Source: an optimization exercise on an open RTL-to-GDS flow (aim: small area). Production flows keep margins and buffers that such runs may drop. Where RTL was checked, it was by simulation tests only, not by an equivalence proof against the original. The series may have gaps, and a smaller design here may also do less where the tests do not look. The RTL of runs 2 and 6 to 8 was laid out without a check of its function. No driver is modelled on the clock port, so clocking that relies on it looks cheaper here than on a real chip.

## flow/design.v

```verilog
module dec2_7seg(display, num);
	input [3:0] num;
	output[6:0] display;
	assign display =
			num	== 0 ? 7'b1000000 :
			num	== 1 ? 7'b1111001 :
			num	== 2 ? 7'b0100100 :
			num	== 3 ? 7'b0110000 :
			num	== 4 ? 7'b0011001 :
			num	== 5 ? 7'b0010010 :
			num	== 6 ? 7'b0000010 :
			num	== 7 ? 7'b1111000 :
			num	== 8 ? 7'b0000000 :
			num	== 9 ? 7'b0010000 :
			7'b0010000;			 
endmodule
module nBit2InputMux(out, sel, in0, in1);
	parameter n = 8;
	input sel;
	input [(n - 1):0] in0, in1;
	output [(n - 1):0] out;
	reg [(n - 1):0] rOut;
	assign out = rOut;
	always@(*) begin
		if (sel) begin
			rOut = in1;
		end
		else begin
			rOut = in0;		
		end
	end 
endmodule
module divideClock(clk_in, clk_out, rst);
	parameter freq = 1'd1;	 
	input clk_in, rst;
	output clk_out;
	reg[31:0] ct;
	reg clk_out;
	always @(posedge clk_in) begin
		if (rst) begin
			clk_out <= 1'b0;
			ct <= 32'b0;
		end else begin
		clk_out <= 0;
		if (ct % (32'd100000000 / (freq * 2)) == 0) begin
			clk_out <= ~clk_out;
			ct <= 32'b0;
		end		
		ct <= ct + 1'd1;
		end
	end
endmodule
module TimerController(state, key, clk, finishBit);
	parameter [3:0]	RESET		= 4'b0100,	 
					SET_SEC 	= 4'b0000,	 
					SET_MIN		= 4'b0001,	 
					READY		= 4'b0011, 	 
					TIMER		= 4'b0010,	 
					FLASH		= 4'b0101,	 
					SEC_MIN 	= 4'b0111,	 
					READY_TIMER	= 4'b1001,
					TIMER_READY	= 4'b1011,
					MIN_READY	= 4'b1010;
	input [2:0] key;
	input clk, finishBit;
	output [3:0] state;
	reg [3:0] state;
	always@(posedge clk) begin
		case (state)
			FLASH:
				state <= FLASH;	 
			TIMER:
				if (~key[2])
					state <= TIMER_READY;
				else if (finishBit)
					state <= FLASH;   
			TIMER_READY:
				if (key[2])
					state <= READY;
			READY_TIMER:
				if (key[2])
					state <= TIMER;
			READY:
				if (~key[2])
					state <= READY_TIMER;
			MIN_READY:
				if (key[1])
					state <= READY;
			SET_MIN:
				if (~key[1])
					state <= MIN_READY;
			SEC_MIN:
				if (key[1])
					state <= SET_MIN;
			SET_SEC:
				if (~key[1])
					state <= SEC_MIN;
			RESET:
				if (key[0])
					state <= SET_SEC;
		endcase
		if (!key[0])	 
			state <= RESET;
	end
endmodule
module OnBoard(LEDR, HEX3, HEX2, HEX1, HEX0, SW, KEY, CLOCK_50);
	parameter [3:0]	RESET		= 4'b0100,	 
					SET_SEC 	= 4'b0000,	 
					SET_MIN		= 4'b0001,	 
					READY		= 4'b0011, 	 
					TIMER		= 4'b0010,	 
					FLASH		= 4'b0101,	 
					SEC_MIN 	= 4'b0111,	 
					READY_TIMER	= 4'b1001,
					TIMER_READY	= 4'b1011,
					MIN_READY	= 4'b1010;
	input [7:0] SW;
	input [2:0] KEY;
	input CLOCK_50;
	output [9:0] LEDR;
	output [6:0] HEX3, HEX2, HEX1, HEX0;
	wire timeoutBit, clk0;	
	wire [3:0] wSTATE;
	TimerController fsm(wSTATE, KEY, CLOCK_50, timeoutBit);	
	divideClock #(500000) dvd(CLOCK_50, clk0, ~KEY[0]);
	wire [3:0] out3, out2, out1, out0;
	dec2_7seg disp3(HEX3, out3);
	dec2_7seg disp2(HEX2, out2);
	dec2_7seg disp1(HEX1, out1);
	dec2_7seg disp0(HEX0, out0);
	reg [3:0] r0, r1, r2, r3;
	reg [15:0] timeStore;
	reg sel;
	nBit2InputMux #(4) mux3(out3, sel, timeStore[15:12], r3);
	nBit2InputMux #(4) mux2(out2, sel, timeStore[11:8], r2);
	nBit2InputMux #(4) mux1(out1, sel, timeStore[7:4], r1);
	nBit2InputMux #(4) mux0(out0, sel, timeStore[3:0], r0);
	assign timeoutBit = ({r3, r2, r1, r0} == 0) ? 1 : 0;
	reg [9:0] LEDR;
	wire CLK500ms;
	divideClock #(1000000) ledrclock(CLOCK_50, CLK500ms, ~KEY[0]);
	always@(posedge CLOCK_50) begin
		if (CLK500ms)
		case(wSTATE)		
			FLASH: begin
				LEDR[9:0] <= ~LEDR[9:0];
			end
			default: begin
				LEDR[9:0] <= 10'b0;
			end
		endcase
	end
	always @(posedge CLOCK_50) begin
		if (clk0)
		case(wSTATE)
			FLASH: begin end
			TIMER: begin
				r0 <= r0 - 1;
				if (r0 == 0) begin
					r0 <= 9;
					r1 <= r1 - 1;
					if (r1 == 0) begin
						r1 <= 5;
						r2 <= r2 - 1;
						if (r2 == 0) begin
							r2 <= 9;
							r3 <= r3 - 1;
						end
					end
				end
			end
			TIMER_READY: begin end
			READY_TIMER: begin end
			READY: begin end	
			default:
				{r3, r2, r1, r0} <= timeStore;	
		endcase
	end
	always@(posedge CLOCK_50) begin
		case(wSTATE)
			MIN_READY:
				sel <= 1;
			SET_MIN: begin
				timeStore[15:12] <= (SW[7:4] <= 4'd5) ? SW[7:4] : 4'd5;
				timeStore[11:8] <= (SW[3:0] <= 4'd9) ? SW[3:0] : 4'd9;
			end
			SEC_MIN: begin
				timeStore[7:4] <= (SW[7:4] <= 4'd5) ? SW[7:4] : 4'd5;
				timeStore[3:0] <= (SW[3:0] <= 4'd9) ? SW[3:0] : 4'd9;
			end
			SET_SEC: begin
				timeStore[7:4] <= (SW[7:4] <= 4'd5) ? SW[7:4] : 4'd5;
				timeStore[3:0] <= (SW[3:0] <= 4'd9) ? SW[3:0] : 4'd9;
			end
			RESET: begin
				sel <= 0;
				timeStore <= 16'b0;
			end
		endcase
	end
endmodule
```

## flow/config.mk

```make
export PLATFORM = sky130hd
export DESIGN_NAME = OnBoard
export DESIGN_NICKNAME = OnBoard
export VERILOG_FILES = /design/flow/design.v
export SDC_FILE = /design/flow/constraint.sdc
export NUM_CORES = 4
export LEC_CHECK = 0
export CAP_MARGIN = 20
export CORE_MARGIN = 2
export CORE_UTILIZATION = 40
export SLEW_MARGIN = 20
```

## flow/run.sh

```bash
#!/bin/bash
# synth_recipe.tcl (not shown) runs the flow's synth.tcl, then flattens the netlist and writes it again
# the make line also repeats each setting of config.mk as NAME=value (left out here)
make -C /OpenROAD-flow-scripts/flow DESIGN_CONFIG=/design/flow/config.mk WORK_HOME=/design/flow/orfs CLKGATE_MAP_FILE= SYNTH_SCRIPT=/design/flow/synth_recipe.tcl finish
```

## flow/constraint.sdc

```tcl
create_clock -name core_clock -period 25.0 [get_ports {CLOCK_50}]
set_input_delay 5.0000 -clock core_clock [delete_from_list [all_inputs] [get_ports {CLOCK_50}]]
set_output_delay 5.0000 -clock core_clock [all_outputs]
set_load 0.01 [all_outputs]
```

run_1/final_congestion.png
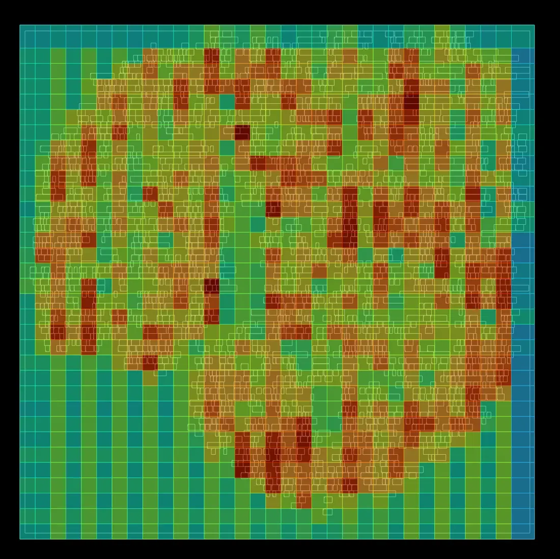
WL/cell: 16.7 µm
met1 GRT Util: 0.266
total track usage: 0.198
met3 Usage GRT: 0.0186

run_1/final_placement.png
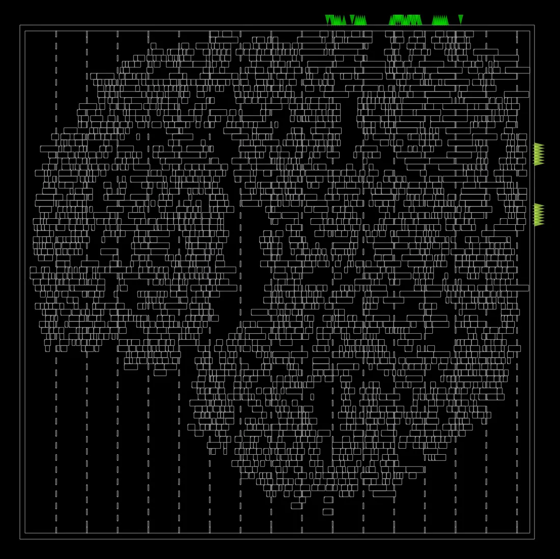
Cell Rows: 83
fill count: 5159
Seq Cell Count: 113
core area: 51200 µm²

==> results.txt, run 1 <==
- Status: finished clean
- Pre-CTS setup slack: 6.84 ns
- GRT overflow: 0
- Post-Syn Area: 20600 µm²
- Clk slew on worst S/H paths: 0.06 ns
- Number of flops mapped to enable cells by yosys: 43
- Avg Cell Area, Syn: 7.70 µm²
- Fin crit period: 18.48 ns
- Yosys top cell area share: 0.0679
- Yosys reg bits: 113
- GPL Wtd Cong: 0.895
- Top_reg_cell synth: dfxtp_1
- RSZ-0062 raised after global routing: false
- CP startpoint kind: flip-flop
- DRT Pass-1 Iters: 6
- Sequential element share of the synthesized area: 0.130
- Vias in the first global route: 19400
- M1 WL: 25.7 mm
- Critical Path AT: 18.82 ns
- Crit Path Max Fanout: 28
- Layout cell share with drive strength beyond 1: 0.140
- Netlist cell types: 180
- Hold buffers post-CTS: 0
- DR vias: 20900
- Setup Total Neg Slack: 0 ns
- WP data required: 25.34 ns
- Synth top area cells: dfxtp_1, edfxtp_1, nor2_1
- Post-synth top area cell: dfxtp_1
- Hpwl dp: 40.5 mm
- Worst slew pin tran: 1.05 ns
- Synth warn: 5
- Crit-path max cell delay: 0.91 ns
- CP endpoint kind: flip-flop
- Nets@finish: 2612
- Initial Util: 0.403
- Final wirelength: 54.9 mm
- Endpoints failing hold: 0
- Commonest non-fill, non-tap cell in the layout: nor2_1
- Clock sinks: 113
- # diodes: 0
- Boundary pin count: 50
- CTS max path bufs: 2
- Post-DRT Antenna Nets: 0
- Metal3 WL: 2.23 mm
- Die width: 231 µm
- Initial DRC count: 1483
- Via/cell ratio: 6.37
- Most frequent cells in the layout: nor2_1, nand2_1, a21oi_1
- Later-pin clock latency in the skew report: 0.45 ns
- Clock tree from TritonCTS: built
- Worst min path class: flip-flop to flip-flop
run_1/registers.png
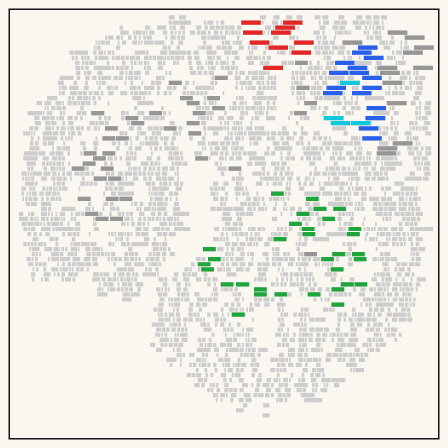
[timeStore] blue | flops: 16 | where: north-east
[LEDR] red | flops: 10
[r0] cyan | flops: 4 | where: north-east
[dvd.ct] green | flops: 32
not coloured: 51
final core occ: 0.420
Seq/total area: 0.125
sequential cell area: 2690 µm²

==> run 1: metrics by stage <==
stage	cells	hold slack [ns]	area [µm²]
finish	3284	0.480	21500
global route	3284	0.530	21500
CTS	3284	0.486	21500
detailed placement	3252	0.468	20900
global placement	3252	0.447	20900
floorplan	2682	0.437	20600
==> run 1: logic make-up (layout without fill, tap and decap cells) <==
family                   count (synthesis)  in the layout  share of synthesized area
AO/OA/AOI/OAI                         1058           1058                      0.418
other                                    1              2                   0.000182
multiplexers                            76             76                     0.0418
adder cells (fa/ha/maj)                 23             23                     0.0123
XOR/XNOR                               116            116                     0.0536
flip-flops                             113            113                      0.130
AND/OR/NAND/NOR                       1050           1050                      0.274
buffers and inverters                  244            166                     0.0703
==> run 1: worst paths after layout <==
check	from	to	depth (start not counted)
setup / recovery	dvd.ct[31]	dvd.clk_out	55
setup reg to reg	dvd.ct[31]	dvd.clk_out	55
hold / removal	dvd.ct[0]	dvd.ct[0]	1
hold reg to reg	dvd.ct[0]	dvd.ct[0]	1
==> run 1: sequential cells by signal (all words and copies together), names as in the netlist, 4 cells and up <==
signal	count
dvd.ct	32
ledrclock.ct	32
timeStore	16
LEDR	10
fsm.state	4
r0	4
r1	4
r2	4
r3	4
==> run 1: cell usage after synthesis, types with 50 or more instances <==
| master | number |
|---|---|
| inv_1 | 71 |
| nand3_1 | 107 |
| o211ai_1 | 50 |
| a21oi_1 | 168 |
| nand2_1 | 197 |
| and2_1 | 80 |
| dfxtp_1 | 70 |
| nor2_1 | 234 |
| nor3_1 | 97 |
| clkbuf_1 | 62 |
| o21ai_0 | 97 |
| xnor2_1 | 98 |
==> run 1: final cells by class <==
cell class,count,area [µm²],share of cell area
Multi-Input combinational cell,2325,16500,0.768
Sequential cell,113,2690,0.125
Tap cell,680,851,0.0396
Timing Repair Buffer,55,531,0.0247
Clock buffer,17,425,0.0198
Inverter,79,297,0.0138
Clock inverter,15,188,0.00873
==> run 1: routing by layer <==
metal | vias up | global-route usage
li1 | 10300 | -
met1 | 9947 | 0.266
met2 | 611 | 0.339
met3 | 73 | 0.0186
met4 | 0 | 0.0460
met5 | - | 0
==> run 1: worst max-delay path: cells and delay by family (launching register included) <==
| kind | cells | cell delay (ns) |
|---|---|---|
| multiplexers | 1 | 0.33 |
| buffers and inverters | 1 | 0.37 |
| flip-flops | 1 | 0.91 |
| AO/OA/AOI/OAI | 36 | 11.92 |
| AND/OR/NAND/NOR | 14 | 4.07 |
| XOR/XNOR | 3 | 0.75 |
==> run 2, diff against run 1 <==
==> flow/design.v (replaced) <==
module OnBoard(LEDR, HEX3, HEX2, HEX1, HEX0, SW, KEY, CLOCK_50);
	input [7:0] SW;
	input [2:0] KEY;
	input CLOCK_50;
	output [9:0] LEDR;
	output [6:0] HEX3, HEX2, HEX1, HEX0;
	localparam [3:0] RESET=4'd4, SET_SEC=4'd0, SET_MIN=4'd1, READY=4'd3, TIMER=4'd2,
		FLASH=4'd5, SEC_MIN=4'd7, READY_TIMER=4'd9, TIMER_READY=4'd11, MIN_READY=4'd10,
		RESET1=4'd12, MIN_READY1=4'd14;
	reg [6:0] p;
	always @(posedge CLOCK_50)
		if (!KEY[0]) p <= 7'd0;
		else p <= (p == 7'd99) ? 7'd0 : p + 7'd1;
	wire tick = (p == 7'd1);
	wire tickL = (p == 7'd1) | (p == 7'd51);
	reg [3:0] st;
	reg [3:0] r0, r2, r3;
	reg [2:0] r1;
	reg [3:0] t0, t2;
	reg [2:0] t1, t3;
	reg led;
	wire zero = ({r3, r2, r1, r0} == 15'd0);
	wire sel = (st == READY) | (st == TIMER) | (st == FLASH) | (st == READY_TIMER) |
		(st == TIMER_READY) | (st == RESET1) | (st == MIN_READY1);
	always @(posedge CLOCK_50) begin
		case (st)
			FLASH: st <= FLASH;
			TIMER: if (~KEY[2]) st <= TIMER_READY; else if (zero) st <= FLASH;
			TIMER_READY: if (KEY[2]) st <= READY;
			READY_TIMER: if (KEY[2]) st <= TIMER;
			READY: if (~KEY[2]) st <= READY_TIMER;
			MIN_READY: st <= KEY[1] ? READY : MIN_READY1;
			MIN_READY1: if (KEY[1]) st <= READY;
			SET_MIN: if (~KEY[1]) st <= MIN_READY;
			SEC_MIN: if (KEY[1]) st <= SET_MIN;
			SET_SEC: if (~KEY[1]) st <= SEC_MIN;
			default: st <= SET_SEC;  
		endcase
		if (!KEY[0]) st <= (sel && st != RESET1 || st == MIN_READY) ? RESET1 : RESET;
	end
	wire [2:0] ct = (SW[7] | (SW[6] & SW[5] & SW[4]) | (SW[6] & SW[5])) ? 3'd5 : SW[6:4];
	wire [3:0] co = (SW[3] & (SW[2] | SW[1])) ? 4'd9 : SW[3:0];
	always @(posedge CLOCK_50) begin
		case (st)
			RESET, RESET1: begin t3 <= 0; t2 <= 0; t1 <= 0; t0 <= 0; end
			SET_SEC, SEC_MIN: begin t1 <= ct; t0 <= co; end
			SET_MIN: begin t3 <= ct; t2 <= co; end
			default: ;
		endcase
	end
	always @(posedge CLOCK_50) begin
		if (tick) case (st)
			TIMER: begin
				r0 <= (r0 == 0) ? 4'd9 : r0 - 4'd1;
				if (r0 == 0) begin
					r1 <= (r1 == 0) ? 3'd5 : r1 - 3'd1;
					if (r1 == 0) begin
						r2 <= (r2 == 0) ? 4'd9 : r2 - 4'd1;
						if (r2 == 0) r3 <= r3 - 4'd1;
					end
				end
			end
			READY, READY_TIMER, TIMER_READY, FLASH: ;
			default: begin r3 <= {1'b0, t3}; r2 <= t2; r1 <= t1; r0 <= t0; end
		endcase
	end
	always @(posedge CLOCK_50)
		if (tickL) led <= (st == FLASH) & ~led;
	assign LEDR = {10{led}};
	wire [3:0] d3 = sel ? r3 : {1'b0, t3};
	wire [3:0] d2 = sel ? r2 : t2;
	wire [2:0] d1 = sel ? r1 : t1;
	wire [3:0] d0 = sel ? r0 : t0;
	assign HEX3 = seg(d3);
	assign HEX2 = seg(d2);
	assign HEX1 = seg({1'b0, d1});
	assign HEX0 = seg(d0);
	function [6:0] seg(input [3:0] n);
		case (n)
			4'd0: seg = 7'b1000000;
			4'd1: seg = 7'b1111001;
			4'd2: seg = 7'b0100100;
			4'd3: seg = 7'b0110000;
			4'd4: seg = 7'b0011001;
			4'd5: seg = 7'b0010010;
			4'd6: seg = 7'b0000010;
			4'd7: seg = 7'b1111000;
			4'd8: seg = 7'b0000000;
			default: seg = 7'b0010000;
		endcase
	endfunction
endmodule
--- a/flow/config.mk
+++ b/flow/config.mk
@@ -5,6 +5,7 @@
 export SDC_FILE = /design/flow/constraint.sdc
 export NUM_CORES = 4
 export LEC_CHECK = 0
+export ABC_AREA = 1
 export CAP_MARGIN = 20
 export CORE_MARGIN = 2
 export CORE_UTILIZATION = 40
run_2/metal_stack.png
Only two layers are drawn.
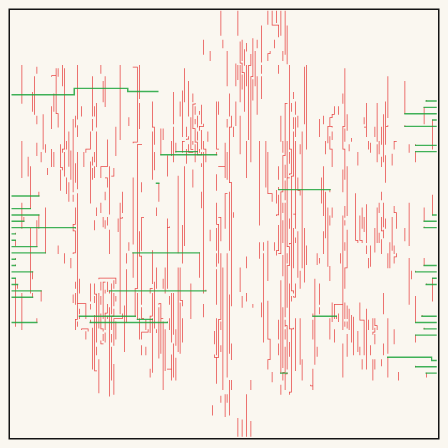
[met2] red | wire length: 2940 µm
[met3] green | wire length: 278 µm
DR vias: 2641
final wirelength: 6.25 mm

run_2/pdn.png
The bar under the picture is 20 µm long. Pins as bars on the die edge.
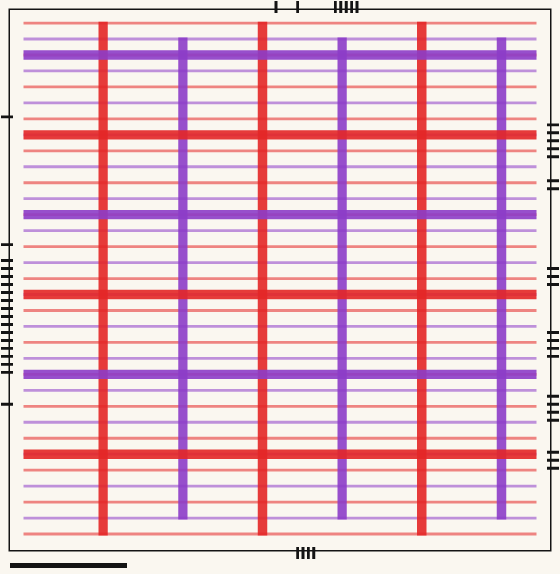
[VDD] purple
[VSS] red
rows: 32
met4 straps: 6
met1 rails: 33
signal pins: 50
core area: 7610 µm²
Die Height: 92.0 µm
die width: 92.0 µm

==> run 2 against run 1 <==
- critical path type is now flip-flop to output pin
- highest routed layer unchanged
- via count decreased by 87%
- cell area is 83% lower
- global-route usage down 4.4 points
- non-clock buffer count down 6
- synthesized cell count fell by 85%
- register-to-register slack better by 16 ns
==> results.txt, run 2 <==
- Biggest register: p
- Status: finished clean (unchanged)
- Worst slew pin tran: 0.964 ns (was 1.05 ns)
- Boundary pin count: 50 (unchanged)
- Setup Total Neg Slack: 0 ns (unchanged)
- Most frequent cells in the layout: nand2_1, nor2_1, inv_1 (was nor2_1, nand2_1, a21oi_1)
- GPL Wtd Cong: 0.895 (about the same)
- CP startpoint kind: flip-flop (unchanged)
- Placed cell count: 548 (was 3252)
- Via/cell ratio: 4.75 (was 6.37)
- Worst min path class: flip-flop to flip-flop (unchanged)
- Total track usage: 0.153 (was 0.198)
- Yosys reg bits: 41 (was 113)
- Commonest non-fill, non-tap cell in the layout: nand2_1 (was nor2_1)
- Post-synth top cells: nand2_1, nor2_1, inv_1 (was nor2_1, nand2_1, a21oi_1)
- Avg Cell Area, Syn: 7.46 µm² (was 7.70 µm²)
- Post-Layout Cell Count: 556 (was 3284)
- Design Area, Final: 3660 µm² (was 21500 µm²)
- GRT overflow: 0 (unchanged)
- Nets@finish: 474 (was 2612)
- Clock sinks: 41 (was 113)
- Top_reg_cell synth: edfxtp_1 (was dfxtp_1)
- WP data required: 20.00 ns (was 25.34 ns)
- Initial Util: 0.407 (was 0.403)
- Synth warn: 1 (was 5)
- Number of flops mapped to enable cells by yosys: 34 (was 43)
- Count leader, synth: nand2_1 (was nor2_1)
- Post-Syn Area: 3100 µm² (was 20600 µm²)
- WL/cell: 11.2 µm (was 16.7 µm)
- RSZ-0062 raised after global routing: false (unchanged)
- Hold buffers post-CTS: 0 (unchanged)
- CTS max path bufs: 2 (unchanged)
- Largest register FFs: 7
- Critical Path AT: 3.24 ns (was 18.82 ns)
- Pre-CTS setup slack: 17.08 ns (was 6.84 ns)
- Fill count: 767 (was 5159)
- Crit Path Max Fanout: 22 (was 28)
- Sequential element share of the synthesized area: 0.375 (was 0.130)
run_2/clock_map.png
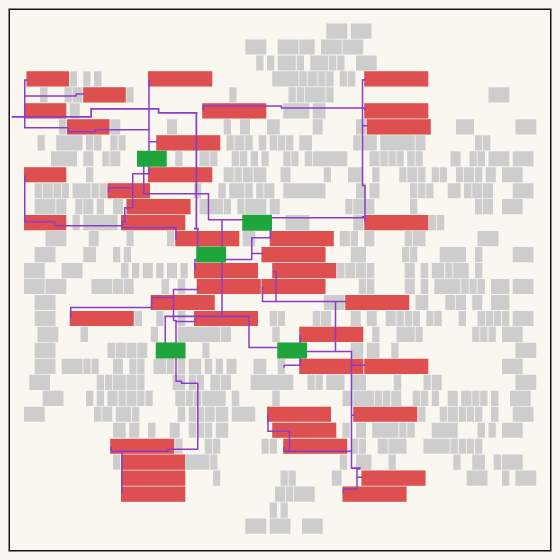
[flip-flops] red | count: 41
[clock wires] purple | length: 530 µm
[cells driving clock nets] green | count: 5
routed clock nets: 6
later-pin clock latency in the skew report: 0.29 ns

run_2/registers.png
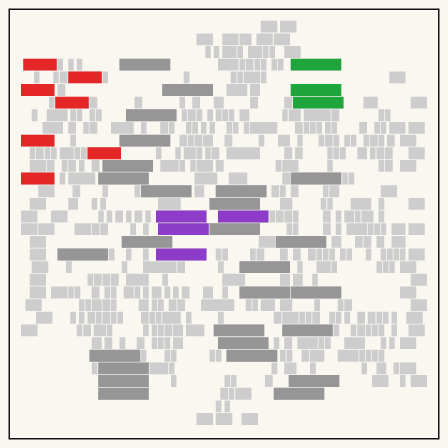
[t2] purple | flops: 4 | where: centre
[r1] green | flops: 3
[p] red | flops: 7 | where: north-west
Seq/total area: 0.317
final core occ: 0.481
sequential cell area: 1160 µm²

==> run 2: changes by cell type after synthesis, sizes merged, moves of 95 or more <==
cell,delta
xnor2,-104
nor3,-105
o21ai,-123
nand2,-95
nor2,-185
a21oi,-178
==> run 2: cells by family (layout without fill, tap and decap cells) <==
group | count (synthesis) | after routing | share of synthesized area
buffers and inverters | 84 | 123 | 0.129
DFF | 41 | 41 | 0.375
and+or+nand+nor | 226 | 226 | 0.352
AOI/OAI and AO/OA | 51 | 51 | 0.0966
adders and majority gates | 9 | 9 | 0.0364
xor gates and xnor gates | 4 | 4 | 0.0113
==> run 2: final timing paths <==
| check | to | from | slack [ns] | cells after the start |
|---|---|---|---|---|
| max reg2reg | r3[3] | st[0] | 22.51 | 7 |
| min | p[0] | p[0] | 0.47 | 1 |
| max | HEX0[0] | st[0] | 16.76 | 14 |
| min reg2reg | p[0] | p[0] | 0.47 | 1 |
==> run 2: final cells by class <==
type,count,area share
Multi-Input combinational cell,290,0.422
Sequential cell,41,0.317
Timing Repair Buffer,49,0.134
Inverter,66,0.0684
Tap cell,102,0.0349
Clock buffer,6,0.0198
Clock inverter,2,0.00342
==> run 2: through the flow <==
step	hold WS [ns]
floorplan	0.433
CTS	0.479
global placement	0.452
detailed placement	0.461
global route	0.494
finish	0.471
==> run 2: per-layer routing <==
metal,share of wire,global-route usage,vias up
met3,0.044,0.0263,2
met2,0.47,0.267,62
met4,0.0030,0.0323,0
met1,0.48,0.201,1176
li1,-,-,1401
met5,0,0,-
==> run 2: critical path, stage by stage, from the launching register on <==
cell and delay, ns:
edfxtp_1 0.53, nand2_1 0.13, clkinv_1 0.09, nand2_1 0.09, nand2_2 0.06, nor2_4 0.47
nand2_4 0.29, nand2_1 0.16, nand2_2 0.09, inv_1 0.08, ha_1 0.13, nand3b_1 0.10
nand2_1 0.09, a21oi_2 0.10, clkdlybuf4s50_1 0.54
==> run 3, diff against run 2 <==
==> flow/design.v (replaced) <==
module OnBoard(LEDR, HEX3, HEX2, HEX1, HEX0, SW, KEY, CLOCK_50);
	input [7:0] SW;
	input [2:0] KEY;
	input CLOCK_50;
	output [9:0] LEDR;
	output [6:0] HEX3, HEX2, HEX1, HEX0;
	localparam [3:0] RST=4'd0, SS=4'd1, SM=4'd2, SMIN=4'd3, MR0=4'd4, MR1=4'd5,
		RDY=4'd6, RT=4'd7, TMR=4'd8, TR=4'd9, FL=4'd10;
	reg [6:0] p;
	wire fb = ((p[0] & ~p[4]) ^ p[1]) ^ p[6];
	always @(posedge CLOCK_50)
		p <= KEY[0] ? {p[5:0], fb} : 7'd3;
	wire tick = ~p[0] & p[1] & p[2] & ~p[3] & ~p[6];
	wire tickL = ~p[0] & p[1] & ~p[3] & ~p[5] & ~p[6];
	reg [3:0] st;
	reg [3:0] d0, d2, d3;
	reg [2:0] d1;
	reg [3:0] o0, o2;
	reg [2:0] o1, o3;
	reg led;
	wire b0 = (d0 == 4'd0);
	wire b1 = b0 & (d1 == 3'd0);
	wire b2 = b1 & (d2 == 4'd0);
	wire zero = b2 & (d3 == 4'd0);
	always @(posedge CLOCK_50) begin
		case (st)
			SS: if (~KEY[1]) st <= SM;
			SM: if (KEY[1]) st <= SMIN;
			SMIN: if (~KEY[1]) st <= MR0;
			MR0: st <= KEY[1] ? RDY : MR1;
			MR1: if (KEY[1]) st <= RDY;
			RDY: if (~KEY[2]) st <= RT;
			RT: if (KEY[2]) st <= TMR;
			TMR: if (~KEY[2]) st <= TR; else if (zero) st <= FL;
			TR: if (KEY[2]) st <= RDY;
			FL: ;
			default: st <= SS;
		endcase
		if (!KEY[0]) st <= RST;
	end
	wire setting = (st == RST) | (st == SS) | (st == SM) | (st == SMIN);
	wire [2:0] ct = (SW[7] | (SW[6] & SW[5])) ? 3'd5 : SW[6:4];
	wire [3:0] co = (SW[3] & (SW[2] | SW[1])) ? 4'd9 : SW[3:0];
	always @(posedge CLOCK_50)
		if ((tick & st != MR1) | st == MR0) begin
			o3 <= d3[2:0]; o2 <= d2; o1 <= d1; o0 <= d0;
		end
	wire ldo = (st == MR0 & ~tick) | (st == MR1 & tick);
	wire dec = (st == TMR) & tick;
	always @(posedge CLOCK_50) begin
		if (st == RST) begin
			d3 <= 0; d2 <= 0; d1 <= 0; d0 <= 0;
		end else if (ldo) begin
			d3 <= {1'b0, o3}; d2 <= o2; d1 <= o1; d0 <= o0;
		end else begin
			if (st == SS | st == SM) begin d1 <= ct; d0 <= co; end
			if (st == SMIN) begin d3 <= {1'b0, ct}; d2 <= co; end
			if (dec) begin
				d0 <= b0 ? 4'd9 : d0 - 4'd1;
				if (b0) d1 <= (d1 == 3'd0) ? 3'd5 : d1 - 3'd1;
				if (b1) d2 <= (d2 == 4'd0) ? 4'd9 : d2 - 4'd1;
				if (b2) d3 <= d3 - 4'd1;
			end
		end
	end
	always @(posedge CLOCK_50)
		if (tickL) led <= (st == FL) & ~led;
	assign LEDR = {10{led}};
	assign HEX3 = seg(d3);
	assign HEX2 = seg(d2);
	assign HEX1 = seg({1'b0, d1});
	assign HEX0 = seg(d0);
	function [6:0] seg(input [3:0] n);
		seg = n == 4'd0 ? 7'b1000000 :
			n == 4'd1 ? 7'b1111001 :
			n == 4'd2 ? 7'b0100100 :
			n == 4'd3 ? 7'b0110000 :
			n == 4'd4 ? 7'b0011001 :
			n == 4'd5 ? 7'b0010010 :
			n == 4'd6 ? 7'b0000010 :
			n == 4'd7 ? 7'b1111000 :
			n == 4'd8 ? 7'b0000000 : 7'b0010000;
	endfunction
endmodule
run_3/clock_map.png
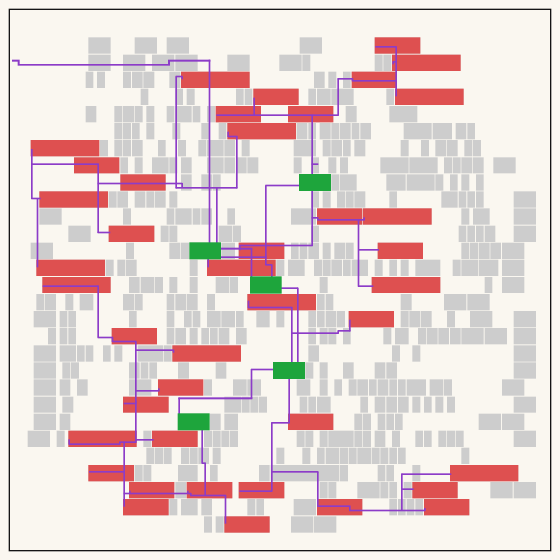
[cells driving clock nets] green | count: 5
[clock wires] purple | length: 596 µm
[flip-flops] red | count: 41
flops lie: widely spread
routed clock nets: 6
clock skew: 0.00639 ns

run_3/final_placement.png
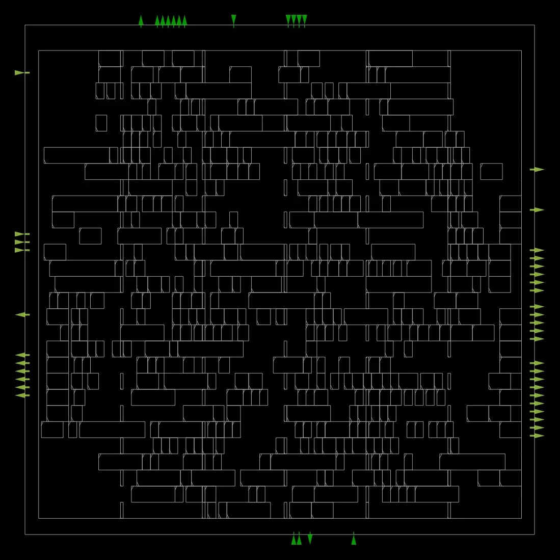
fill count: 634
Post-Layout Cell Count: 527
final core occ: 0.511

==> run 3 against run 2 <==
- non-clock buffer count unchanged
- cell area down 10%
- sequential share of layout area down 2.2 points
- wire length down 0.21%
- count of clock-buffer cells in the layout unchanged
- largest cell class unchanged
- critical endpoint is now HEX3[5]
- flip-flop and latch count unchanged
- clock skew up 0.0027 ns
- synthesized area down 13%
- die area down 13%
==> results.txt, run 3 <==
- Post-synth top area cell: dfxtp_1 (was edfxtp_1)
- Endpoints failing hold: 0 (unchanged)
- R2R cell count: 5 (was 7)
- Crit Path Max Fanout: 6 (was 22)
- Yosys reg bits: 41 (unchanged)
- Post-DRT Antenna Nets: 0 (unchanged)
- Setup Total Neg Slack: 0 ns (unchanged)
- Cell Rows: 29 (was 32)
- DRT Pass-1 Iters: 4 (unchanged)
- Core area: 6420 µm² (was 7610 µm²)
- Post-Syn Area: 2680 µm² (was 3100 µm²)
- Die Height: 85.9 µm (was 92.0 µm)
- Clock sinks: 41 (unchanged)
- Number of flops mapped to enable cells by yosys: 15 (was 34)
- Fin crit period: 7.40 ns (was 8.24 ns)
- Hpwl dp: 4.80 mm (was 5.01 mm)
- CP Buf/Inv Count: 2 (was 3)
- Later-pin clock latency in the skew report: 0.29 ns (about the same)
- Worst slew pin tran: 0.734 ns (was 0.964 ns)
- GRT overflow: 0 (unchanged)
- Yosys top cell area share: 0.194 (was 0.330)
- CTS max path bufs: 2 (unchanged)
- CP max-delay cell: clkdlybuf4s50_1 (unchanged)
- Status: finished clean (unchanged)
- GPL Wtd Cong: 0.894 (was 0.895)
- Biggest register: p (unchanged)
- Sequential element share of the synthesized area: 0.362 (was 0.375)
- # diodes: 0 (unchanged)
- Vias in the first global route: 2328 (was 2408)
- CP dominant cell by count: nand2_1 (unchanged)
- Clock tree from TritonCTS: built (unchanged)
- Hold buffers post-CTS: 0 (unchanged)
- Boundary pin count: 50 (unchanged)
- Worst min path class: flip-flop to flip-flop (unchanged)
- Via/cell ratio: 4.80 (was 4.75)
- Count leader, synth: nand2_1 (unchanged)
- Worst path depth: 8 (was 14)
- Synth top area cells: dfxtp_1, edfxtp_1, nand2_1 (was edfxtp_1, nand2_1, nor2_1)
- Commonest non-fill, non-tap cell in the layout: nand2_1 (unchanged)
- # H-tree levels: 2 (unchanged)
- Hold_sp: p[3] (was p[0])
- Worst setup startpoint: d3[0] (was st[0])
- Top delay family on crit path: buffers and inverters (was simple AND/OR/NAND/NOR gates)
- Avg Cell Area, Syn: 6.61 µm² (was 7.46 µm²)
- Crit path capture: HEX3[5] (was HEX0[0])
- Clk slew on worst S/H paths: 0.08 ns (about the same)
- CP startpoint kind: flip-flop (unchanged)
- CP endpoint kind: output pin (unchanged)
- Initial DRC count: 124 (was 118)
- Crit-path max cell delay: 0.56 ns (was 0.54 ns)
- Largest register FFs: 7 (unchanged)
- R2r setup slk: 23.21 ns (was 22.51 ns)
- WP data required: 20.00 ns (about the same)
- Die area: 7380 µm² (was 8460 µm²)
- Worst R2R Start: p[0] (was st[0])
- Layout cell share with drive strength beyond 1: 0.0778 (was 0.106)
run_3/final_congestion.png
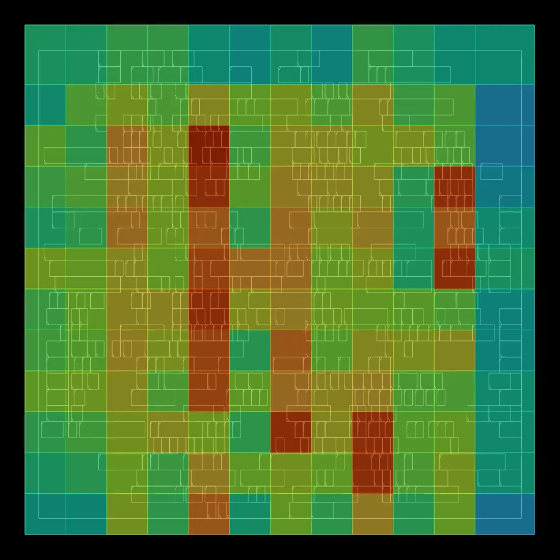
met2 Use GR: 0.278
WL/cell: 11.8 µm
GRT busiest layer: met2
met3 Usage GRT: 0.0318

run_3/metal_stack.png
Only two layers are drawn.
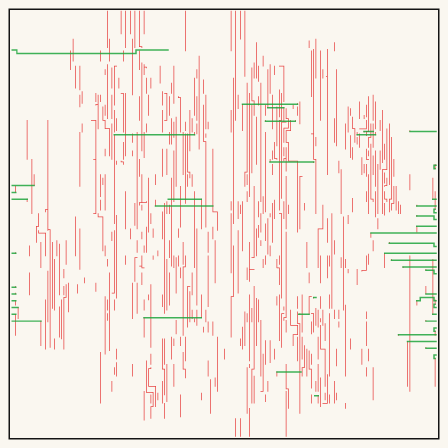
[met2] red | wire length: 2780 µm
[met3] green | wire length: 241 µm
total track usage: 0.179
DR vias: 2530
final wirelength: 6.23 mm

==> run 3: cell types whose count changed after synthesis, moves of 7 or more <==
cell	before	now
nor2_1	58	50
edfxtp_1	34	15
nor2_2	1	9
dfxtp_1	7	26
nand2_1	94	115
a21oi_1	6	13
==> run 3: final cells by class <==
type                    instances  area [µm²]  area share
flip-flops and latches         41         971       0.296
multi-input cells             287        1370       0.418
inverters                      65         244      0.0743
repair buffers                 49         490       0.149
well taps                      77        96.3      0.0293
clock inverters                 2        35.0      0.0107
clock buffers                   6        72.6      0.0221
==> run 3: worst min-delay path, delay by kind of cell (launching register included) <==
family        cells  cell delay, ns
buf+inv           1            0.03
simple gates      1            0.05
flops             1            0.32
==> run 3: stage by stage <==
step	utilization	hold slack [ns]	cell area [µm²]	setup slack [ns]
2_1_floorplan	-	0.407	2680	18.62
3_3_place_gp	0.494	0.414	3180	18.06
3_5_place_dp	0.494	0.419	3180	17.97
4_1_cts	0.511	0.432	3280	17.64
5_1_grt	0.511	0.447	3280	17.46
6_report	0.511	0.429	3280	17.60
==> run 3: cell families after synthesis <==
logic type               count (synthesis)  synth area share
buffers and inverters                   78             0.126
AND/OR/NAND/NOR                        220             0.352
adder cells (fa/ha/maj)                  5            0.0233
XOR/XNOR                                 3           0.00979
AO/OA/AOI/OAI                           59             0.126
flip-flops                              41             0.362
==> run 3: per-layer routing <==
layer	GRT usage	wire length (µm)
met4	0.0577	61
met1	0.252	3150
met2	0.278	2780
met5	0	0
met3	0.0318	240
==> run 3: worst min path at each step <==
stage / cells after the start / to / slack, ns
finish: 2 / p[4] / 0.43
global route: 2 / d2[1] / 0.45
CTS: 2 / p[4] / 0.43
detailed placement: 2 / p[4] / 0.42
global placement: 2 / p[6] / 0.41
floorplan: 2 / p[4] / 0.41
==> run 4, diff against run 3 <==
==> flow/flow/run.sh (new file) <==
#!/bin/bash
# Own layout flow: the standard ORFS flow (standard.sh, unchanged synthesis), with
# - one buf_1 per input/output port instead of the default port buffer,
# - combinational cells downsized to their smallest drive after floorplan (timing is loose),
# - CTS with small clock buffers and no dummy loads.
# Each step's full output goes to a log file in this folder; ORFS's own logs are under orfs/logs.
set -euo pipefail
HERE=$(pwd)
export BUFFER_PORTS_ARGS="-buffer_cell sky130_fd_sc_hd__buf_1"
export POST_FLOORPLAN_TCL="$HERE/flow/downsize.tcl"
export CTS_ARGS="-sink_clustering_enable -repair_clock_nets -buf_list sky130_fd_sc_hd__clkbuf_4 -dont_use_dummy_load"
bash standard.sh synth > "$HERE/log_synth.txt" 2>&1
bash standard.sh finish > "$HERE/log_layout.txt" 2>&1
==> flow/flow/downsize.tcl (new file) <==
# Swap every combinational cell to the smallest-area drive strength of the same function.
set db [ord::get_db]
set block [ord::get_db_block]
set n 0
foreach inst [$block getInsts] {
  set mname [[$inst getMaster] getName]
  if {![regexp {^(sky130_fd_sc_hd__[a-z0-9]+)_([0-9]+)$} $mname -> base drive]} { continue }
  if {[regexp {df|dl|tap|fill|decap|conb|clk} $base]} { continue }
  set best ""
  set barea 1e9
  foreach d {0 1 2 3 4 6 8 12 16} {
    set m [$db findMaster ${base}_$d]
    if {$m == "NULL"} { continue }
    if {[lsearch -exact $::env(DONT_USE_CELLS) ${base}_$d] >= 0} { continue }
    set a [expr {[$m getWidth] * [$m getHeight]}]
    if {$a < $barea} { set barea $a; set best ${base}_$d }
  }
  if {$best ne "" && $best ne $mname} {
    replace_cell [$inst getName] $best
    incr n
  }
}
puts "downsize: replaced $n cells"
==> flow/standard.sh (new file) <==
#!/bin/bash
# synth_recipe.tcl (not shown) runs the flow's synth.tcl, then flattens the netlist and writes it again
# the make line also repeats each setting of config.mk as NAME=value (left out here)
make -C /OpenROAD-flow-scripts/flow DESIGN_CONFIG=/design/flow/config.mk WORK_HOME=/design/flow/orfs CLKGATE_MAP_FILE= SYNTH_SCRIPT=/design/flow/synth_recipe.tcl "${@:-finish}"
removed: flow/run.sh
run_4/final_congestion.png
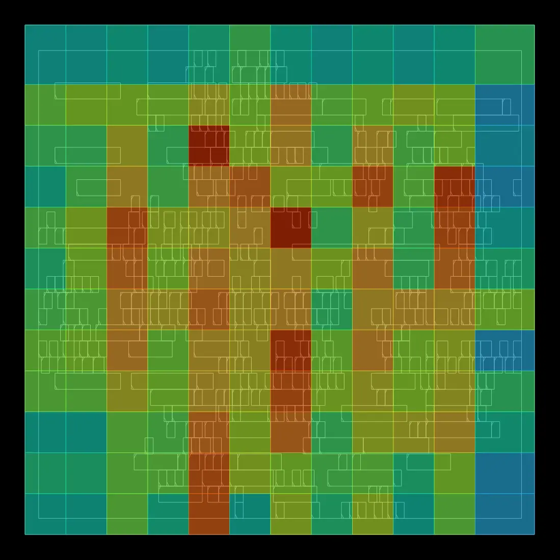
final core occ: 0.441
total track usage: 0.176
met2 Use GR: 0.283
met3 Usage GRT: 0.0308

run_4/clock_map.png
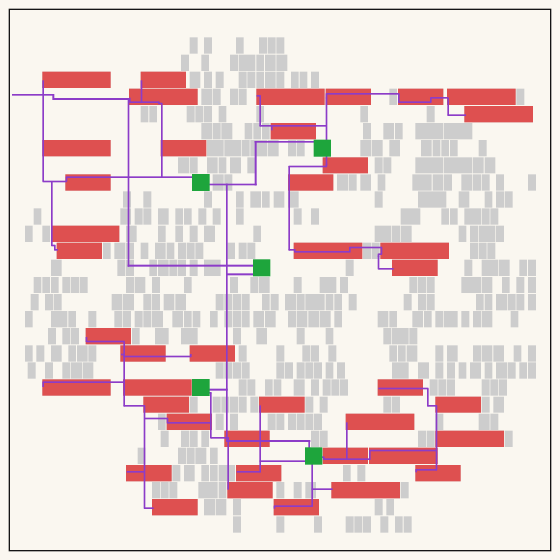
[cells driving clock nets] green | count: 5
[clock wires] purple | length: 521 µm
[flip-flops] red | count: 41
routed clock nets: 6
clock skew: 0.0204 ns

==> run 4 against run 3 <==
- synthesized cell count unchanged
- highest routed layer unchanged
- hold slack gained 0.0049 ns
- sequential share of layout area grew 4.7 points
- utilization decreased by 7.0 points
- first-iteration DRC count is 8.9% lower
==> results.txt, run 4 <==
- GPL Wtd Cong: 0.895 (was 0.894)
- Biggest register: p (unchanged)
- Clk slew on worst S/H paths: 0.11 ns (was 0.08 ns)
- Clock tree from TritonCTS: built (unchanged)
- Post-synth top area cell: dfxtp_1 (unchanged)
- RSZ-0062 raised after global routing: false (unchanged)
- Async SR Flop Fraction: 0 (unchanged)
- Worst slew pin tran: 0.870 ns (was 0.734 ns)
- Hold buffers post-CTS: 0 (unchanged)
- Layout cell share with drive strength beyond 1: 0.0112 (was 0.0778)
- Synth top area cells: dfxtp_1, edfxtp_1, nand2_1 (unchanged)
- Slew Limit Fails: 0 (unchanged)
- Crit-path cells: inv_1, ha_1, o21ai_0, nand2_1, nor2_1, nand2_1, a41oi_1, buf_1 (was inv_1, ha_1, o21ai_0, nand2_1, nor2_1, nand2_1, a41oi_1, clkdlybuf4s50_1)
- CTS Buf Count: 5 (unchanged)
- Critical path type: flip-flop to output pin (unchanged)
- Hpwl dp: 4.68 mm (was 4.80 mm)
- Netlist cell types: 29 (unchanged)
- Critical Path AT: 2.04 ns (was 2.40 ns)
- GRT overflow: 0 (unchanged)
- Post-Syn Area: 2680 µm² (unchanged)
- Post-CTS Resized: 0 (unchanged)
- Fin crit period: 7.04 ns (was 7.40 ns)
- Initial DRC count: 113 (was 124)
- Later-pin clock latency in the skew report: 0.35 ns (was 0.29 ns)
- Yosys top cell area share: 0.194 (unchanged)
- Worst min path class: flip-flop to flip-flop (unchanged)
- # diodes: 0 (unchanged)
- Crit-path max cell delay: 0.44 ns (was 0.56 ns)
- Post-DRT Antenna Nets: 0 (unchanged)
- Largest net degree at the start of global routing: 16 (unchanged)
- Via/cell ratio: 4.92 (was 4.80)
- Post-synthesis cell count: 406 (unchanged)
- Top_reg_cell synth: dfxtp_1 (unchanged)
- DR vias: 2579 (was 2530)
- Endpoints failing hold: 0 (unchanged)
- Slew Limit Headroom: 0.418 (was 0.510)
- WP data required: 20.00 ns (about the same)
- Sequential element share of the synthesized area: 0.362 (unchanged)
- CP max-delay cell: dfxtp_1 (was clkdlybuf4s50_1)
- First-pass GRT wire length: 10.4 mm (was 10.6 mm)
- Die area: 7380 µm² (unchanged)
- CP startpoint kind: flip-flop (unchanged)
- Setup Total Neg Slack: 0 ns (unchanged)
- Final wirelength: 6.13 mm (was 6.23 mm)
- Number of flops mapped to enable cells by yosys: 15 (unchanged)
- Initial antenna violation count: 0 (unchanged)
- Status: finished clean (unchanged)
- # H-tree levels: 2 (unchanged)
- Largest register FFs: 7 (unchanged)
- Area delta synth->final: 5.64% (was 22.3%)
- Commonest non-fill, non-tap cell in the layout: nand2_1 (unchanged)
- Placed cell count: 519 (unchanged)
- CP dominant cell by count: nand2_1 (unchanged)
- Achievable frequency: 142 MHz (was 135 MHz)
- Post-synth top cells: nand2_1, inv_1, nor2_1 (unchanged)
- # setup viols final: 0 (unchanged)
- Port buffer count: 49 (unchanged)
- Final period util: 0.281 (was 0.296)
- Post-route DRC: 0 (unchanged)
- Count leader, synth: nand2_1 (unchanged)
- Vias in the first global route: 2333 (was 2328)
- Avg Cell Area, Syn: 6.61 µm² (unchanged)
- WL/cell: 11.7 µm (was 11.8 µm)
- Postcts setup bufs: 0 (unchanged)
- Yosys reg bits: 41 (unchanged)
- Max-cap viol count: 0 (unchanged)
- Clock sinks: 41 (unchanged)
- Initial Util: 0.418 (unchanged)
- Fill count: 673 (was 634)
- Nets@finish: 466 (unchanged)
- Synth warn: 1 (unchanged)
- CP endpoint kind: output pin (unchanged)
- Boundary pin count: 50 (unchanged)
- CTS max path bufs: 2 (unchanged)
- Crit Path Max Fanout: 6 (unchanged)
- Most frequent cells in the layout: nand2_1, inv_1, nor2_1 (unchanged)
- Root buffer cell: clkbuf_4 (was clkbuf_8)
- DRT Pass-1 Iters: 4 (unchanged)
run_4/final_placement.png
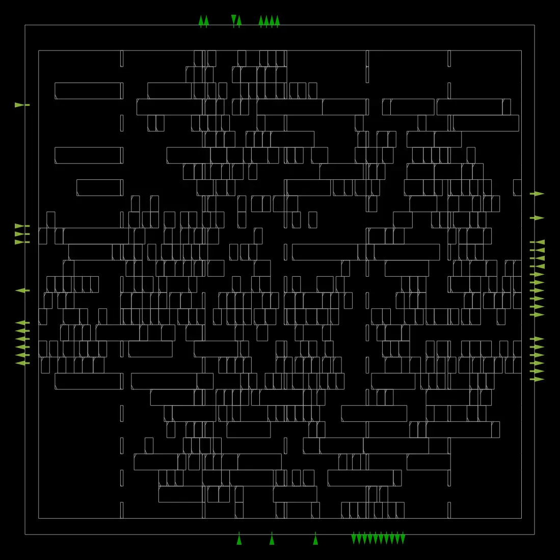
Cell Rows: 29
Seq/total area: 0.342
Post-Layout Cell Count: 524

run_4/pdn.png
The bar under the picture is 20 µm long. Pins as bars on the die edge.
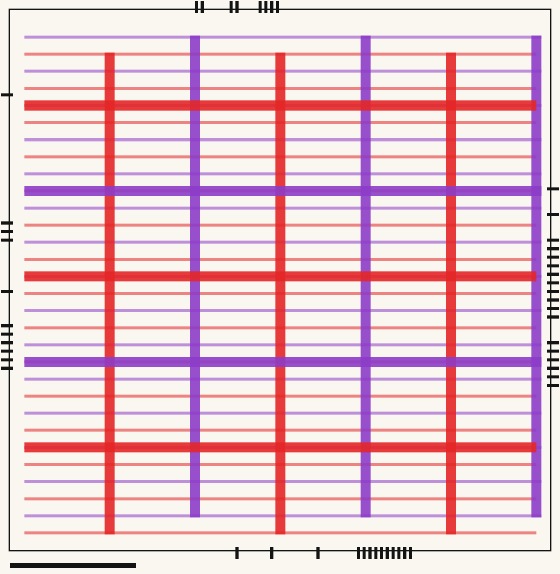
[VDD] purple
[VSS] red
met4 straps: 6
met1 rails: 30
met5 straps: 5
Die Height: 85.9 µm
core area: 6420 µm²
die width: 85.9 µm

==> run 4: cell types whose count changed in the layout (fill, tap and decap cells not counted), moves of 9 or more <==
cell,before,now
clkdlybuf4s50_1,49,0
buf_1,0,49
nor2_2,9,0
nor2_1,50,62
==> run 4: cell families after synthesis <==
group / count (synthesis) / synth area share
xor gates and xnor gates: 3 / 0.00979
and+or+nand+nor: 220 / 0.352
DFF: 41 / 0.362
buffers and inverters: 78 / 0.126
AOI/OAI and AO/OA: 59 / 0.126
adders and majority gates: 5 / 0.0233
==> run 4: critical path: cells and delay by family, from the launching register on <==
kind | cells | cell delay, ns
buffers and inverters | 2 | 0.29
AND/OR/NAND/NOR | 3 | 0.31
flip-flops | 1 | 0.44
adder cells (fa/ha/maj) | 1 | 0.24
AO/OA/AOI/OAI | 2 | 0.41
==> run 4: final cells by class <==
cell class / instances / area [µm²] / share of cell area
clock buffers: 5 / 37.5 / 0.0132
flip-flops and latches: 41 / 971 / 0.342
repair buffers: 49 / 184 / 0.0649
inverters: 65 / 244 / 0.0861
multi-input cells: 287 / 1300 / 0.459
well taps: 77 / 96.3 / 0.0340
==> run 4: routing by layer <==
| layer | share of wire | vias up | global-route usage |
|---|---|---|---|
| li1 | - | 1363 | - |
| met1 | 0.49 | 1148 | 0.241 |
| met2 | 0.45 | 58 | 0.283 |
| met3 | 0.049 | 10 | 0.0308 |
| met4 | 0.015 | 0 | 0.0563 |
| met5 | 0 | - | 0 |
==> run 4: per-stage QoR <==
stage                     worst slack (ns)  area (µm²)  hold slack [ns]
after floorplan                      18.62        2680            0.407
after global placement               18.44        2800            0.411
after detailed placement             18.38        2800            0.420
after CTS                            17.97        2840            0.438
after global routing                 17.73        2840            0.453
final                                17.96        2840            0.434
==> run 4: worst paths after layout <==
path	end	start	depth (start not counted)	slack, ns
setup / recovery	HEX3[5]	d3[0]	8	17.96
hold / removal	p[4]	p[3]	2	0.43
setup reg to reg	d1[1]	st[2]	9	23.04
hold reg to reg	p[4]	p[3]	2	0.43
==> run 5: a larger rewrite; changed files in full <==
==> flow/design.v <==
module OnBoard(LEDR, HEX3, HEX2, HEX1, HEX0, SW, KEY, CLOCK_50);
	input [7:0] SW;
	input [2:0] KEY;
	input CLOCK_50;
	output [9:0] LEDR;
	output [6:0] HEX3, HEX2, HEX1, HEX0;
	localparam [3:0] RST=4'd0, SS=4'd1, SM=4'd2, SMIN=4'd3, MR0=4'd4, MR1=4'd5,
		RDY=4'd6, RT=4'd7, TMR=4'd8, TR=4'd9, FL=4'd10;
	reg [6:0] p;
	wire fb = ((p[0] & ~p[4]) ^ p[1]) ^ p[6];
	always @(posedge CLOCK_50)
		p <= KEY[0] ? {p[5:0], fb} : 7'd3;
	wire tick = ~p[0] & p[1] & p[2] & ~p[3] & ~p[6];
	wire tickL = ~p[0] & p[1] & ~p[3] & ~p[5] & ~p[6];
	reg [3:0] st;
	reg [3:0] d0, d2, d3;
	reg [2:0] d1;
	reg [3:0] o0, o2;
	reg [2:0] o1, o3;
	reg led;
	wire z0 = ~(d0[0] | d0[1] | d0[2] | d0[3]);
	wire b1 = z0 & ~(d1[0] | d1[1] | d1[2]);
	wire b2 = b1 & ~(d2[0] | d2[1] | d2[2] | d2[3]);
	wire zero = b2 & ~(d3[0] | d3[1] | d3[2] | d3[3]);
	always @(posedge CLOCK_50) begin
		case (st)
			SS: if (~KEY[1]) st <= SM;
			SM: if (KEY[1]) st <= SMIN;
			SMIN: if (~KEY[1]) st <= MR0;
			MR0: st <= KEY[1] ? RDY : MR1;
			MR1: if (KEY[1]) st <= RDY;
			RDY: if (~KEY[2]) st <= RT;
			RT: if (KEY[2]) st <= TMR;
			TMR: if (~KEY[2]) st <= TR; else if (zero) st <= FL;
			TR: if (KEY[2]) st <= RDY;
			FL: ;
			default: st <= SS;
		endcase
		if (!KEY[0]) st <= RST;
	end
	wire sRST = (st == RST);
	wire sSEC = (st == SS) | (st == SM);
	wire sMIN = (st == SMIN);
	wire sMR0 = (st == MR0);
	wire sMR1 = (st == MR1);
	wire sTMR = (st == TMR);
	wire sFL = (st == FL);
	wire [2:0] ct = (SW[7] | (SW[6] & SW[5])) ? 3'd5 : SW[6:4];
	wire [3:0] co = (SW[3] & (SW[2] | SW[1])) ? 4'd9 : SW[3:0];
	always @(posedge CLOCK_50)
		if ((tick & ~sMR1) | sMR0) begin
			o3 <= d3[2:0]; o2 <= d2; o1 <= d1; o0 <= d0;
		end
	wire ldo = (sMR0 & ~tick) | (sMR1 & tick);
	wire mr = sMR0 | sMR1;
	wire tdec = sTMR & tick;
	wire en0 = sRST | sSEC | ldo | tdec;
	wire en1 = sRST | sSEC | ldo | (tdec & z0);
	wire en2 = sRST | sMIN | ldo | (tdec & b1);
	wire en3 = sRST | sMIN | ldo | (tdec & b2);
	wire [3:0] n0 = {d0[0] ? d0[3] : ~(d0[1] | d0[2] | d0[3]),
	                 d0[0] ? d0[2] : ((d0[2] & d0[1]) | d0[3]),
	                 d0[0] ? d0[1] : (~d0[1] & (d0[2] | d0[3])),
	                 ~d0[0]};
	wire [2:0] n1 = {d1[0] ? d1[2] : ~(d1[1] | d1[2]),
	                 d1[0] ? d1[1] : d1[2],
	                 ~d1[0]};
	wire [3:0] n2 = {d2[0] ? d2[3] : ~(d2[1] | d2[2] | d2[3]),
	                 d2[0] ? d2[2] : ((d2[2] & d2[1]) | d2[3]),
	                 d2[0] ? d2[1] : (~d2[1] & (d2[2] | d2[3])),
	                 ~d2[0]};
	wire [3:0] n3 = d3 - 4'd1;
	wire sset = sSEC | sMIN;
	wire [2:0] cts = {3{sset}} & ct;
	wire [3:0] cos = {4{sset}} & co;
	always @(posedge CLOCK_50) begin
		if (en0) d0 <= ({4{mr}} & o0) | ({4{sTMR}} & n0) | cos;
		if (en1) d1 <= ({3{mr}} & o1) | ({3{sTMR}} & n1) | cts;
		if (en2) d2 <= ({4{mr}} & o2) | ({4{sTMR}} & n2) | cos;
		if (en3) d3 <= ({4{mr}} & {1'b0, o3}) | ({4{sTMR}} & n3) | {1'b0, cts};
	end
	always @(posedge CLOCK_50)
		if (tickL) led <= sFL & ~led;
	assign LEDR = {10{led}};
	assign HEX3 = seg16(d3);
	assign HEX2 = seg10(d2);
	assign HEX1 = seg6(d1);
	assign HEX0 = seg10(d0);
	function [6:0] seg16(input [3:0] n);
		seg16 =
			n == 4'd0 ? 7'b1000000 :
			n == 4'd1 ? 7'b1111001 :
			n == 4'd2 ? 7'b0100100 :
			n == 4'd3 ? 7'b0110000 :
			n == 4'd4 ? 7'b0011001 :
			n == 4'd5 ? 7'b0010010 :
			n == 4'd6 ? 7'b0000010 :
			n == 4'd7 ? 7'b1111000 :
			n == 4'd8 ? 7'b0000000 :
			n == 4'd9 ? 7'b0010000 :
			n == 4'd10 ? 7'b0010000 :
			n == 4'd11 ? 7'b0010000 :
			n == 4'd12 ? 7'b0010000 :
			n == 4'd13 ? 7'b0010000 :
			n == 4'd14 ? 7'b0010000 :
			7'b0010000;
	endfunction
	function [6:0] seg10(input [3:0] n);
		seg10 =
			n == 4'd0 ? 7'b1000000 :
			n == 4'd1 ? 7'b1111001 :
			n == 4'd2 ? 7'b0100100 :
			n == 4'd3 ? 7'b0110000 :
			n == 4'd4 ? 7'b0011001 :
			n == 4'd5 ? 7'b0010010 :
			n == 4'd6 ? 7'b0000010 :
			n == 4'd7 ? 7'b1111000 :
			n == 4'd8 ? 7'b0000000 :
			n == 4'd9 ? 7'b0010000 :
			n == 4'd10 ? 7'b0010000 :
			n == 4'd11 ? 7'b0010000 :
			n == 4'd12 ? 7'b0010000 :
			n == 4'd13 ? 7'b0010000 :
			n == 4'd14 ? 7'b0010000 :
			7'b0010000;
	endfunction
	function [6:0] seg6(input [2:0] n);
		seg6 =
			n == 3'd0 ? 7'b1000000 :
			n == 3'd1 ? 7'b1111001 :
			n == 3'd2 ? 7'b0100100 :
			n == 3'd3 ? 7'b0110000 :
			n == 3'd4 ? 7'b0011001 :
			n == 3'd5 ? 7'b0010010 :
			n == 3'd6 ? 7'b0010000 :
			7'b0010000;
	endfunction
endmodule
==> flow/flow/run.sh <==
#!/bin/bash
# Own layout flow: the standard ORFS flow (standard.sh) with these changes:
# - synthesis: flow/synth.tcl (synth_recipe.tcl with a stronger area script for abc),
# - one buf_1 per input/output port instead of the default port buffer,
# - combinational cells downsized to their smallest drive after floorplan (timing is loose),
# - CTS with small clock buffers and no dummy loads.
# Each step's full output goes to a log file in this folder; ORFS's own logs are under orfs/logs.
set -euo pipefail
HERE=$(pwd)
export FLOW_SYNTH_TCL="$HERE/synth_recipe.tcl"
export OWN_ABC_SCRIPT="$HERE/flow/abc_own.script"
export BUFFER_PORTS_ARGS="-buffer_cell sky130_fd_sc_hd__buf_1"
export POST_FLOORPLAN_TCL="$HERE/flow/downsize.tcl"
export CTS_ARGS="-sink_clustering_enable -repair_clock_nets -buf_list sky130_fd_sc_hd__clkbuf_4 -dont_use_dummy_load"
sed "s#SYNTH_SCRIPT=[^ ]*#SYNTH_SCRIPT=$HERE/flow/synth.tcl#" standard.sh > "$HERE/own.sh"
grep -q "SYNTH_SCRIPT=$HERE/flow/synth.tcl" "$HERE/own.sh"
bash "$HERE/own.sh" synth > "$HERE/log_synth.txt" 2>&1
bash "$HERE/own.sh" finish > "$HERE/log_layout.txt" 2>&1
==> flow/flow/abc_own.script <==
strash
&get -n
&deepsyn -T 20
&put
dch -f
map -a
==> flow/flow/synth.tcl <==
# The standard synthesis (synth_recipe.tcl, sourced unchanged), with one difference:
# the combinational mapping step (abc) runs flow/abc_own.script instead of ORFS's script.
# Flip-flops are mapped before abc, so the registers are the standard synthesis's.
proc abc {args} {
  set i [lsearch -exact $args -script]
  if {$i >= 0} { lset args [expr {$i + 1}] $::env(OWN_ABC_SCRIPT) }
  yosys abc {*}$args
}
source $::env(FLOW_SYNTH_TCL)
run_5/final_placement.png
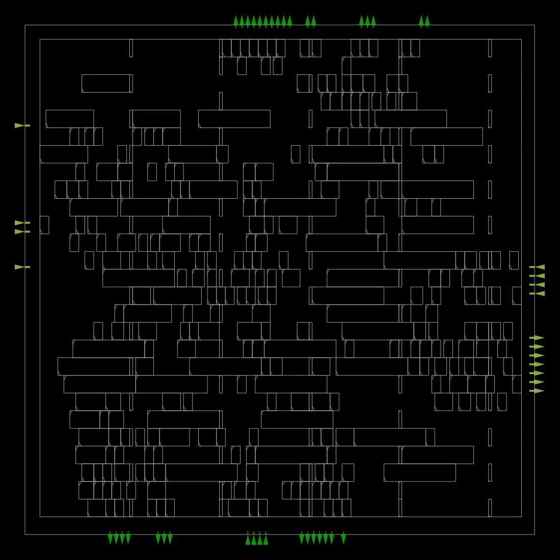
Cell Rows: 27
Seq/total area: 0.456
Post-Layout Cell Count: 380
final core occ: 0.452

run_5/registers.png
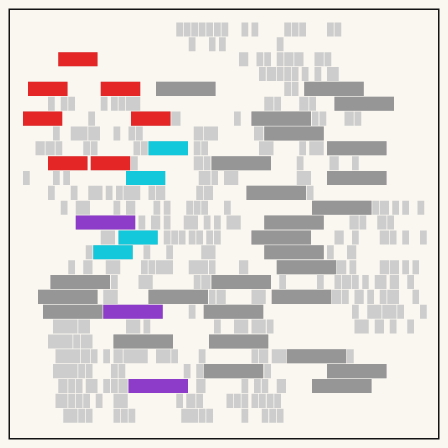
[st] cyan | flops: 4
[o3] purple | flops: 3
[p] red | flops: 7 | where: north-west
not coloured: 27
sequential cell area: 1120 µm²

==> run 5 against run 4 <==
- hold slack worse by 0.0072 ns
- via count is 25% lower
- count of clock-buffer cells in the layout stayed put
- synthesized cell count is 35% lower
- cell area is 13% lower
- wire length is 21% lower
- utilization is 1.1 points higher
- largest cell class is now registers
==> results.txt, run 5 <==
- Synth warn: 1 (unchanged)
- Largest register FFs: 7 (unchanged)
- Biggest register: p (unchanged)
- Final period util: 0.280 (was 0.281)
- Clock sinks: 41 (unchanged)
- GPL Wtd Cong: 0.832 (was 0.895)
- # H-tree levels: 2 (unchanged)
- Layout cell share with drive strength beyond 1: 0.0260 (was 0.0112)
- Hold buffers post-CTS: 0 (unchanged)
- Design Area, Final: 2460 µm² (was 2840 µm²)
- Die area: 6140 µm² (was 7380 µm²)
- CP dominant cell by count: nor2_1 (was nand2_1)
- Crit-path cells: clkinv_1, ha_1, nor2_1, o31ai_1, nor2_1, nand2_1, o21ai_0, buf_1 (was inv_1, ha_1, o21ai_0, nand2_1, nor2_1, nand2_1, a41oi_1, buf_1)
- Final wirelength: 4.84 mm (was 6.13 mm)
- Boundary pin count: 50 (unchanged)
- Via/cell ratio: 5.08 (was 4.92)
- RSZ-0062 raised after global routing: false (unchanged)
- Crit-path max cell delay: 0.45 ns (was 0.44 ns)
- Hpwl dp: 3.63 mm (was 4.68 mm)
- Status: finished clean (unchanged)
- Netlist cell types: 24 (was 29)
- Mux cell area share after synthesis: 0 (unchanged)
- # setup viols final: 0 (unchanged)
- Post-Synth Adder-Cell Area: 0.0283 (was 0.0233)
- Core area: 5440 µm² (was 6420 µm²)
- Post-Syn Area: 2210 µm² (was 2680 µm²)
- Largest net degree at the start of global routing: 18 (was 16)
- Post-synthesis cell count: 263 (was 406)
- CP startpoint kind: flip-flop (unchanged)
- Post-synth top cells: nor2_1, clkinv_1, nand2_1 (was nand2_1, inv_1, nor2_1)
- Die Height: 78.4 µm (was 85.9 µm)
- WL/cell: 12.7 µm (was 11.7 µm)
- Clock tree from TritonCTS: built (unchanged)
- Top_reg_cell synth: edfxtp_1 (was dfxtp_1)
- Commonest non-fill, non-tap cell in the layout: buf_1 (was nand2_1)
- Count leader, synth: nor2_1 (was nand2_1)
- WP data required: 20.00 ns (about the same)
- Initial DRC count: 121 (was 113)
- Number of flops mapped to enable cells by yosys: 30 (was 15)
- Endpoints failing hold: 0 (unchanged)
- Synth Area in XOR/XNOR: 0.00396 (was 0.00979)
- CP endpoint kind: output pin (unchanged)
- Area delta synth->final: 11.2% (was 5.64%)
- Post-DRT Antenna Nets: 0 (unchanged)
- Critical Path AT: 2.00 ns (was 2.04 ns)
- CP max-delay cell: edfxtp_1 (was dfxtp_1)
- Critical path type: flip-flop to output pin (unchanged)
- Nets@finish: 327 (was 466)
- Synth top area cells: edfxtp_1, dfxtp_1, nor2_1 (was dfxtp_1, edfxtp_1, nand2_1)
- Postcts setup bufs: 0 (unchanged)
- Compound-Gate Fraction of Synth Area: 0.125 (was 0.126)
- Yosys reg bits: 41 (unchanged)
- Post-CTS Resized: 0 (unchanged)
- Avg Cell Area, Syn: 8.41 µm² (was 6.61 µm²)
- Max-cap viol count: 0 (unchanged)
- Achievable frequency: 143 MHz (was 142 MHz)
- GRT overflow: 0 (unchanged)
- Setup Total Neg Slack: 0 ns (unchanged)
- Slew Limit Headroom: 0.429 (was 0.418)
- Crit Path Max Fanout: 6 (unchanged)
- Initial Util: 0.407 (was 0.418)
- Initial antenna violation count: 0 (unchanged)
- Post-synth top area cell: edfxtp_1 (was dfxtp_1)
- Root buffer cell: clkbuf_4 (unchanged)
- # diodes: 0 (unchanged)
- Post-route DRC: 0 (unchanged)
- Placed cell areas: 2420 µm² (was 2800 µm²)
- Port buffer count: 49 (unchanged)
- Slew Limit Fails: 0 (unchanged)
- Placed cell count: 375 (was 519)
- CTS Buf Count: 5 (unchanged)
- Largest family of logic cells by synthesized area: simple AND/OR/NAND/NOR gates (unchanged)
- Clk slew on worst S/H paths: 0.11 ns (about the same)
- CTS max path bufs: 2 (unchanged)
- Sequential element share of the synthesized area: 0.507 (was 0.362)
- DRT Pass-1 Iters: 4 (unchanged)
- Die width: 78.4 µm (was 85.9 µm)
- Most frequent cells in the layout: buf_1, nor2_1, clkinv_1, nand2_1, edfxtp_1 (was nand2_1, inv_1, nor2_1)
- Worst slew pin tran: 0.853 ns (was 0.870 ns)
- First-pass GRT wire length: 8.28 mm (was 10.4 mm)
- Worst min path class: flip-flop to flip-flop (unchanged)
- Vias in the first global route: 1816 (was 2333)
- Yosys top cell area share: 0.407 (was 0.194)
- Fill count: 549 (was 673)
- Fin crit period: 7.00 ns (was 7.04 ns)
- Simple-Gate Fraction of Synth Area: 0.231 (was 0.352)
- Async SR Flop Fraction: 0 (unchanged)
run_5/metal_stack.png
Only two layers are drawn.
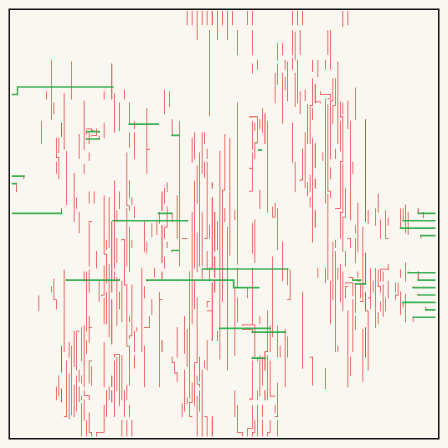
[met2] red | wire length: 2280 µm
[met3] green | wire length: 171 µm
DR vias: 1932
total track usage: 0.170

run_5/clock_map.png
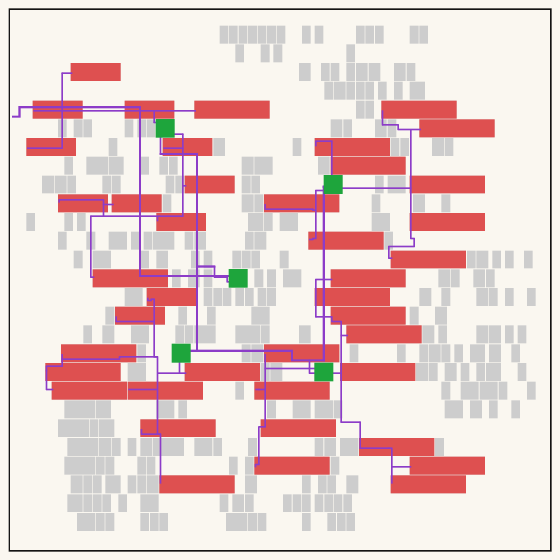
[clock wires] purple | length: 467 µm
[flip-flops] red | count: 41
[cells driving clock nets] green | count: 5
routed clock nets: 6
flops lie: widely spread
later-pin clock latency in the skew report: 0.35 ns
clock skew: 0.0117 ns

-- run 5: routing by layer --
| metal | wire length (µm) | GRT usage |
|---|---|---|
| met5 | 0 | 0 |
| met4 | 99 | 0.0702 |
| met3 | 171 | 0.0253 |
| met2 | 2280 | 0.278 |
| met1 | 2290 | 0.227 |
-- run 5: final cells by class --
| type | count | area (µm²) | area share |
|---|---|---|---|
| Inverter | 40 | 150 | 0.0610 |
| Tap cell | 72 | 90.1 | 0.0366 |
| Multi-Input combinational cell | 171 | 862 | 0.350 |
| Clock buffer | 5 | 37.5 | 0.0153 |
| Sequential cell | 41 | 1120 | 0.456 |
| Timing Repair Buffer | 51 | 199 | 0.0809 |
-- run 5: worst paths after layout --
check / startpoint / to / slack, ns / cells past startpoint
setup / recovery: d3[0] / HEX3[6] / 18.00 / 8
hold / removal: p[2] / p[3] / 0.43 / 2
setup reg to reg: st[3] / d3[0] / 22.35 / 7
hold reg to reg: p[2] / p[3] / 0.43 / 2
-- run 5: logic make-up (layout without fill, tap and decap cells) --
| kind of cell | Yosys count | count (layout) |
|---|---|---|
| adder cells (fa/ha/maj) | 5 | 5 |
| XOR/XNOR | 1 | 1 |
| AO/OA/AOI/OAI | 43 | 43 |
| flip-flops | 41 | 41 |
| buffers and inverters | 51 | 96 |
| AND/OR/NAND/NOR | 122 | 122 |
-- run 5: per-stage QoR --
stage                     worst slack (ns)   util  hold slack, ns
after floorplan                      18.52      -           0.403
after global placement               18.45  0.444           0.408
after detailed placement             18.37  0.444           0.417
after CTS                            18.00  0.451           0.430
after global routing                 17.75  0.452           0.456
final                                18.00  0.452           0.427
-- run 5: critical path, delay by kind of cell, from the launching register on --
family	cells	cell delay, ns
flip-flops	1	0.45
adder cells (fa/ha/maj)	1	0.29
AO/OA/AOI/OAI	2	0.18
AND/OR/NAND/NOR	3	0.42
buffers and inverters	2	0.31
==> run 6, diff against run 5 <==
--- a/flow/design.v
+++ b/flow/design.v
@@ -6,12 +6,15 @@
 	output [6:0] HEX3, HEX2, HEX1, HEX0;
 	localparam [3:0] RST=4'd0, SS=4'd1, SM=4'd2, SMIN=4'd3, MR0=4'd4, MR1=4'd5,
 		RDY=4'd6, RT=4'd7, TMR=4'd8, TR=4'd9, FL=4'd10;
-	reg [6:0] p;
-	wire fb = ((p[0] & ~p[4]) ^ p[1]) ^ p[6];
+	localparam [6:0] INV = 7'b0101010, RV = 7'b0000011;
+	wire k = KEY[0];
+	reg [6:0] q;
+	wire [6:0] s = q ^ INV;
+	wire fb = ((s[0] & ~s[4]) ^ s[1]) ^ s[6];
 	always @(posedge CLOCK_50)
-		p <= KEY[0] ? {p[5:0], fb} : 7'd3;
-	wire tick = ~p[0] & p[1] & p[2] & ~p[3] & ~p[6];
-	wire tickL = ~p[0] & p[1] & ~p[3] & ~p[5] & ~p[6];
+		q <= INV ^ (k ? {s[5:0], fb} : RV);
+	wire tick = ~s[0] & s[1] & s[2] & ~s[3] & ~s[6];
+	wire tickL = ~s[0] & s[1] & ~s[3] & ~s[5] & ~s[6];
 	reg [3:0] st;
 	reg [3:0] d0, d2, d3;
 	reg [2:0] d1;
@@ -45,19 +48,30 @@
 	wire sMR1 = (st == MR1);
 	wire sTMR = (st == TMR);
 	wire sFL = (st == FL);
-	wire [2:0] ct = (SW[7] | (SW[6] & SW[5])) ? 3'd5 : SW[6:4];
-	wire [3:0] co = (SW[3] & (SW[2] | SW[1])) ? 4'd9 : SW[3:0];
-	always @(posedge CLOCK_50)
-		if ((tick & ~sMR1) | sMR0) begin
-			o3 <= d3[2:0]; o2 <= d2; o1 <= d1; o0 <= d0;
-		end
+	wire sset = sSEC | sMIN;
+	wire gt5 = SW[7] | (SW[6] & SW[5]);
+	wire gt9 = SW[3] & (SW[2] | SW[1]);
+	wire [2:0] cts = {3{sset}} & {SW[6] | gt5, SW[5] & ~gt5, SW[4] | gt5};
+	wire [3:0] cos = {4{sset}} & {SW[3], SW[2] & ~SW[3], SW[1] & ~SW[3], SW[0] | gt9};
+	wire oen = (tick & ~sMR1) | sMR0;
+	always @(posedge CLOCK_50) begin
+		o0 <= ({4{oen}} & d0) | ({4{~oen}} & o0);
+		o1 <= ({3{oen}} & d1) | ({3{~oen}} & o1);
+		o2 <= ({4{oen}} & d2) | ({4{~oen}} & o2);
+		o3 <= ({3{oen}} & d3[2:0]) | ({3{~oen}} & o3);
+	end
 	wire ldo = (sMR0 & ~tick) | (sMR1 & tick);
-	wire mr = sMR0 | sMR1;
 	wire tdec = sTMR & tick;
-	wire en0 = sRST | sSEC | ldo | tdec;
-	wire en1 = sRST | sSEC | ldo | (tdec & z0);
-	wire en2 = sRST | sMIN | ldo | (tdec & b1);
-	wire en3 = sRST | sMIN | ldo | (tdec & b2);
+	wire ldc0 = sRST | sSEC;
+	wire ldc2 = sRST | sMIN;
+	wire ln0 = tdec;
+	wire ln1 = tdec & z0;
+	wire ln2 = tdec & b1;
+	wire ln3 = tdec & b2;
+	wire h0 = ~(ldo | ln0 | ldc0);
+	wire h1 = ~(ldo | ln1 | ldc0);
+	wire h2 = ~(ldo | ln2 | ldc2);
+	wire h3 = ~(ldo | ln3 | ldc2);
 	wire [3:0] n0 = {d0[0] ? d0[3] : ~(d0[1] | d0[2] | d0[3]),
 	                 d0[0] ? d0[2] : ((d0[2] & d0[1]) | d0[3]),
 	                 d0[0] ? d0[1] : (~d0[1] & (d0[2] | d0[3])),
@@ -69,18 +83,18 @@
 	                 d2[0] ? d2[2] : ((d2[2] & d2[1]) | d2[3]),
 	                 d2[0] ? d2[1] : (~d2[1] & (d2[2] | d2[3])),
 	                 ~d2[0]};
-	wire [3:0] n3 = d3 - 4'd1;
-	wire sset = sSEC | sMIN;
-	wire [2:0] cts = {3{sset}} & ct;
-	wire [3:0] cos = {4{sset}} & co;
+	wire [3:0] n3 = {d3[3] ^ ~(d3[2] | d3[1] | d3[0]),
+	                 d3[2] ^ ~(d3[1] | d3[0]),
+	                 d3[1] ^ ~d3[0],
+	                 ~d3[0]};
 	always @(posedge CLOCK_50) begin
-		if (en0) d0 <= ({4{mr}} & o0) | ({4{sTMR}} & n0) | cos;
-		if (en1) d1 <= ({3{mr}} & o1) | ({3{sTMR}} & n1) | cts;
-		if (en2) d2 <= ({4{mr}} & o2) | ({4{sTMR}} & n2) | cos;
-		if (en3) d3 <= ({4{mr}} & {1'b0, o3}) | ({4{sTMR}} & n3) | {1'b0, cts};
+		d0 <= ({4{h0}} & d0) | ({4{ldo}} & o0) | ({4{ln0}} & n0) | ({4{ldc0}} & cos);
+		d1 <= ({3{h1}} & d1) | ({3{ldo}} & o1) | ({3{ln1}} & n1) | ({3{ldc0}} & cts);
+		d2 <= ({4{h2}} & d2) | ({4{ldo}} & o2) | ({4{ln2}} & n2) | ({4{ldc2}} & cos);
+		d3 <= ({4{h3}} & d3) | ({4{ldo}} & {1'b0, o3}) | ({4{ln3}} & n3) | ({4{ldc2}} & {1'b0, cts});
 	end
 	always @(posedge CLOCK_50)
-		if (tickL) led <= sFL & ~led;
+		led <= (tickL & sFL & ~led) | (~tickL & led);
 	assign LEDR = {10{led}};
 	assign HEX3 = seg16(d3);
 	assign HEX2 = seg10(d2);
run_6/clock_map.png
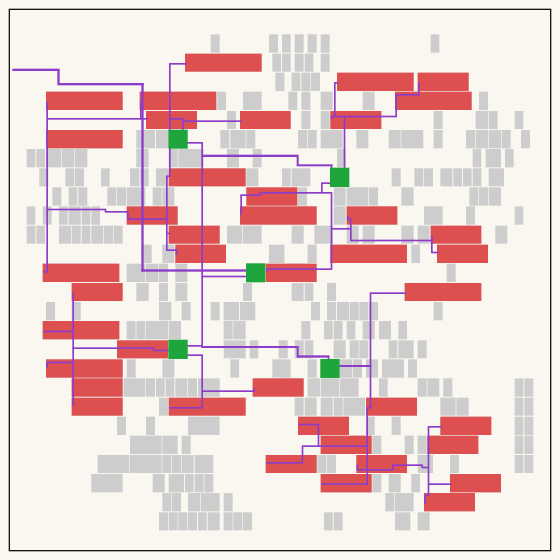
[cells driving clock nets] green | count: 5
[clock wires] purple | length: 505 µm
[flip-flops] red | count: 41
flops lie: widely spread
routed clock nets: 6
clock skew: 0.0276 ns

run_6/final_congestion.png
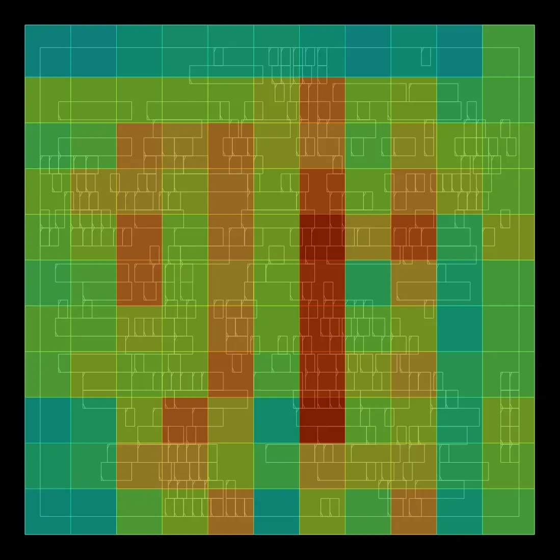
met3 Usage GRT: 0.0400
total track usage: 0.175

==> run 6 against run 5 <==
- still clean on timing, DRC and antenna
- cell area fell by 4.5%
- critical path depth did not move
- first-iteration DRC count rose by 12%
- cell count rose by 1.3%
- utilization rose by 0.78 points
- wire length rose by 1.6%
- global-route usage rose by 0.44 points
- sequential share of layout area fell by 4.7 points
- flip-flop and latch count did not move
- die area fell by 3.8%
- register-to-register slack got worse by 0.52 ns
- critical path type unchanged
- highest routed layer unchanged
==> results.txt, run 6 <==
- Placed cell areas: 2310 µm² (was 2420 µm²)
- Post-route DRC: 0 (unchanged)
- Clock sinks: 41 (unchanged)
- GRT overflow: 0 (unchanged)
- Clock tree from TritonCTS: built (unchanged)
- Hold Path End: q[3] (was p[3])
- Pre-CTS setup slack: 18.35 ns (was 18.37 ns)
- First-pass GRT wire length: 8.29 mm (was 8.28 mm)
- Worst R2R Start: q[1] (was st[3])
- GPL Wtd Cong: 0.766 (was 0.832)
- Sequential element share of the synthesized area: 0.453 (was 0.507)
- Initial antenna violation count: 0 (unchanged)
- Slew Limit Fails: 0 (unchanged)
- Achievable frequency: 142 MHz (was 143 MHz)
- Root buffer cell: clkbuf_4 (unchanged)
- Count leader, synth: nor2_1 (unchanged)
- CTS max path bufs: 2 (unchanged)
- Synth top area cells: dfxtp_1, edfxtp_1, nor2_1 (was edfxtp_1, dfxtp_1, nor2_1)
- CTS Buf Count: 5 (unchanged)
- Cell Rows: 26 (was 27)
- Post-Layout Cell Count: 385 (was 380)
- CP endpoint kind: output pin (unchanged)
- WP data required: 20.00 ns (about the same)
- Initial DRC count: 135 (was 121)
- Number of flops mapped to enable cells by yosys: 14 (was 30)
- Yosys reg bits: 41 (unchanged)
- Critical path type: flip-flop to output pin (unchanged)
- Hold_sp: q[2] (was p[2])
- Endpoints failing hold: 0 (unchanged)
- # setup viols final: 0 (unchanged)
- Post-CTS Resized: 0 (unchanged)
- Final period util: 0.281 (was 0.280)
- Area delta synth->final: 10.7% (was 11.2%)
- Placed cell count: 380 (was 375)
- Boundary pin count: 50 (unchanged)
- Status: finished clean (unchanged)
- DRT Pass-1 Iters: 5 (was 4)
- Post-Syn Area: 2120 µm² (was 2210 µm²)
- FF-to-FF End: d1[0] (was d3[0])
- # diodes: 0 (unchanged)
- Layout cell share with drive strength beyond 1: 0.0190 (was 0.0260)
- Later-pin clock latency in the skew report: 0.35 ns (about the same)
run_6/registers.png
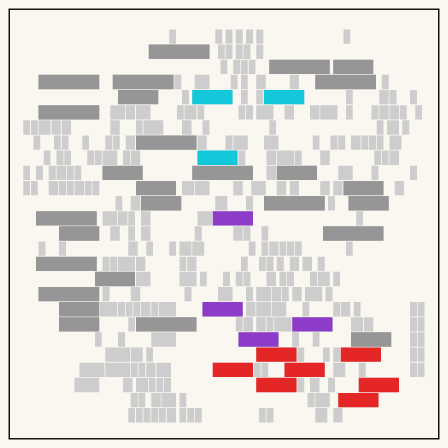
[d1] cyan | flops: 3
[st] purple | flops: 4 | where: south
[q] red | flops: 7
Seq/total area: 0.409
sequential cell area: 961 µm²
final core occ: 0.460

run_6/metal_stack.png
Only two layers are drawn.
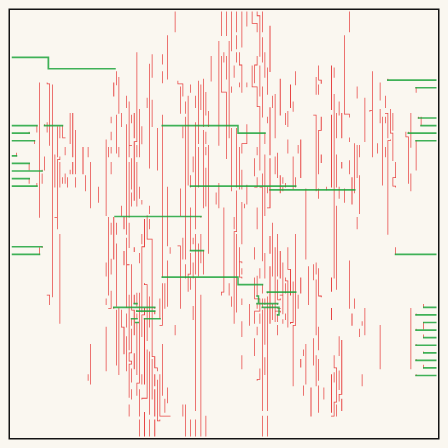
[met3] green | wire length: 244 µm
[met2] red | wire length: 2260 µm
final wirelength: 4.92 mm
DR vias: 2010
WL/cell: 12.8 µm

[run 6: layer usage]
metal	vias to the layer above	wire length, µm	GRT usage
met3	4	243	0.0400
met5	-	0	0
met2	60	2260	0.286
met1	916	2380	0.229
li1	1030	-	-
met4	0	29	0.0527
[run 6: how the worst max path moves through the flow]
| stage | to | slack [ns] | cells after the start |
|---|---|---|---|
| 2_1_floorplan | HEX3[6] | 18.56 | 7 |
| 3_3_place_gp | HEX3[6] | 18.49 | 8 |
| 3_5_place_dp | HEX3[3] | 18.35 | 8 |
| 4_1_cts | HEX3[3] | 17.97 | 8 |
| 5_1_grt | HEX3[3] | 17.82 | 8 |
| 6_report | HEX3[3] | 17.97 | 8 |
[run 6: kinds of logic after synthesis]
kind of cell,count (synthesis),share of synthesized area
fa+ha+maj,5,0.0295
buf+inv,49,0.106
compound gates,48,0.147
flops,41,0.453
simple gates,129,0.265
[run 6: stage by stage]
stage / utilization / hold slack, ns
3_3_place_gp: 0.453 / 0.376
6_report: 0.460 / 0.406
5_1_grt: 0.460 / 0.427
4_1_cts: 0.460 / 0.406
2_1_floorplan: - / 0.358
3_5_place_dp: 0.453 / 0.378
[run 6: cell type report]
class | instances | area share
repair buffers | 49 | 0.0783
flip-flops and latches | 41 | 0.409
inverters | 38 | 0.0607
clock buffers | 5 | 0.0160
multi-input cells | 182 | 0.399
well taps | 70 | 0.0373
[run 6: critical path, stage by stage (launching register included)]
cell	delay, ns
dfxtp_1	0.44
clkinv_1	0.14
ha_1	0.29
nor2_1	0.21
o21ai_0	0.16
nor2_1	0.15
nand2_1	0.08
o31ai_1	0.07
buf_1	0.17
==> run 7, diff against run 6 <==
--- a/flow/flow/run.sh
+++ b/flow/flow/run.sh
@@ -11,7 +11,7 @@
 export OWN_ABC_SCRIPT="$HERE/flow/abc_own.script"
 export BUFFER_PORTS_ARGS="-buffer_cell sky130_fd_sc_hd__buf_1"
 export POST_FLOORPLAN_TCL="$HERE/flow/downsize.tcl"
-export CTS_ARGS="-sink_clustering_enable -repair_clock_nets -buf_list sky130_fd_sc_hd__clkbuf_4 -dont_use_dummy_load"
+export CTS_ARGS="-sink_clustering_enable -repair_clock_nets -buf_list sky130_fd_sc_hd__clkbuf_8 -sink_clustering_size 24 -dont_use_dummy_load"
 sed "s#SYNTH_SCRIPT=[^ ]*#SYNTH_SCRIPT=$HERE/flow/synth.tcl#" standard.sh > "$HERE/own.sh"
 grep -q "SYNTH_SCRIPT=$HERE/flow/synth.tcl" "$HERE/own.sh"
 bash "$HERE/own.sh" synth > "$HERE/log_synth.txt" 2>&1
run_7/registers.png
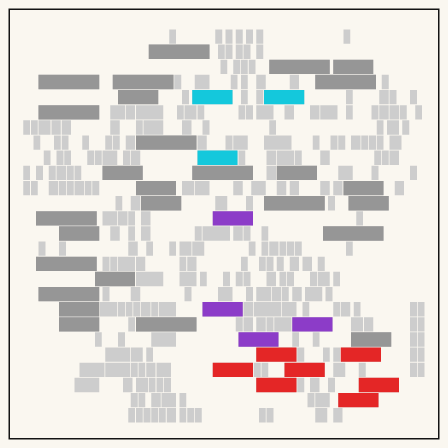
[st] purple | flops: 4 | where: south
[q] red | flops: 7
[d1] cyan | flops: 3
Seq/total area: 0.404

run_7/metal_stack.png
Only two layers are drawn.
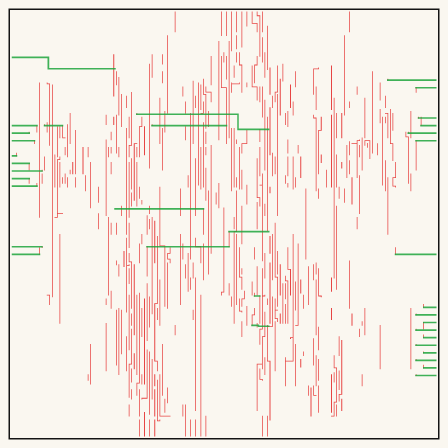
[met3] green | wire length: 205 µm
[met2] red | wire length: 2290 µm
DR vias: 1969
WL/cell: 12.9 µm
final wirelength: 4.96 mm

==> run 7 against run 6 <==
- via count is 2.0% lower
- register-to-register slack hardly changed
- cell area is 1.3% higher
- setup slack better by 0.061 ns
- die area stayed put
- fmax is 0.88% higher
- largest cell class unchanged
- non-clock buffer count stayed put
==> results.txt, run 7 <==
- Status: finished clean (unchanged)
- GPL Wtd Cong: 0.766 (unchanged)
- Number of flops mapped to enable cells by yosys: 14 (unchanged)
- Clock tree from TritonCTS: built (unchanged)
- # H-tree levels: 2 (unchanged)
- Fill count: 519 (was 524)
- Cell Rows: 26 (unchanged)
- Hold buffers post-CTS: 0 (unchanged)
- Crit-path max cell delay: 0.43 ns (was 0.44 ns)
- Achievable frequency: 143 MHz (was 142 MHz)
- Critical Path AT: 1.97 ns (was 2.03 ns)
- Commonest non-fill, non-tap cell in the layout: buf_1 (unchanged)
- WP data required: 20.00 ns (about the same)
- CTS max path bufs: 2 (unchanged)
- Netlist cell types: 30 (unchanged)
- Sequential element share of the synthesized area: 0.453 (unchanged)
- Async SR Flop Fraction: 0 (unchanged)
- Hold slack final: 0.396 ns (was 0.406 ns)
- FF-to-FF End: d1[0] (unchanged)
- Setup Total Neg Slack: 0 ns (unchanged)
- CP endpoint kind: output pin (unchanged)
- GRT overflow: 0 (unchanged)
- Post-synth top area cell: dfxtp_1 (unchanged)
- CP dominant cell by count: nor2_1 (unchanged)
- # diodes: 0 (unchanged)
- Worst slew pin tran: 0.855 ns (was 0.854 ns)
- RSZ-0062 raised after global routing: false (unchanged)
- Most frequent cells in the layout: buf_1, nor2_1, clkinv_1 (unchanged)
- Hold_sp: q[2] (unchanged)
- Yosys top cell area share: 0.255 (unchanged)
- First-pass GRT wire length: 8.34 mm (was 8.29 mm)
- Endpoints failing hold: 0 (unchanged)
- CTS Buf Count: 5 (unchanged)
- Nets@finish: 334 (unchanged)
- Via/cell ratio: 5.11 (was 5.22)
- Post-synthesis cell count: 272 (unchanged)
- Worst R2R Start: q[1] (unchanged)
- Slew Limit Fails: 0 (unchanged)
run_7/pdn.png
The bar under the picture is 20 µm long. Pins as bars on the die edge.
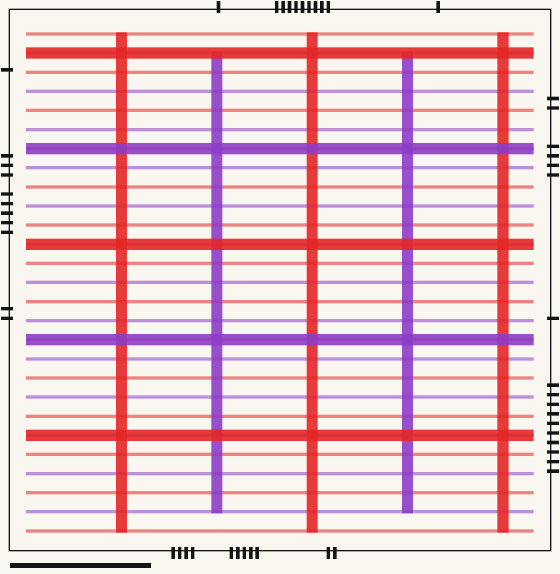
[VDD] purple
[VSS] red
met5 straps: 5
signal pins: 50
rows: 26
met1 rails: 27
Die Height: 76.9 µm
die width: 76.9 µm
core area: 5110 µm²

run_7/clock_map.png
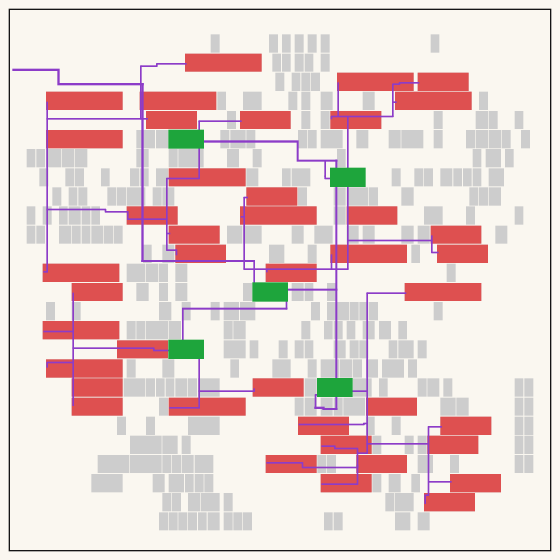
[clock wires] purple | length: 524 µm
[flip-flops] red | count: 41
[cells driving clock nets] green | count: 5
routed clock nets: 6
clock skew: 0.0151 ns
later-pin clock latency in the skew report: 0.30 ns

[run 7: cell types whose count changed in the layout (fill, tap and decap cells not counted)]
| cell | before | now |
|---|---|---|
| clkbuf_8 | 0 | 5 |
| clkbuf_4 | 5 | 0 |
[run 7: worst min path at each step]
stage	endpoint	slack, ns	cells after the start
after floorplan	q[3]	0.36	1
after detailed placement	q[3]	0.38	1
after global placement	q[3]	0.38	1
final	q[3]	0.40	1
after global routing	q[3]	0.42	1
after CTS	q[3]	0.40	1
[run 7: kinds of logic after synthesis]
group | share of synthesized area
buffers and inverters | 0.106
AOI/OAI and AO/OA | 0.147
DFF | 0.453
adders and majority gates | 0.0295
and+or+nand+nor | 0.265
[run 7: metrics by stage]
stage               setup slack [ns]  cell area (µm²)  utilization  cells
floorplan                      18.56             2120            -    272
global placement               18.49             2310        0.453    380
detailed placement             18.35             2310        0.453    380
CTS                            18.03             2380        0.466    385
global route                   17.89             2380        0.466    385
finish                         18.03             2380        0.466    385
[run 7: critical path, delay by kind of cell, from the launching register on]
family	cells	cell delay, ns
flops	1	0.43
buf+inv	2	0.31
fa+ha+maj	1	0.29
simple gates	3	0.43
compound gates	2	0.21
[run 7: cell type report]
| cell class | count | area, µm² | area share |
|---|---|---|---|
| timing repair buffer | 49 | 184 | 0.0772 |
| sequential | 41 | 961 | 0.404 |
| multi-input combinational | 182 | 937 | 0.394 |
| inverter | 38 | 143 | 0.0599 |
| tap | 70 | 87.6 | 0.0368 |
| clock buffer | 5 | 68.8 | 0.0289 |
[run 7: per-layer routing]
metal / wire [µm] / part of all wire / track usage / vias up
li1: - / - / - / 1025
met3: 205 / 0.041 / 0.0435 / 5
met5: 0 / 0 / 0 / -
met4: 60 / 0.012 / 0.0527 / 0
met2: 2290 / 0.46 / 0.286 / 40
met1: 2410 / 0.48 / 0.231 / 899
==> run 8, diff against run 7 <==
--- a/flow/flow/run.sh
+++ b/flow/flow/run.sh
@@ -11,7 +11,7 @@
 export OWN_ABC_SCRIPT="$HERE/flow/abc_own.script"
 export BUFFER_PORTS_ARGS="-buffer_cell sky130_fd_sc_hd__buf_1"
 export POST_FLOORPLAN_TCL="$HERE/flow/downsize.tcl"
-export CTS_ARGS="-sink_clustering_enable -repair_clock_nets -buf_list sky130_fd_sc_hd__clkbuf_8 -sink_clustering_size 24 -dont_use_dummy_load"
+export CTS_ARGS="-sink_clustering_enable -repair_clock_nets -buf_list \"sky130_fd_sc_hd__clkbuf_2 sky130_fd_sc_hd__clkbuf_4 sky130_fd_sc_hd__clkbuf_8\" -dont_use_dummy_load"
 sed "s#SYNTH_SCRIPT=[^ ]*#SYNTH_SCRIPT=$HERE/flow/synth.tcl#" standard.sh > "$HERE/own.sh"
 grep -q "SYNTH_SCRIPT=$HERE/flow/synth.tcl" "$HERE/own.sh"
 bash "$HERE/own.sh" synth > "$HERE/log_synth.txt" 2>&1
run_8/final_congestion.png
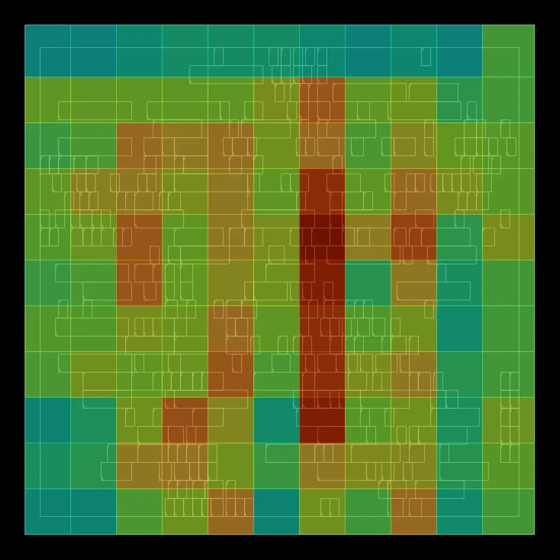
met3 Usage GRT: 0.0435
met2 Use GR: 0.286
total track usage: 0.176
final core occ: 0.466
met1 GRT Util: 0.231

==> run 8 against run 7 <==
- register-to-register slack about the same
- first-iteration DRC count unchanged
- cell area unchanged
- utilization unchanged
- synthesized cell count unchanged
- global-route usage unchanged
- still clean
- clock skew unchanged
- count of clock-buffer cells in the layout unchanged
==> results.txt, run 8 <==
- Die Height: 76.9 µm (unchanged)
- Area delta synth->final: 12.1% (unchanged)
- Async SR Flop Fraction: 0 (unchanged)
- Fin crit period: 6.97 ns (unchanged)
- Worst setup startpoint: d3[0] (unchanged)
- DR vias: 1969 (unchanged)
- Design Area, Final: 2380 µm² (unchanged)
- Post-synth top area cell: dfxtp_1 (unchanged)
- Post-route DRC: 0 (unchanged)
- Endpoints failing hold: 0 (unchanged)
- Crit Path Max Fanout: 6 (unchanged)
- Final period util: 0.279 (unchanged)
- CP max-delay cell: dfxtp_1 (unchanged)
- Max-cap viol count: 0 (unchanged)
- Nets@finish: 334 (unchanged)
- Clock sinks: 41 (unchanged)
- Synth warn: 1 (unchanged)
- CTS max path bufs: 2 (unchanged)
- CP dominant cell by count: nor2_1 (unchanged)
- Placed cell count: 380 (unchanged)
- WP data required: 20.00 ns (about the same)
- Crit-path cells: clkinv_1, ha_1, nor2_1, o21ai_0, nor2_1, nand2_1, o31ai_1, buf_1 (unchanged)
- Die area: 5910 µm² (unchanged)
- Hpwl dp: 3.72 mm (unchanged)
- Yosys top cell area share: 0.255 (unchanged)
- GRT overflow: 0 (unchanged)
- First-pass GRT wire length: 8.34 mm (unchanged)
- Worst slew pin tran: 0.855 ns (unchanged)
- Number of flops mapped to enable cells by yosys: 14 (unchanged)
- Commonest non-fill, non-tap cell in the layout: buf_1 (unchanged)
- Placed cell areas: 2310 µm² (unchanged)
- Slew Limit Headroom: 0.430 (unchanged)
- Postcts setup bufs: 0 (unchanged)
- Synth top area cells: dfxtp_1, edfxtp_1, nor2_1 (unchanged)
- # H-tree levels: 2 (unchanged)
- Final wirelength: 4.96 mm (unchanged)
- Slew Limit Fails: 0 (unchanged)
- Setup ws final: 18.03 ns (unchanged)
- Status: finished clean (unchanged)
- Count leader, synth: nor2_1 (unchanged)
- Largest net degree at the start of global routing: 18 (unchanged)
- Top_reg_cell synth: dfxtp_1 (unchanged)
- Clk slew on worst S/H paths: 0.07 ns (about the same)
- Via/cell ratio: 5.11 (unchanged)
- Initial Util: 0.416 (unchanged)
- GPL Wtd Cong: 0.766 (unchanged)
- Clock skew: 0.0151 ns (unchanged)
- Hold buffers post-CTS: 0 (unchanged)
- Post-Syn Area: 2120 µm² (unchanged)
- # setup viols final: 0 (unchanged)
- Later-pin clock latency in the skew report: 0.30 ns (about the same)
- DRT Pass-1 Iters: 4 (unchanged)
- Initial antenna violation count: 0 (unchanged)
- Port buffer count: 49 (unchanged)
- Crit-path max cell delay: 0.43 ns (about the same)
- Post-CTS Resized: 0 (unchanged)
- Core area: 5110 µm² (unchanged)
- Most frequent cells in the layout: buf_1, nor2_1, clkinv_1 (unchanged)
- Post-DRT Antenna Nets: 0 (unchanged)
- Worst min path class: flip-flop to flip-flop (unchanged)
- Vias in the first global route: 1809 (unchanged)
- Sequential element share of the synthesized area: 0.453 (unchanged)
- Avg Cell Area, Syn: 7.81 µm² (unchanged)
- Post-synthesis cell count: 272 (unchanged)
- Root buffer cell: clkbuf_8 (unchanged)
- Layout cell share with drive strength beyond 1: 0.0190 (unchanged)
- Clock tree from TritonCTS: built (unchanged)
- Yosys reg bits: 41 (unchanged)
- RSZ-0062 raised after global routing: false (unchanged)
- Post-synth top cells: nor2_1, clkinv_1, nand2_1 (unchanged)
- Pre-CTS setup slack: 18.35 ns (unchanged)
- CP startpoint kind: flip-flop (unchanged)
- Critical path type: flip-flop to output pin (unchanged)
run_8/final_placement.png
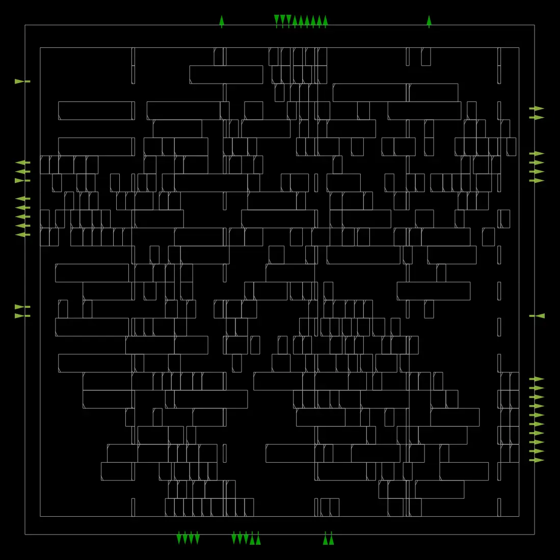
fill count: 519
Tapcells: 70

## run 8: cell counts after synthesis
No cell type changed its count.
## run 8: logic make-up (layout without fill, tap and decap cells)
| kind of cell | after synthesis | after routing | share of synthesized area |
|---|---|---|---|
| compound gates | 48 | 48 | 0.147 |
| fa+ha+maj | 5 | 5 | 0.0295 |
| buf+inv | 49 | 92 | 0.106 |
| flops | 41 | 41 | 0.453 |
| simple gates | 129 | 129 | 0.265 |
## run 8: worst paths after layout
path / to / slack (ns) / cells past startpoint
worst min register to register: q[3] / 0.40 / 1
worst min-delay path: q[3] / 0.40 / 1
worst max register to register: d1[0] / 21.83 / 11
worst max-delay path: HEX3[3] / 18.03 / 8
## run 8: final cells by class
type | count | area (µm²)
flip-flops and latches | 41 | 961
well taps | 70 | 87.6
multi-input cells | 182 | 937
fillers | 519 | 2730
inverters | 38 | 143
clock buffers | 5 | 68.8
repair buffers | 49 | 184
## run 8: worst max-delay path, delay by kind of cell (launching register included)
kind                     cells  cell delay (ns)
buffers and inverters        2             0.31
flip-flops                   1             0.43
AND/OR/NAND/NOR              3             0.43
AO/OA/AOI/OAI                2             0.21
adder cells (fa/ha/maj)      1             0.29
## run 8: metal layers
| layer | vias up | global-route usage | wire [µm] |
|---|---|---|---|
| met5 | - | 0 | 0 |
| met4 | 0 | 0.0527 | 60 |
| met3 | 5 | 0.0435 | 205 |
| met2 | 40 | 0.286 | 2290 |
| met1 | 899 | 0.231 | 2410 |
| li1 | 1025 | - | - |
==> run 9, diff against run 8 <==
--- a/flow/design.v
+++ b/flow/design.v
@@ -4,8 +4,8 @@
 	input CLOCK_50;
 	output [9:0] LEDR;
 	output [6:0] HEX3, HEX2, HEX1, HEX0;
-	localparam [3:0] RST=4'd0, SS=4'd1, SM=4'd2, SMIN=4'd3, MR0=4'd4, MR1=4'd5,
-		RDY=4'd6, RT=4'd7, TMR=4'd8, TR=4'd9, FL=4'd10;
+	localparam [3:0] RST=4'd10, SS=4'd9, SM=4'd15, SMIN=4'd14, MR0=4'd0, MR1=4'd8,
+		RDY=4'd5, RT=4'd7, TMR=4'd1, TR=4'd3, FL=4'd12;
 	localparam [6:0] INV = 7'b0101010, RV = 7'b0000011;
 	wire k = KEY[0];
 	reg [6:0] q;
@@ -54,12 +54,10 @@
 	wire [2:0] cts = {3{sset}} & {SW[6] | gt5, SW[5] & ~gt5, SW[4] | gt5};
 	wire [3:0] cos = {4{sset}} & {SW[3], SW[2] & ~SW[3], SW[1] & ~SW[3], SW[0] | gt9};
 	wire oen = (tick & ~sMR1) | sMR0;
-	always @(posedge CLOCK_50) begin
-		o0 <= ({4{oen}} & d0) | ({4{~oen}} & o0);
-		o1 <= ({3{oen}} & d1) | ({3{~oen}} & o1);
-		o2 <= ({4{oen}} & d2) | ({4{~oen}} & o2);
-		o3 <= ({3{oen}} & d3[2:0]) | ({3{~oen}} & o3);
-	end
+	always @(posedge CLOCK_50)
+		if (oen) begin
+			o3 <= d3[2:0]; o2 <= d2; o1 <= d1; o0 <= d0;
+		end
 	wire ldo = (sMR0 & ~tick) | (sMR1 & tick);
 	wire tdec = sTMR & tick;
 	wire ldc0 = sRST | sSEC;
--- a/flow/flow/run.sh
+++ b/flow/flow/run.sh
@@ -11,7 +11,7 @@
 export OWN_ABC_SCRIPT="$HERE/flow/abc_own.script"
 export BUFFER_PORTS_ARGS="-buffer_cell sky130_fd_sc_hd__buf_1"
 export POST_FLOORPLAN_TCL="$HERE/flow/downsize.tcl"
-export CTS_ARGS="-sink_clustering_enable -repair_clock_nets -buf_list \"sky130_fd_sc_hd__clkbuf_2 sky130_fd_sc_hd__clkbuf_4 sky130_fd_sc_hd__clkbuf_8\" -dont_use_dummy_load"
+export CTS_ARGS="-sink_clustering_enable -repair_clock_nets -buf_list sky130_fd_sc_hd__clkbuf_4 -dont_use_dummy_load"
 sed "s#SYNTH_SCRIPT=[^ ]*#SYNTH_SCRIPT=$HERE/flow/synth.tcl#" standard.sh > "$HERE/own.sh"
 grep -q "SYNTH_SCRIPT=$HERE/flow/synth.tcl" "$HERE/own.sh"
 bash "$HERE/own.sh" synth > "$HERE/log_synth.txt" 2>&1
==> flow/flow/abc_own.script (replaced) <==
strash
&get -n
&deepsyn -T 20
&put
dch -f
&get -n
&nf -R 1000
&put
==> flow/flow/synth.tcl (replaced) <==
# The standard synthesis (synth_recipe.tcl, sourced unchanged), with two differences:
# the combinational mapping step (abc) runs flow/abc_own.script instead of ORFS's script.
# Yosys's half/full-adder extraction is skipped (abc maps that logic instead).
# Flip-flops are mapped before abc, so the registers are the standard synthesis's.
proc abc {args} {
  set i [lsearch -exact $args -script]
  if {$i >= 0} { lset args [expr {$i + 1}] $::env(OWN_ABC_SCRIPT) }
  yosys abc {*}$args
}
proc extract_fa {args} {}
source $::env(FLOW_SYNTH_TCL)
--- a/flow/config.mk
+++ b/flow/config.mk
@@ -8,5 +8,5 @@
 export ABC_AREA = 1
 export CAP_MARGIN = 20
 export CORE_MARGIN = 2
-export CORE_UTILIZATION = 40
+export CORE_UTILIZATION = 75
 export SLEW_MARGIN = 20
run_9/registers.png
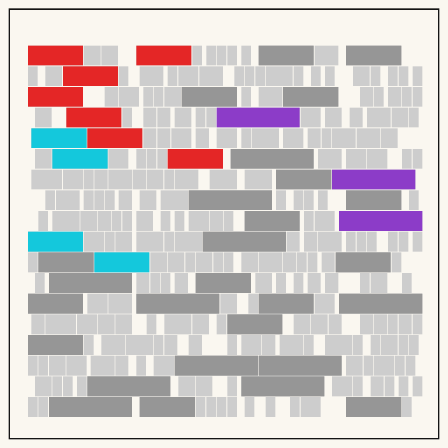
[o3] purple | flops: 3
[st] cyan | flops: 4 | where: west
[q] red | flops: 7 | where: north-west
not coloured: 27
final core occ: 0.882

run_9/metal_stack.png
Only two layers are drawn.
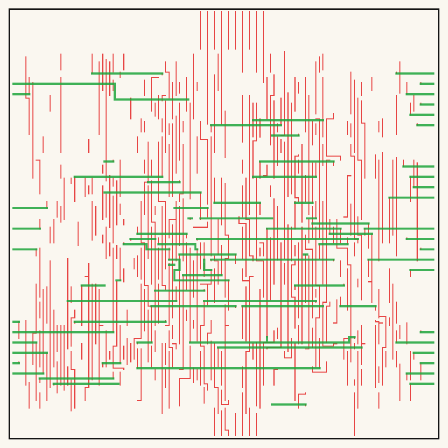
[met3] green | wire length: 529 µm
[met2] red | wire length: 2130 µm
WL/cell: 15.2 µm
DR vias: 1910
total track usage: 0.312
final wirelength: 4.60 mm

==> run 9 against run 8 <==
- still clean on timing, DRC and antenna
- utilization increased by 42 points
- flip-flop and latch count unchanged
- synthesized area down 3.4%
- hold slack better by 0.0015 ns
- die area fell by 46%
==> results.txt, run 9 <==
- Status: finished clean (unchanged)
- Top_reg_cell synth: dfxtp_1 (unchanged)
- Worst setup startpoint: d0[0] (was d3[0])
- Clock skew: 0.00459 ns (was 0.0151 ns)
- GRT overflow: 0 (unchanged)
- Layout cell share with drive strength beyond 1: 0.0257 (was 0.0190)
- DRT Pass-1 Iters: 6 (was 4)
- Initial antenna violation count: 0 (unchanged)
- Worst min path class: flip-flop to flip-flop (unchanged)
- Hpwl dp: 3.31 mm (was 3.72 mm)
- Netlist cell types: 42 (was 30)
- Initial Util: 0.806 (was 0.416)
- Yosys top cell area share: 0.263 (was 0.255)
- Async SR Flop Fraction: 0 (unchanged)
- CP startpoint kind: flip-flop (unchanged)
- Root buffer cell: clkbuf_4 (was clkbuf_8)
- CTS Buf Count: 5 (unchanged)
- Clock tree from TritonCTS: built (unchanged)
- Die area: 3170 µm² (was 5910 µm²)
- GPL Wtd Cong: 0.848 (was 0.766)
- Post-Layout Cell Count: 302 (was 385)
- Post-synthesis cell count: 227 (was 272)
- Hold Crit Depth: 1 (unchanged)
- Pre-CTS setup slack: 18.77 ns (was 18.35 ns)
- RSZ-0062 raised after global routing: false (unchanged)
- Synth warn: 1 (unchanged)
- CP endpoint kind: output pin (unchanged)
- Max-cap viol count: 0 (unchanged)
- Placed cell count: 297 (was 380)
- Boundary pin count: 50 (unchanged)
- Die Height: 56.3 µm (was 76.9 µm)
- Sequential element share of the synthesized area: 0.468 (was 0.453)
- Commonest non-fill, non-tap cell in the layout: buf_1 (unchanged)
- Largest net degree at the start of global routing: 16 (was 18)
- First-pass GRT wire length: 7.77 mm (was 8.34 mm)
- Worst R2R Start: q[1] (unchanged)
- Via/cell ratio: 6.32 (was 5.11)
- Nets@finish: 286 (was 334)
- # diodes: 0 (unchanged)
- Critical Path AT: 1.64 ns (was 1.97 ns)
- Clock sinks: 41 (unchanged)
- R2r setup slk: 22.20 ns (was 21.83 ns)
- Post-synth top area cell: dfxtp_1 (unchanged)
- Post-CTS Resized: 0 (unchanged)
- # setup viols final: 0 (unchanged)
- Achievable frequency: 151 MHz (was 143 MHz)
- CTS max path bufs: 2 (unchanged)
- Synth top area cells: dfxtp_1, edfxtp_1, nor2_1 (unchanged)
- Number of flops mapped to enable cells by yosys: 14 (unchanged)
- Crit path capture: HEX0[0] (was HEX3[3])
- Slew Limit Fails: 0 (unchanged)
- Most frequent cells in the layout: buf_1, nor2_1, dfxtp_1 (was buf_1, nor2_1, clkinv_1)
- Count leader, synth: nor2_1 (unchanged)
- Post-Syn Area: 2050 µm² (was 2120 µm²)
- Vias in the first global route: 1664 (was 1809)
- FF-to-FF End: d3[3] (was d1[0])
- # H-tree levels: 2 (unchanged)
- Slew Limit Headroom: 0.559 (was 0.430)
- Post-route DRC: 0 (unchanged)
- Die width: 56.3 µm (was 76.9 µm)
- Area of the multi-input gates: 993 µm² (was 937 µm²)
- Fin crit period: 6.64 ns (was 6.97 ns)
- Post-DRT Antenna Nets: 0 (unchanged)
- Worst slew pin tran: 0.660 ns (was 0.855 ns)
- Critical path type: flip-flop to output pin (unchanged)
- Hold_sp: q[2] (unchanged)
- Endpoints failing hold: 0 (unchanged)
- Post-synth top cells: nor2_1, dfxtp_1, nand2_1 (was nor2_1, clkinv_1, nand2_1)
- Sequential cell area: 961 µm² (unchanged)
- Initial DRC count: 159 (was 145)
- Port buffer count: 49 (unchanged)
- Avg Cell Area, Syn: 9.04 µm² (was 7.81 µm²)
- R2R cell count: 13 (was 11)
- Crit Path Max Fanout: 10 (was 6)
- Hold buffers post-CTS: 0 (unchanged)
- Biggest register: q
- Clk slew on worst S/H paths: 0.10 ns (was 0.07 ns)
- Setup ws final: 18.36 ns (was 18.03 ns)
- Largest register FFs: 7
- Setup Total Neg Slack: 0 ns (unchanged)
- Postcts setup bufs: 0 (unchanged)
- Final period util: 0.266 (was 0.279)
run_9/clock_map.png
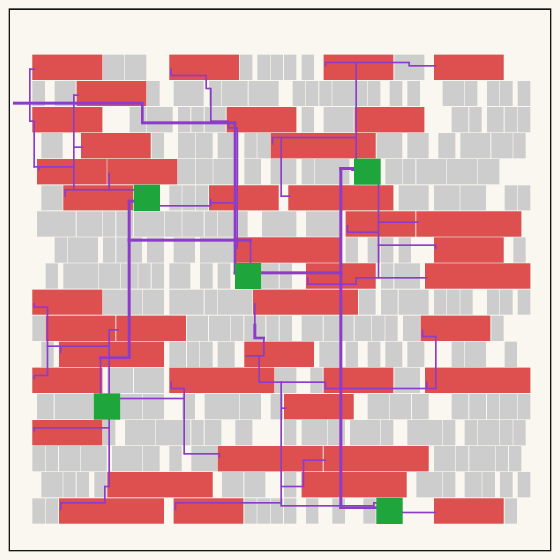
[flip-flops] red | count: 41
[clock wires] purple | length: 451 µm
[cells driving clock nets] green | count: 5
flops lie: widely spread
routed clock nets: 6
later-pin clock latency in the skew report: 0.35 ns

run_9/final_placement.png
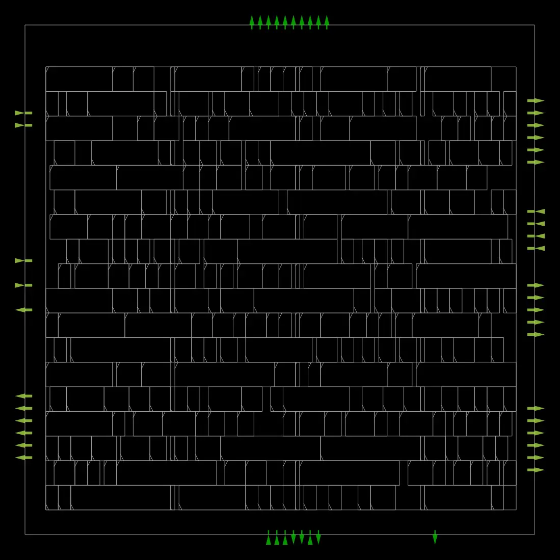
Seq/total area: 0.428
Cell Rows: 18
core area: 2540 µm²
Seq Cell Count: 41
fill count: 142

==> run 9: area by class of cell <==
type,instances,share of cell area
Inverter,4,0.00669
Tap cell,30,0.0167
Sequential cell,41,0.428
Multi-Input combinational cell,171,0.443
Timing Repair Buffer,51,0.0887
Clock buffer,5,0.0167
==> run 9: cell families after synthesis <==
kind of cell / synth area share
mux: 0.0152
buf+inv: 0.0476
xor+xnor: 0.0213
simple gates: 0.296
compound gates: 0.152
flops: 0.468
==> run 9: metal layers <==
metal / part of all wire / global-route usage / wire [µm] / up-vias
li1: - / - / - / 919
met1: 0.40 / 0.438 / 1840 / 850
met2: 0.46 / 0.471 / 2130 / 127
met3: 0.11 / 0.0691 / 528 / 14
met4: 0.020 / 0.122 / 93 / 0
met5: 0 / 0 / 0 / -
==> run 9: worst min-delay path by stage <==
stage / end
global route: q[5]
detailed placement: q[3]
finish: q[3]
global placement: q[3]
floorplan: q[3]
CTS: q[3]
==> run 9: critical path: stages (launching register included) <==
cell and delay (ns):
dfxtp_1 0.54, xnor2_1 0.19, a22o_1 0.20, nor2b_1 0.18, buf_1 0.18
==> run 9: stage by stage <==
stage,hold WS [ns],instance area [µm²]
floorplan,0.358,2050
global placement,0.365,2210
detailed placement,0.368,2210
CTS,0.401,2240
global route,0.429,2240
finish,0.398,2240
==> run 10, diff against run 9 <==
--- a/flow/flow/run.sh
+++ b/flow/flow/run.sh
@@ -3,7 +3,7 @@
 # - synthesis: flow/synth.tcl (synth_recipe.tcl with a stronger area script for abc),
 # - one buf_1 per input/output port instead of the default port buffer,
 # - combinational cells downsized to their smallest drive after floorplan (timing is loose),
-# - CTS with small clock buffers and no dummy loads.
+# - CTS with small clock buffers and no dummy loads; buffers driving 11+ sinks are upsized.
 # Each step's full output goes to a log file in this folder; ORFS's own logs are under orfs/logs.
 set -euo pipefail
 HERE=$(pwd)
@@ -11,6 +11,7 @@
 export OWN_ABC_SCRIPT="$HERE/flow/abc_own.script"
 export BUFFER_PORTS_ARGS="-buffer_cell sky130_fd_sc_hd__buf_1"
 export POST_FLOORPLAN_TCL="$HERE/flow/downsize.tcl"
+export POST_CTS_TCL="$HERE/flow/post_cts.tcl"
 export CTS_ARGS="-sink_clustering_enable -repair_clock_nets -buf_list sky130_fd_sc_hd__clkbuf_4 -dont_use_dummy_load"
 sed "s#SYNTH_SCRIPT=[^ ]*#SYNTH_SCRIPT=$HERE/flow/synth.tcl#" standard.sh > "$HERE/own.sh"
 grep -q "SYNTH_SCRIPT=$HERE/flow/synth.tcl" "$HERE/own.sh"
==> flow/flow/post_cts.tcl (new file) <==
set block [ord::get_db_block]
set n 0
foreach inst [$block getInsts] {
  if {[[$inst getMaster] getName] ne "sky130_fd_sc_hd__clkbuf_4"} { continue }
  set net [[$inst findITerm X] getNet]
  if {$net == "NULL"} { continue }
  set fo 0
  foreach it [$net getITerms] { if {[$it isInputSignal]} { incr fo } }
  if {$fo >= 11} {
    replace_cell [$inst getName] sky130_fd_sc_hd__clkbuf_8
    incr n
  }
}
puts "post_cts: upsized $n clock buffers"
if {$n > 0} {
  detailed_placement
  check_placement -verbose
}
run_10/final_placement.png
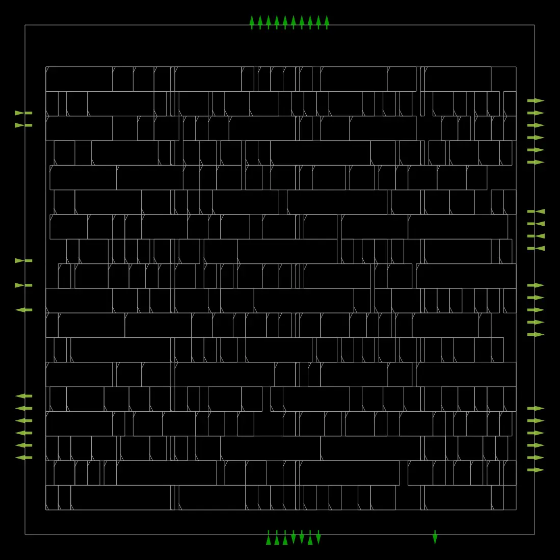
Post-Layout Cell Count: 302
final core occ: 0.884
Seq/total area: 0.427
Tapcells: 30
fill count: 140

run_10/metal_stack.png
Only two layers are drawn.
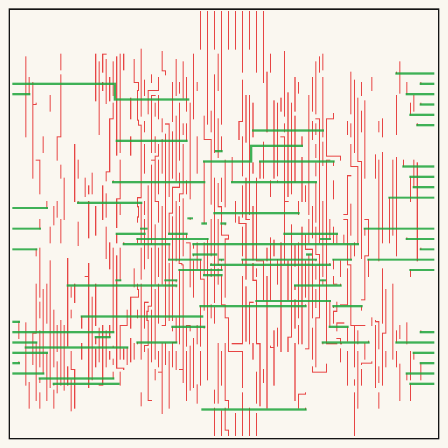
[met3] green | wire length: 449 µm
[met2] red | wire length: 2170 µm
WL/cell: 15.3 µm
total track usage: 0.314
final wirelength: 4.63 mm
DR vias: 1917

==> run 10 against run 9 <==
- cell count unchanged
- clock skew increased by 0.029 ns
- synthesized cell count unchanged
- first-iteration DRC count increased by 23%
- hold slack got worse by 0.0034 ns
- highest routed layer unchanged
==> results.txt, run 10 <==
- Status: finished clean (unchanged)
- # setup viols final: 0 (unchanged)
- Placed cell areas: 2210 µm² (unchanged)
- Hold Crit Depth: 1 (unchanged)
- Top delay family on crit path: flip-flops (unchanged)
- Via/cell ratio: 6.35 (was 6.32)
- WP data required: 20.00 ns (about the same)
- R2R cell count: 13 (unchanged)
- Post-DRT Antenna Nets: 0 (unchanged)
- Nets@finish: 286 (unchanged)
- Async SR Flop Fraction: 0 (unchanged)
- Commonest non-fill, non-tap cell in the layout: buf_1 (unchanged)
- Die width: 56.3 µm (unchanged)
- Fin crit period: 6.65 ns (was 6.64 ns)
- Clock sinks: 41 (unchanged)
- Placed cell count: 297 (unchanged)
- Cell Rows: 18 (unchanged)
- Post-Synth Adder-Cell Area: 0 (unchanged)
- Largest net degree at the start of global routing: 16 (unchanged)
- Post-route DRC: 0 (unchanged)
- CP endpoint kind: output pin (unchanged)
- Vias in the first global route: 1678 (was 1664)
- Simple-Gate Fraction of Synth Area: 0.296 (unchanged)
- DRT Pass-1 Iters: 5 (was 6)
- Clk slew on worst S/H paths: 0.10 ns (about the same)
- Later-pin clock latency in the skew report: 0.35 ns (about the same)
- Avg Cell Area, Syn: 9.04 µm² (unchanged)
- Crit-path max cell delay: 0.55 ns (was 0.54 ns)
- Count leader, synth: nor2_1 (unchanged)
- GRT overflow: 0 (unchanged)
- Hpwl dp: 3.31 mm (unchanged)
- First-pass GRT wire length: 7.85 mm (was 7.77 mm)
- # diodes: 0 (unchanged)
- Layout cell share with drive strength beyond 1: 0.0257 (unchanged)
- CP Buf/Inv Count: 1 (unchanged)
- Endpoints failing hold: 0 (unchanged)
- Boundary pin count: 50 (unchanged)
- Clock skew: 0.0340 ns (was 0.00459 ns)
- Die Height: 56.3 µm (unchanged)
- Design Area, Final: 2250 µm² (was 2240 µm²)
- Post-Syn Area: 2050 µm² (unchanged)
- Worst min path class: flip-flop to flip-flop (unchanged)
- Number of flops mapped to enable cells by yosys: 14 (unchanged)
- Largest family of logic cells by synthesized area: simple AND/OR/NAND/NOR gates (unchanged)
- R2r setup slk: 22.21 ns (was 22.20 ns)
- Slew Limit Headroom: 0.570 (was 0.559)
run_10/registers.png
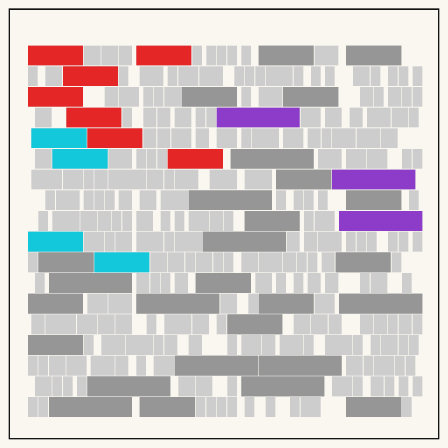
[o3] purple | flops: 3
[st] cyan | flops: 4 | where: west
[q] red | flops: 7 | where: north-west

run_10/final_congestion.png
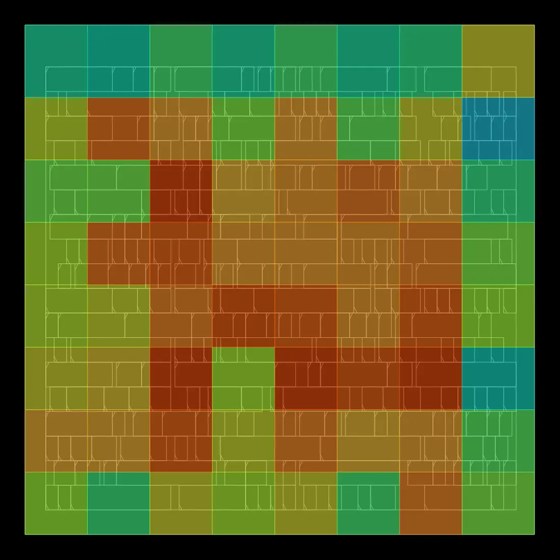
met1 GRT Util: 0.438
met2 Use GR: 0.484
met3 Usage GRT: 0.0691

## run 10: cell count changes in the layout (fill, tap and decap cells not counted)
| cell | previous run | this run |
|---|---|---|
| clkbuf_4 | 5 | 4 |
| clkbuf_8 | 0 | 1 |
## run 10: per-stage QoR
| stage | utilization |
|---|---|
| 2_1_floorplan | - |
| 6_report | 0.884 |
| 3_3_place_gp | 0.867 |
| 5_1_grt | 0.884 |
| 3_5_place_dp | 0.867 |
## run 10: layout make-up
class | count | area [µm²] | share of cell area
clock buffers | 5 | 43.8 | 0.0195
inverters | 4 | 15.0 | 0.00667
multi-input cells | 171 | 993 | 0.442
flip-flops and latches | 41 | 961 | 0.427
well taps | 30 | 37.5 | 0.0167
repair buffers | 51 | 199 | 0.0884
## run 10: kinds of logic after synthesis
| logic type | after synthesis |
|---|---|
| XOR/XNOR | 5 |
| flip-flops | 41 |
| AO/OA/AOI/OAI | 39 |
| buffers and inverters | 15 |
| multiplexers | 3 |
| AND/OR/NAND/NOR | 124 |
## run 10: per-layer routing
layer | part of all wire | global-route usage | up-vias | wire length [µm]
li1 | - | - | 919 | -
met1 | 0.41 | 0.438 | 863 | 1900
met2 | 0.47 | 0.484 | 118 | 2170
met3 | 0.097 | 0.0691 | 17 | 448
met4 | 0.023 | 0.112 | 0 | 108
met5 | 0 | 0 | - | 0
## run 10: worst reg2reg max path: stages (launching register included)
cell and delay [ns]:
dfxtp_1 0.34, nor4b_1 0.38, nand2_1 0.14, nand2_1 0.07, o21ai_0 0.12, o311a_1 0.17, nor2_1 0.18, nand3_1 0.17
nor2_1 0.32, nand3_1 0.19, nor2_1 0.22, nand3_1 0.18, nor2_1 0.16, xnor2_1 0.12
## run 10: worst max-delay path by stage
stage,start,to,slack (ns),cells after the start
after floorplan,d0[0],HEX0[0],18.91,3
after global placement,d0[0],HEX0[0],18.84,4
after detailed placement,d0[0],HEX0[0],18.77,4
after global routing,d2[1],HEX2[0],18.21,5
final,d0[0],HEX0[0],18.35,4

[port drivers added, routing unchanged]
The results above use ideal ports. As a check the final layouts listed here were re-extracted and re-timed, cells and wires unchanged.
Step 1: set_driving_cell puts a clkbuf_16 on CLOCK_50 and a buf_2 on each other input, an assumption about the parent block.
Step 2 moves the port delays by t, midway between the first and last clock arrival at a register: inputs arrive t later, outputs are due t later. That takes back most of the time a late clock gives input paths.
Slacks: ideal ports / drivers / drivers and shift; pairs: ideal ports / drivers.
| run | shift t [ns] | setup slack, ns | worst setup path after step 2 |
|---|---|---|---|
| run 1 | 0.488 | 6.518 / 6.518 / 6.518 | register to register |
| run 2 | 0.312 | 16.755 / 16.729 / 17.041 | register to output |
| run 3 | 0.318 | 17.599 / 17.570 / 17.888 | register to output |
| run 4 | 0.367 | 17.963 / 17.937 / 18.304 | register to output |
| run 5 | 0.365 | 18.004 / 17.980 / 18.345 | register to output |
| run 6 | 0.357 | 17.970 / 17.945 / 18.301 | register to output |
| run 7 | 0.318 | 18.031 / 18.003 / 18.320 | register to output |
| run 8 | 0.318 | 18.031 / 18.003 / 18.320 | register to output |
| run 9 | 0.372 | 18.359 / 18.337 / 18.709 | register to output |
| run 10 | 0.358 | 18.350 / 18.327 / 18.685 | register to output |
After both steps setup and hold are still met in every run listed.
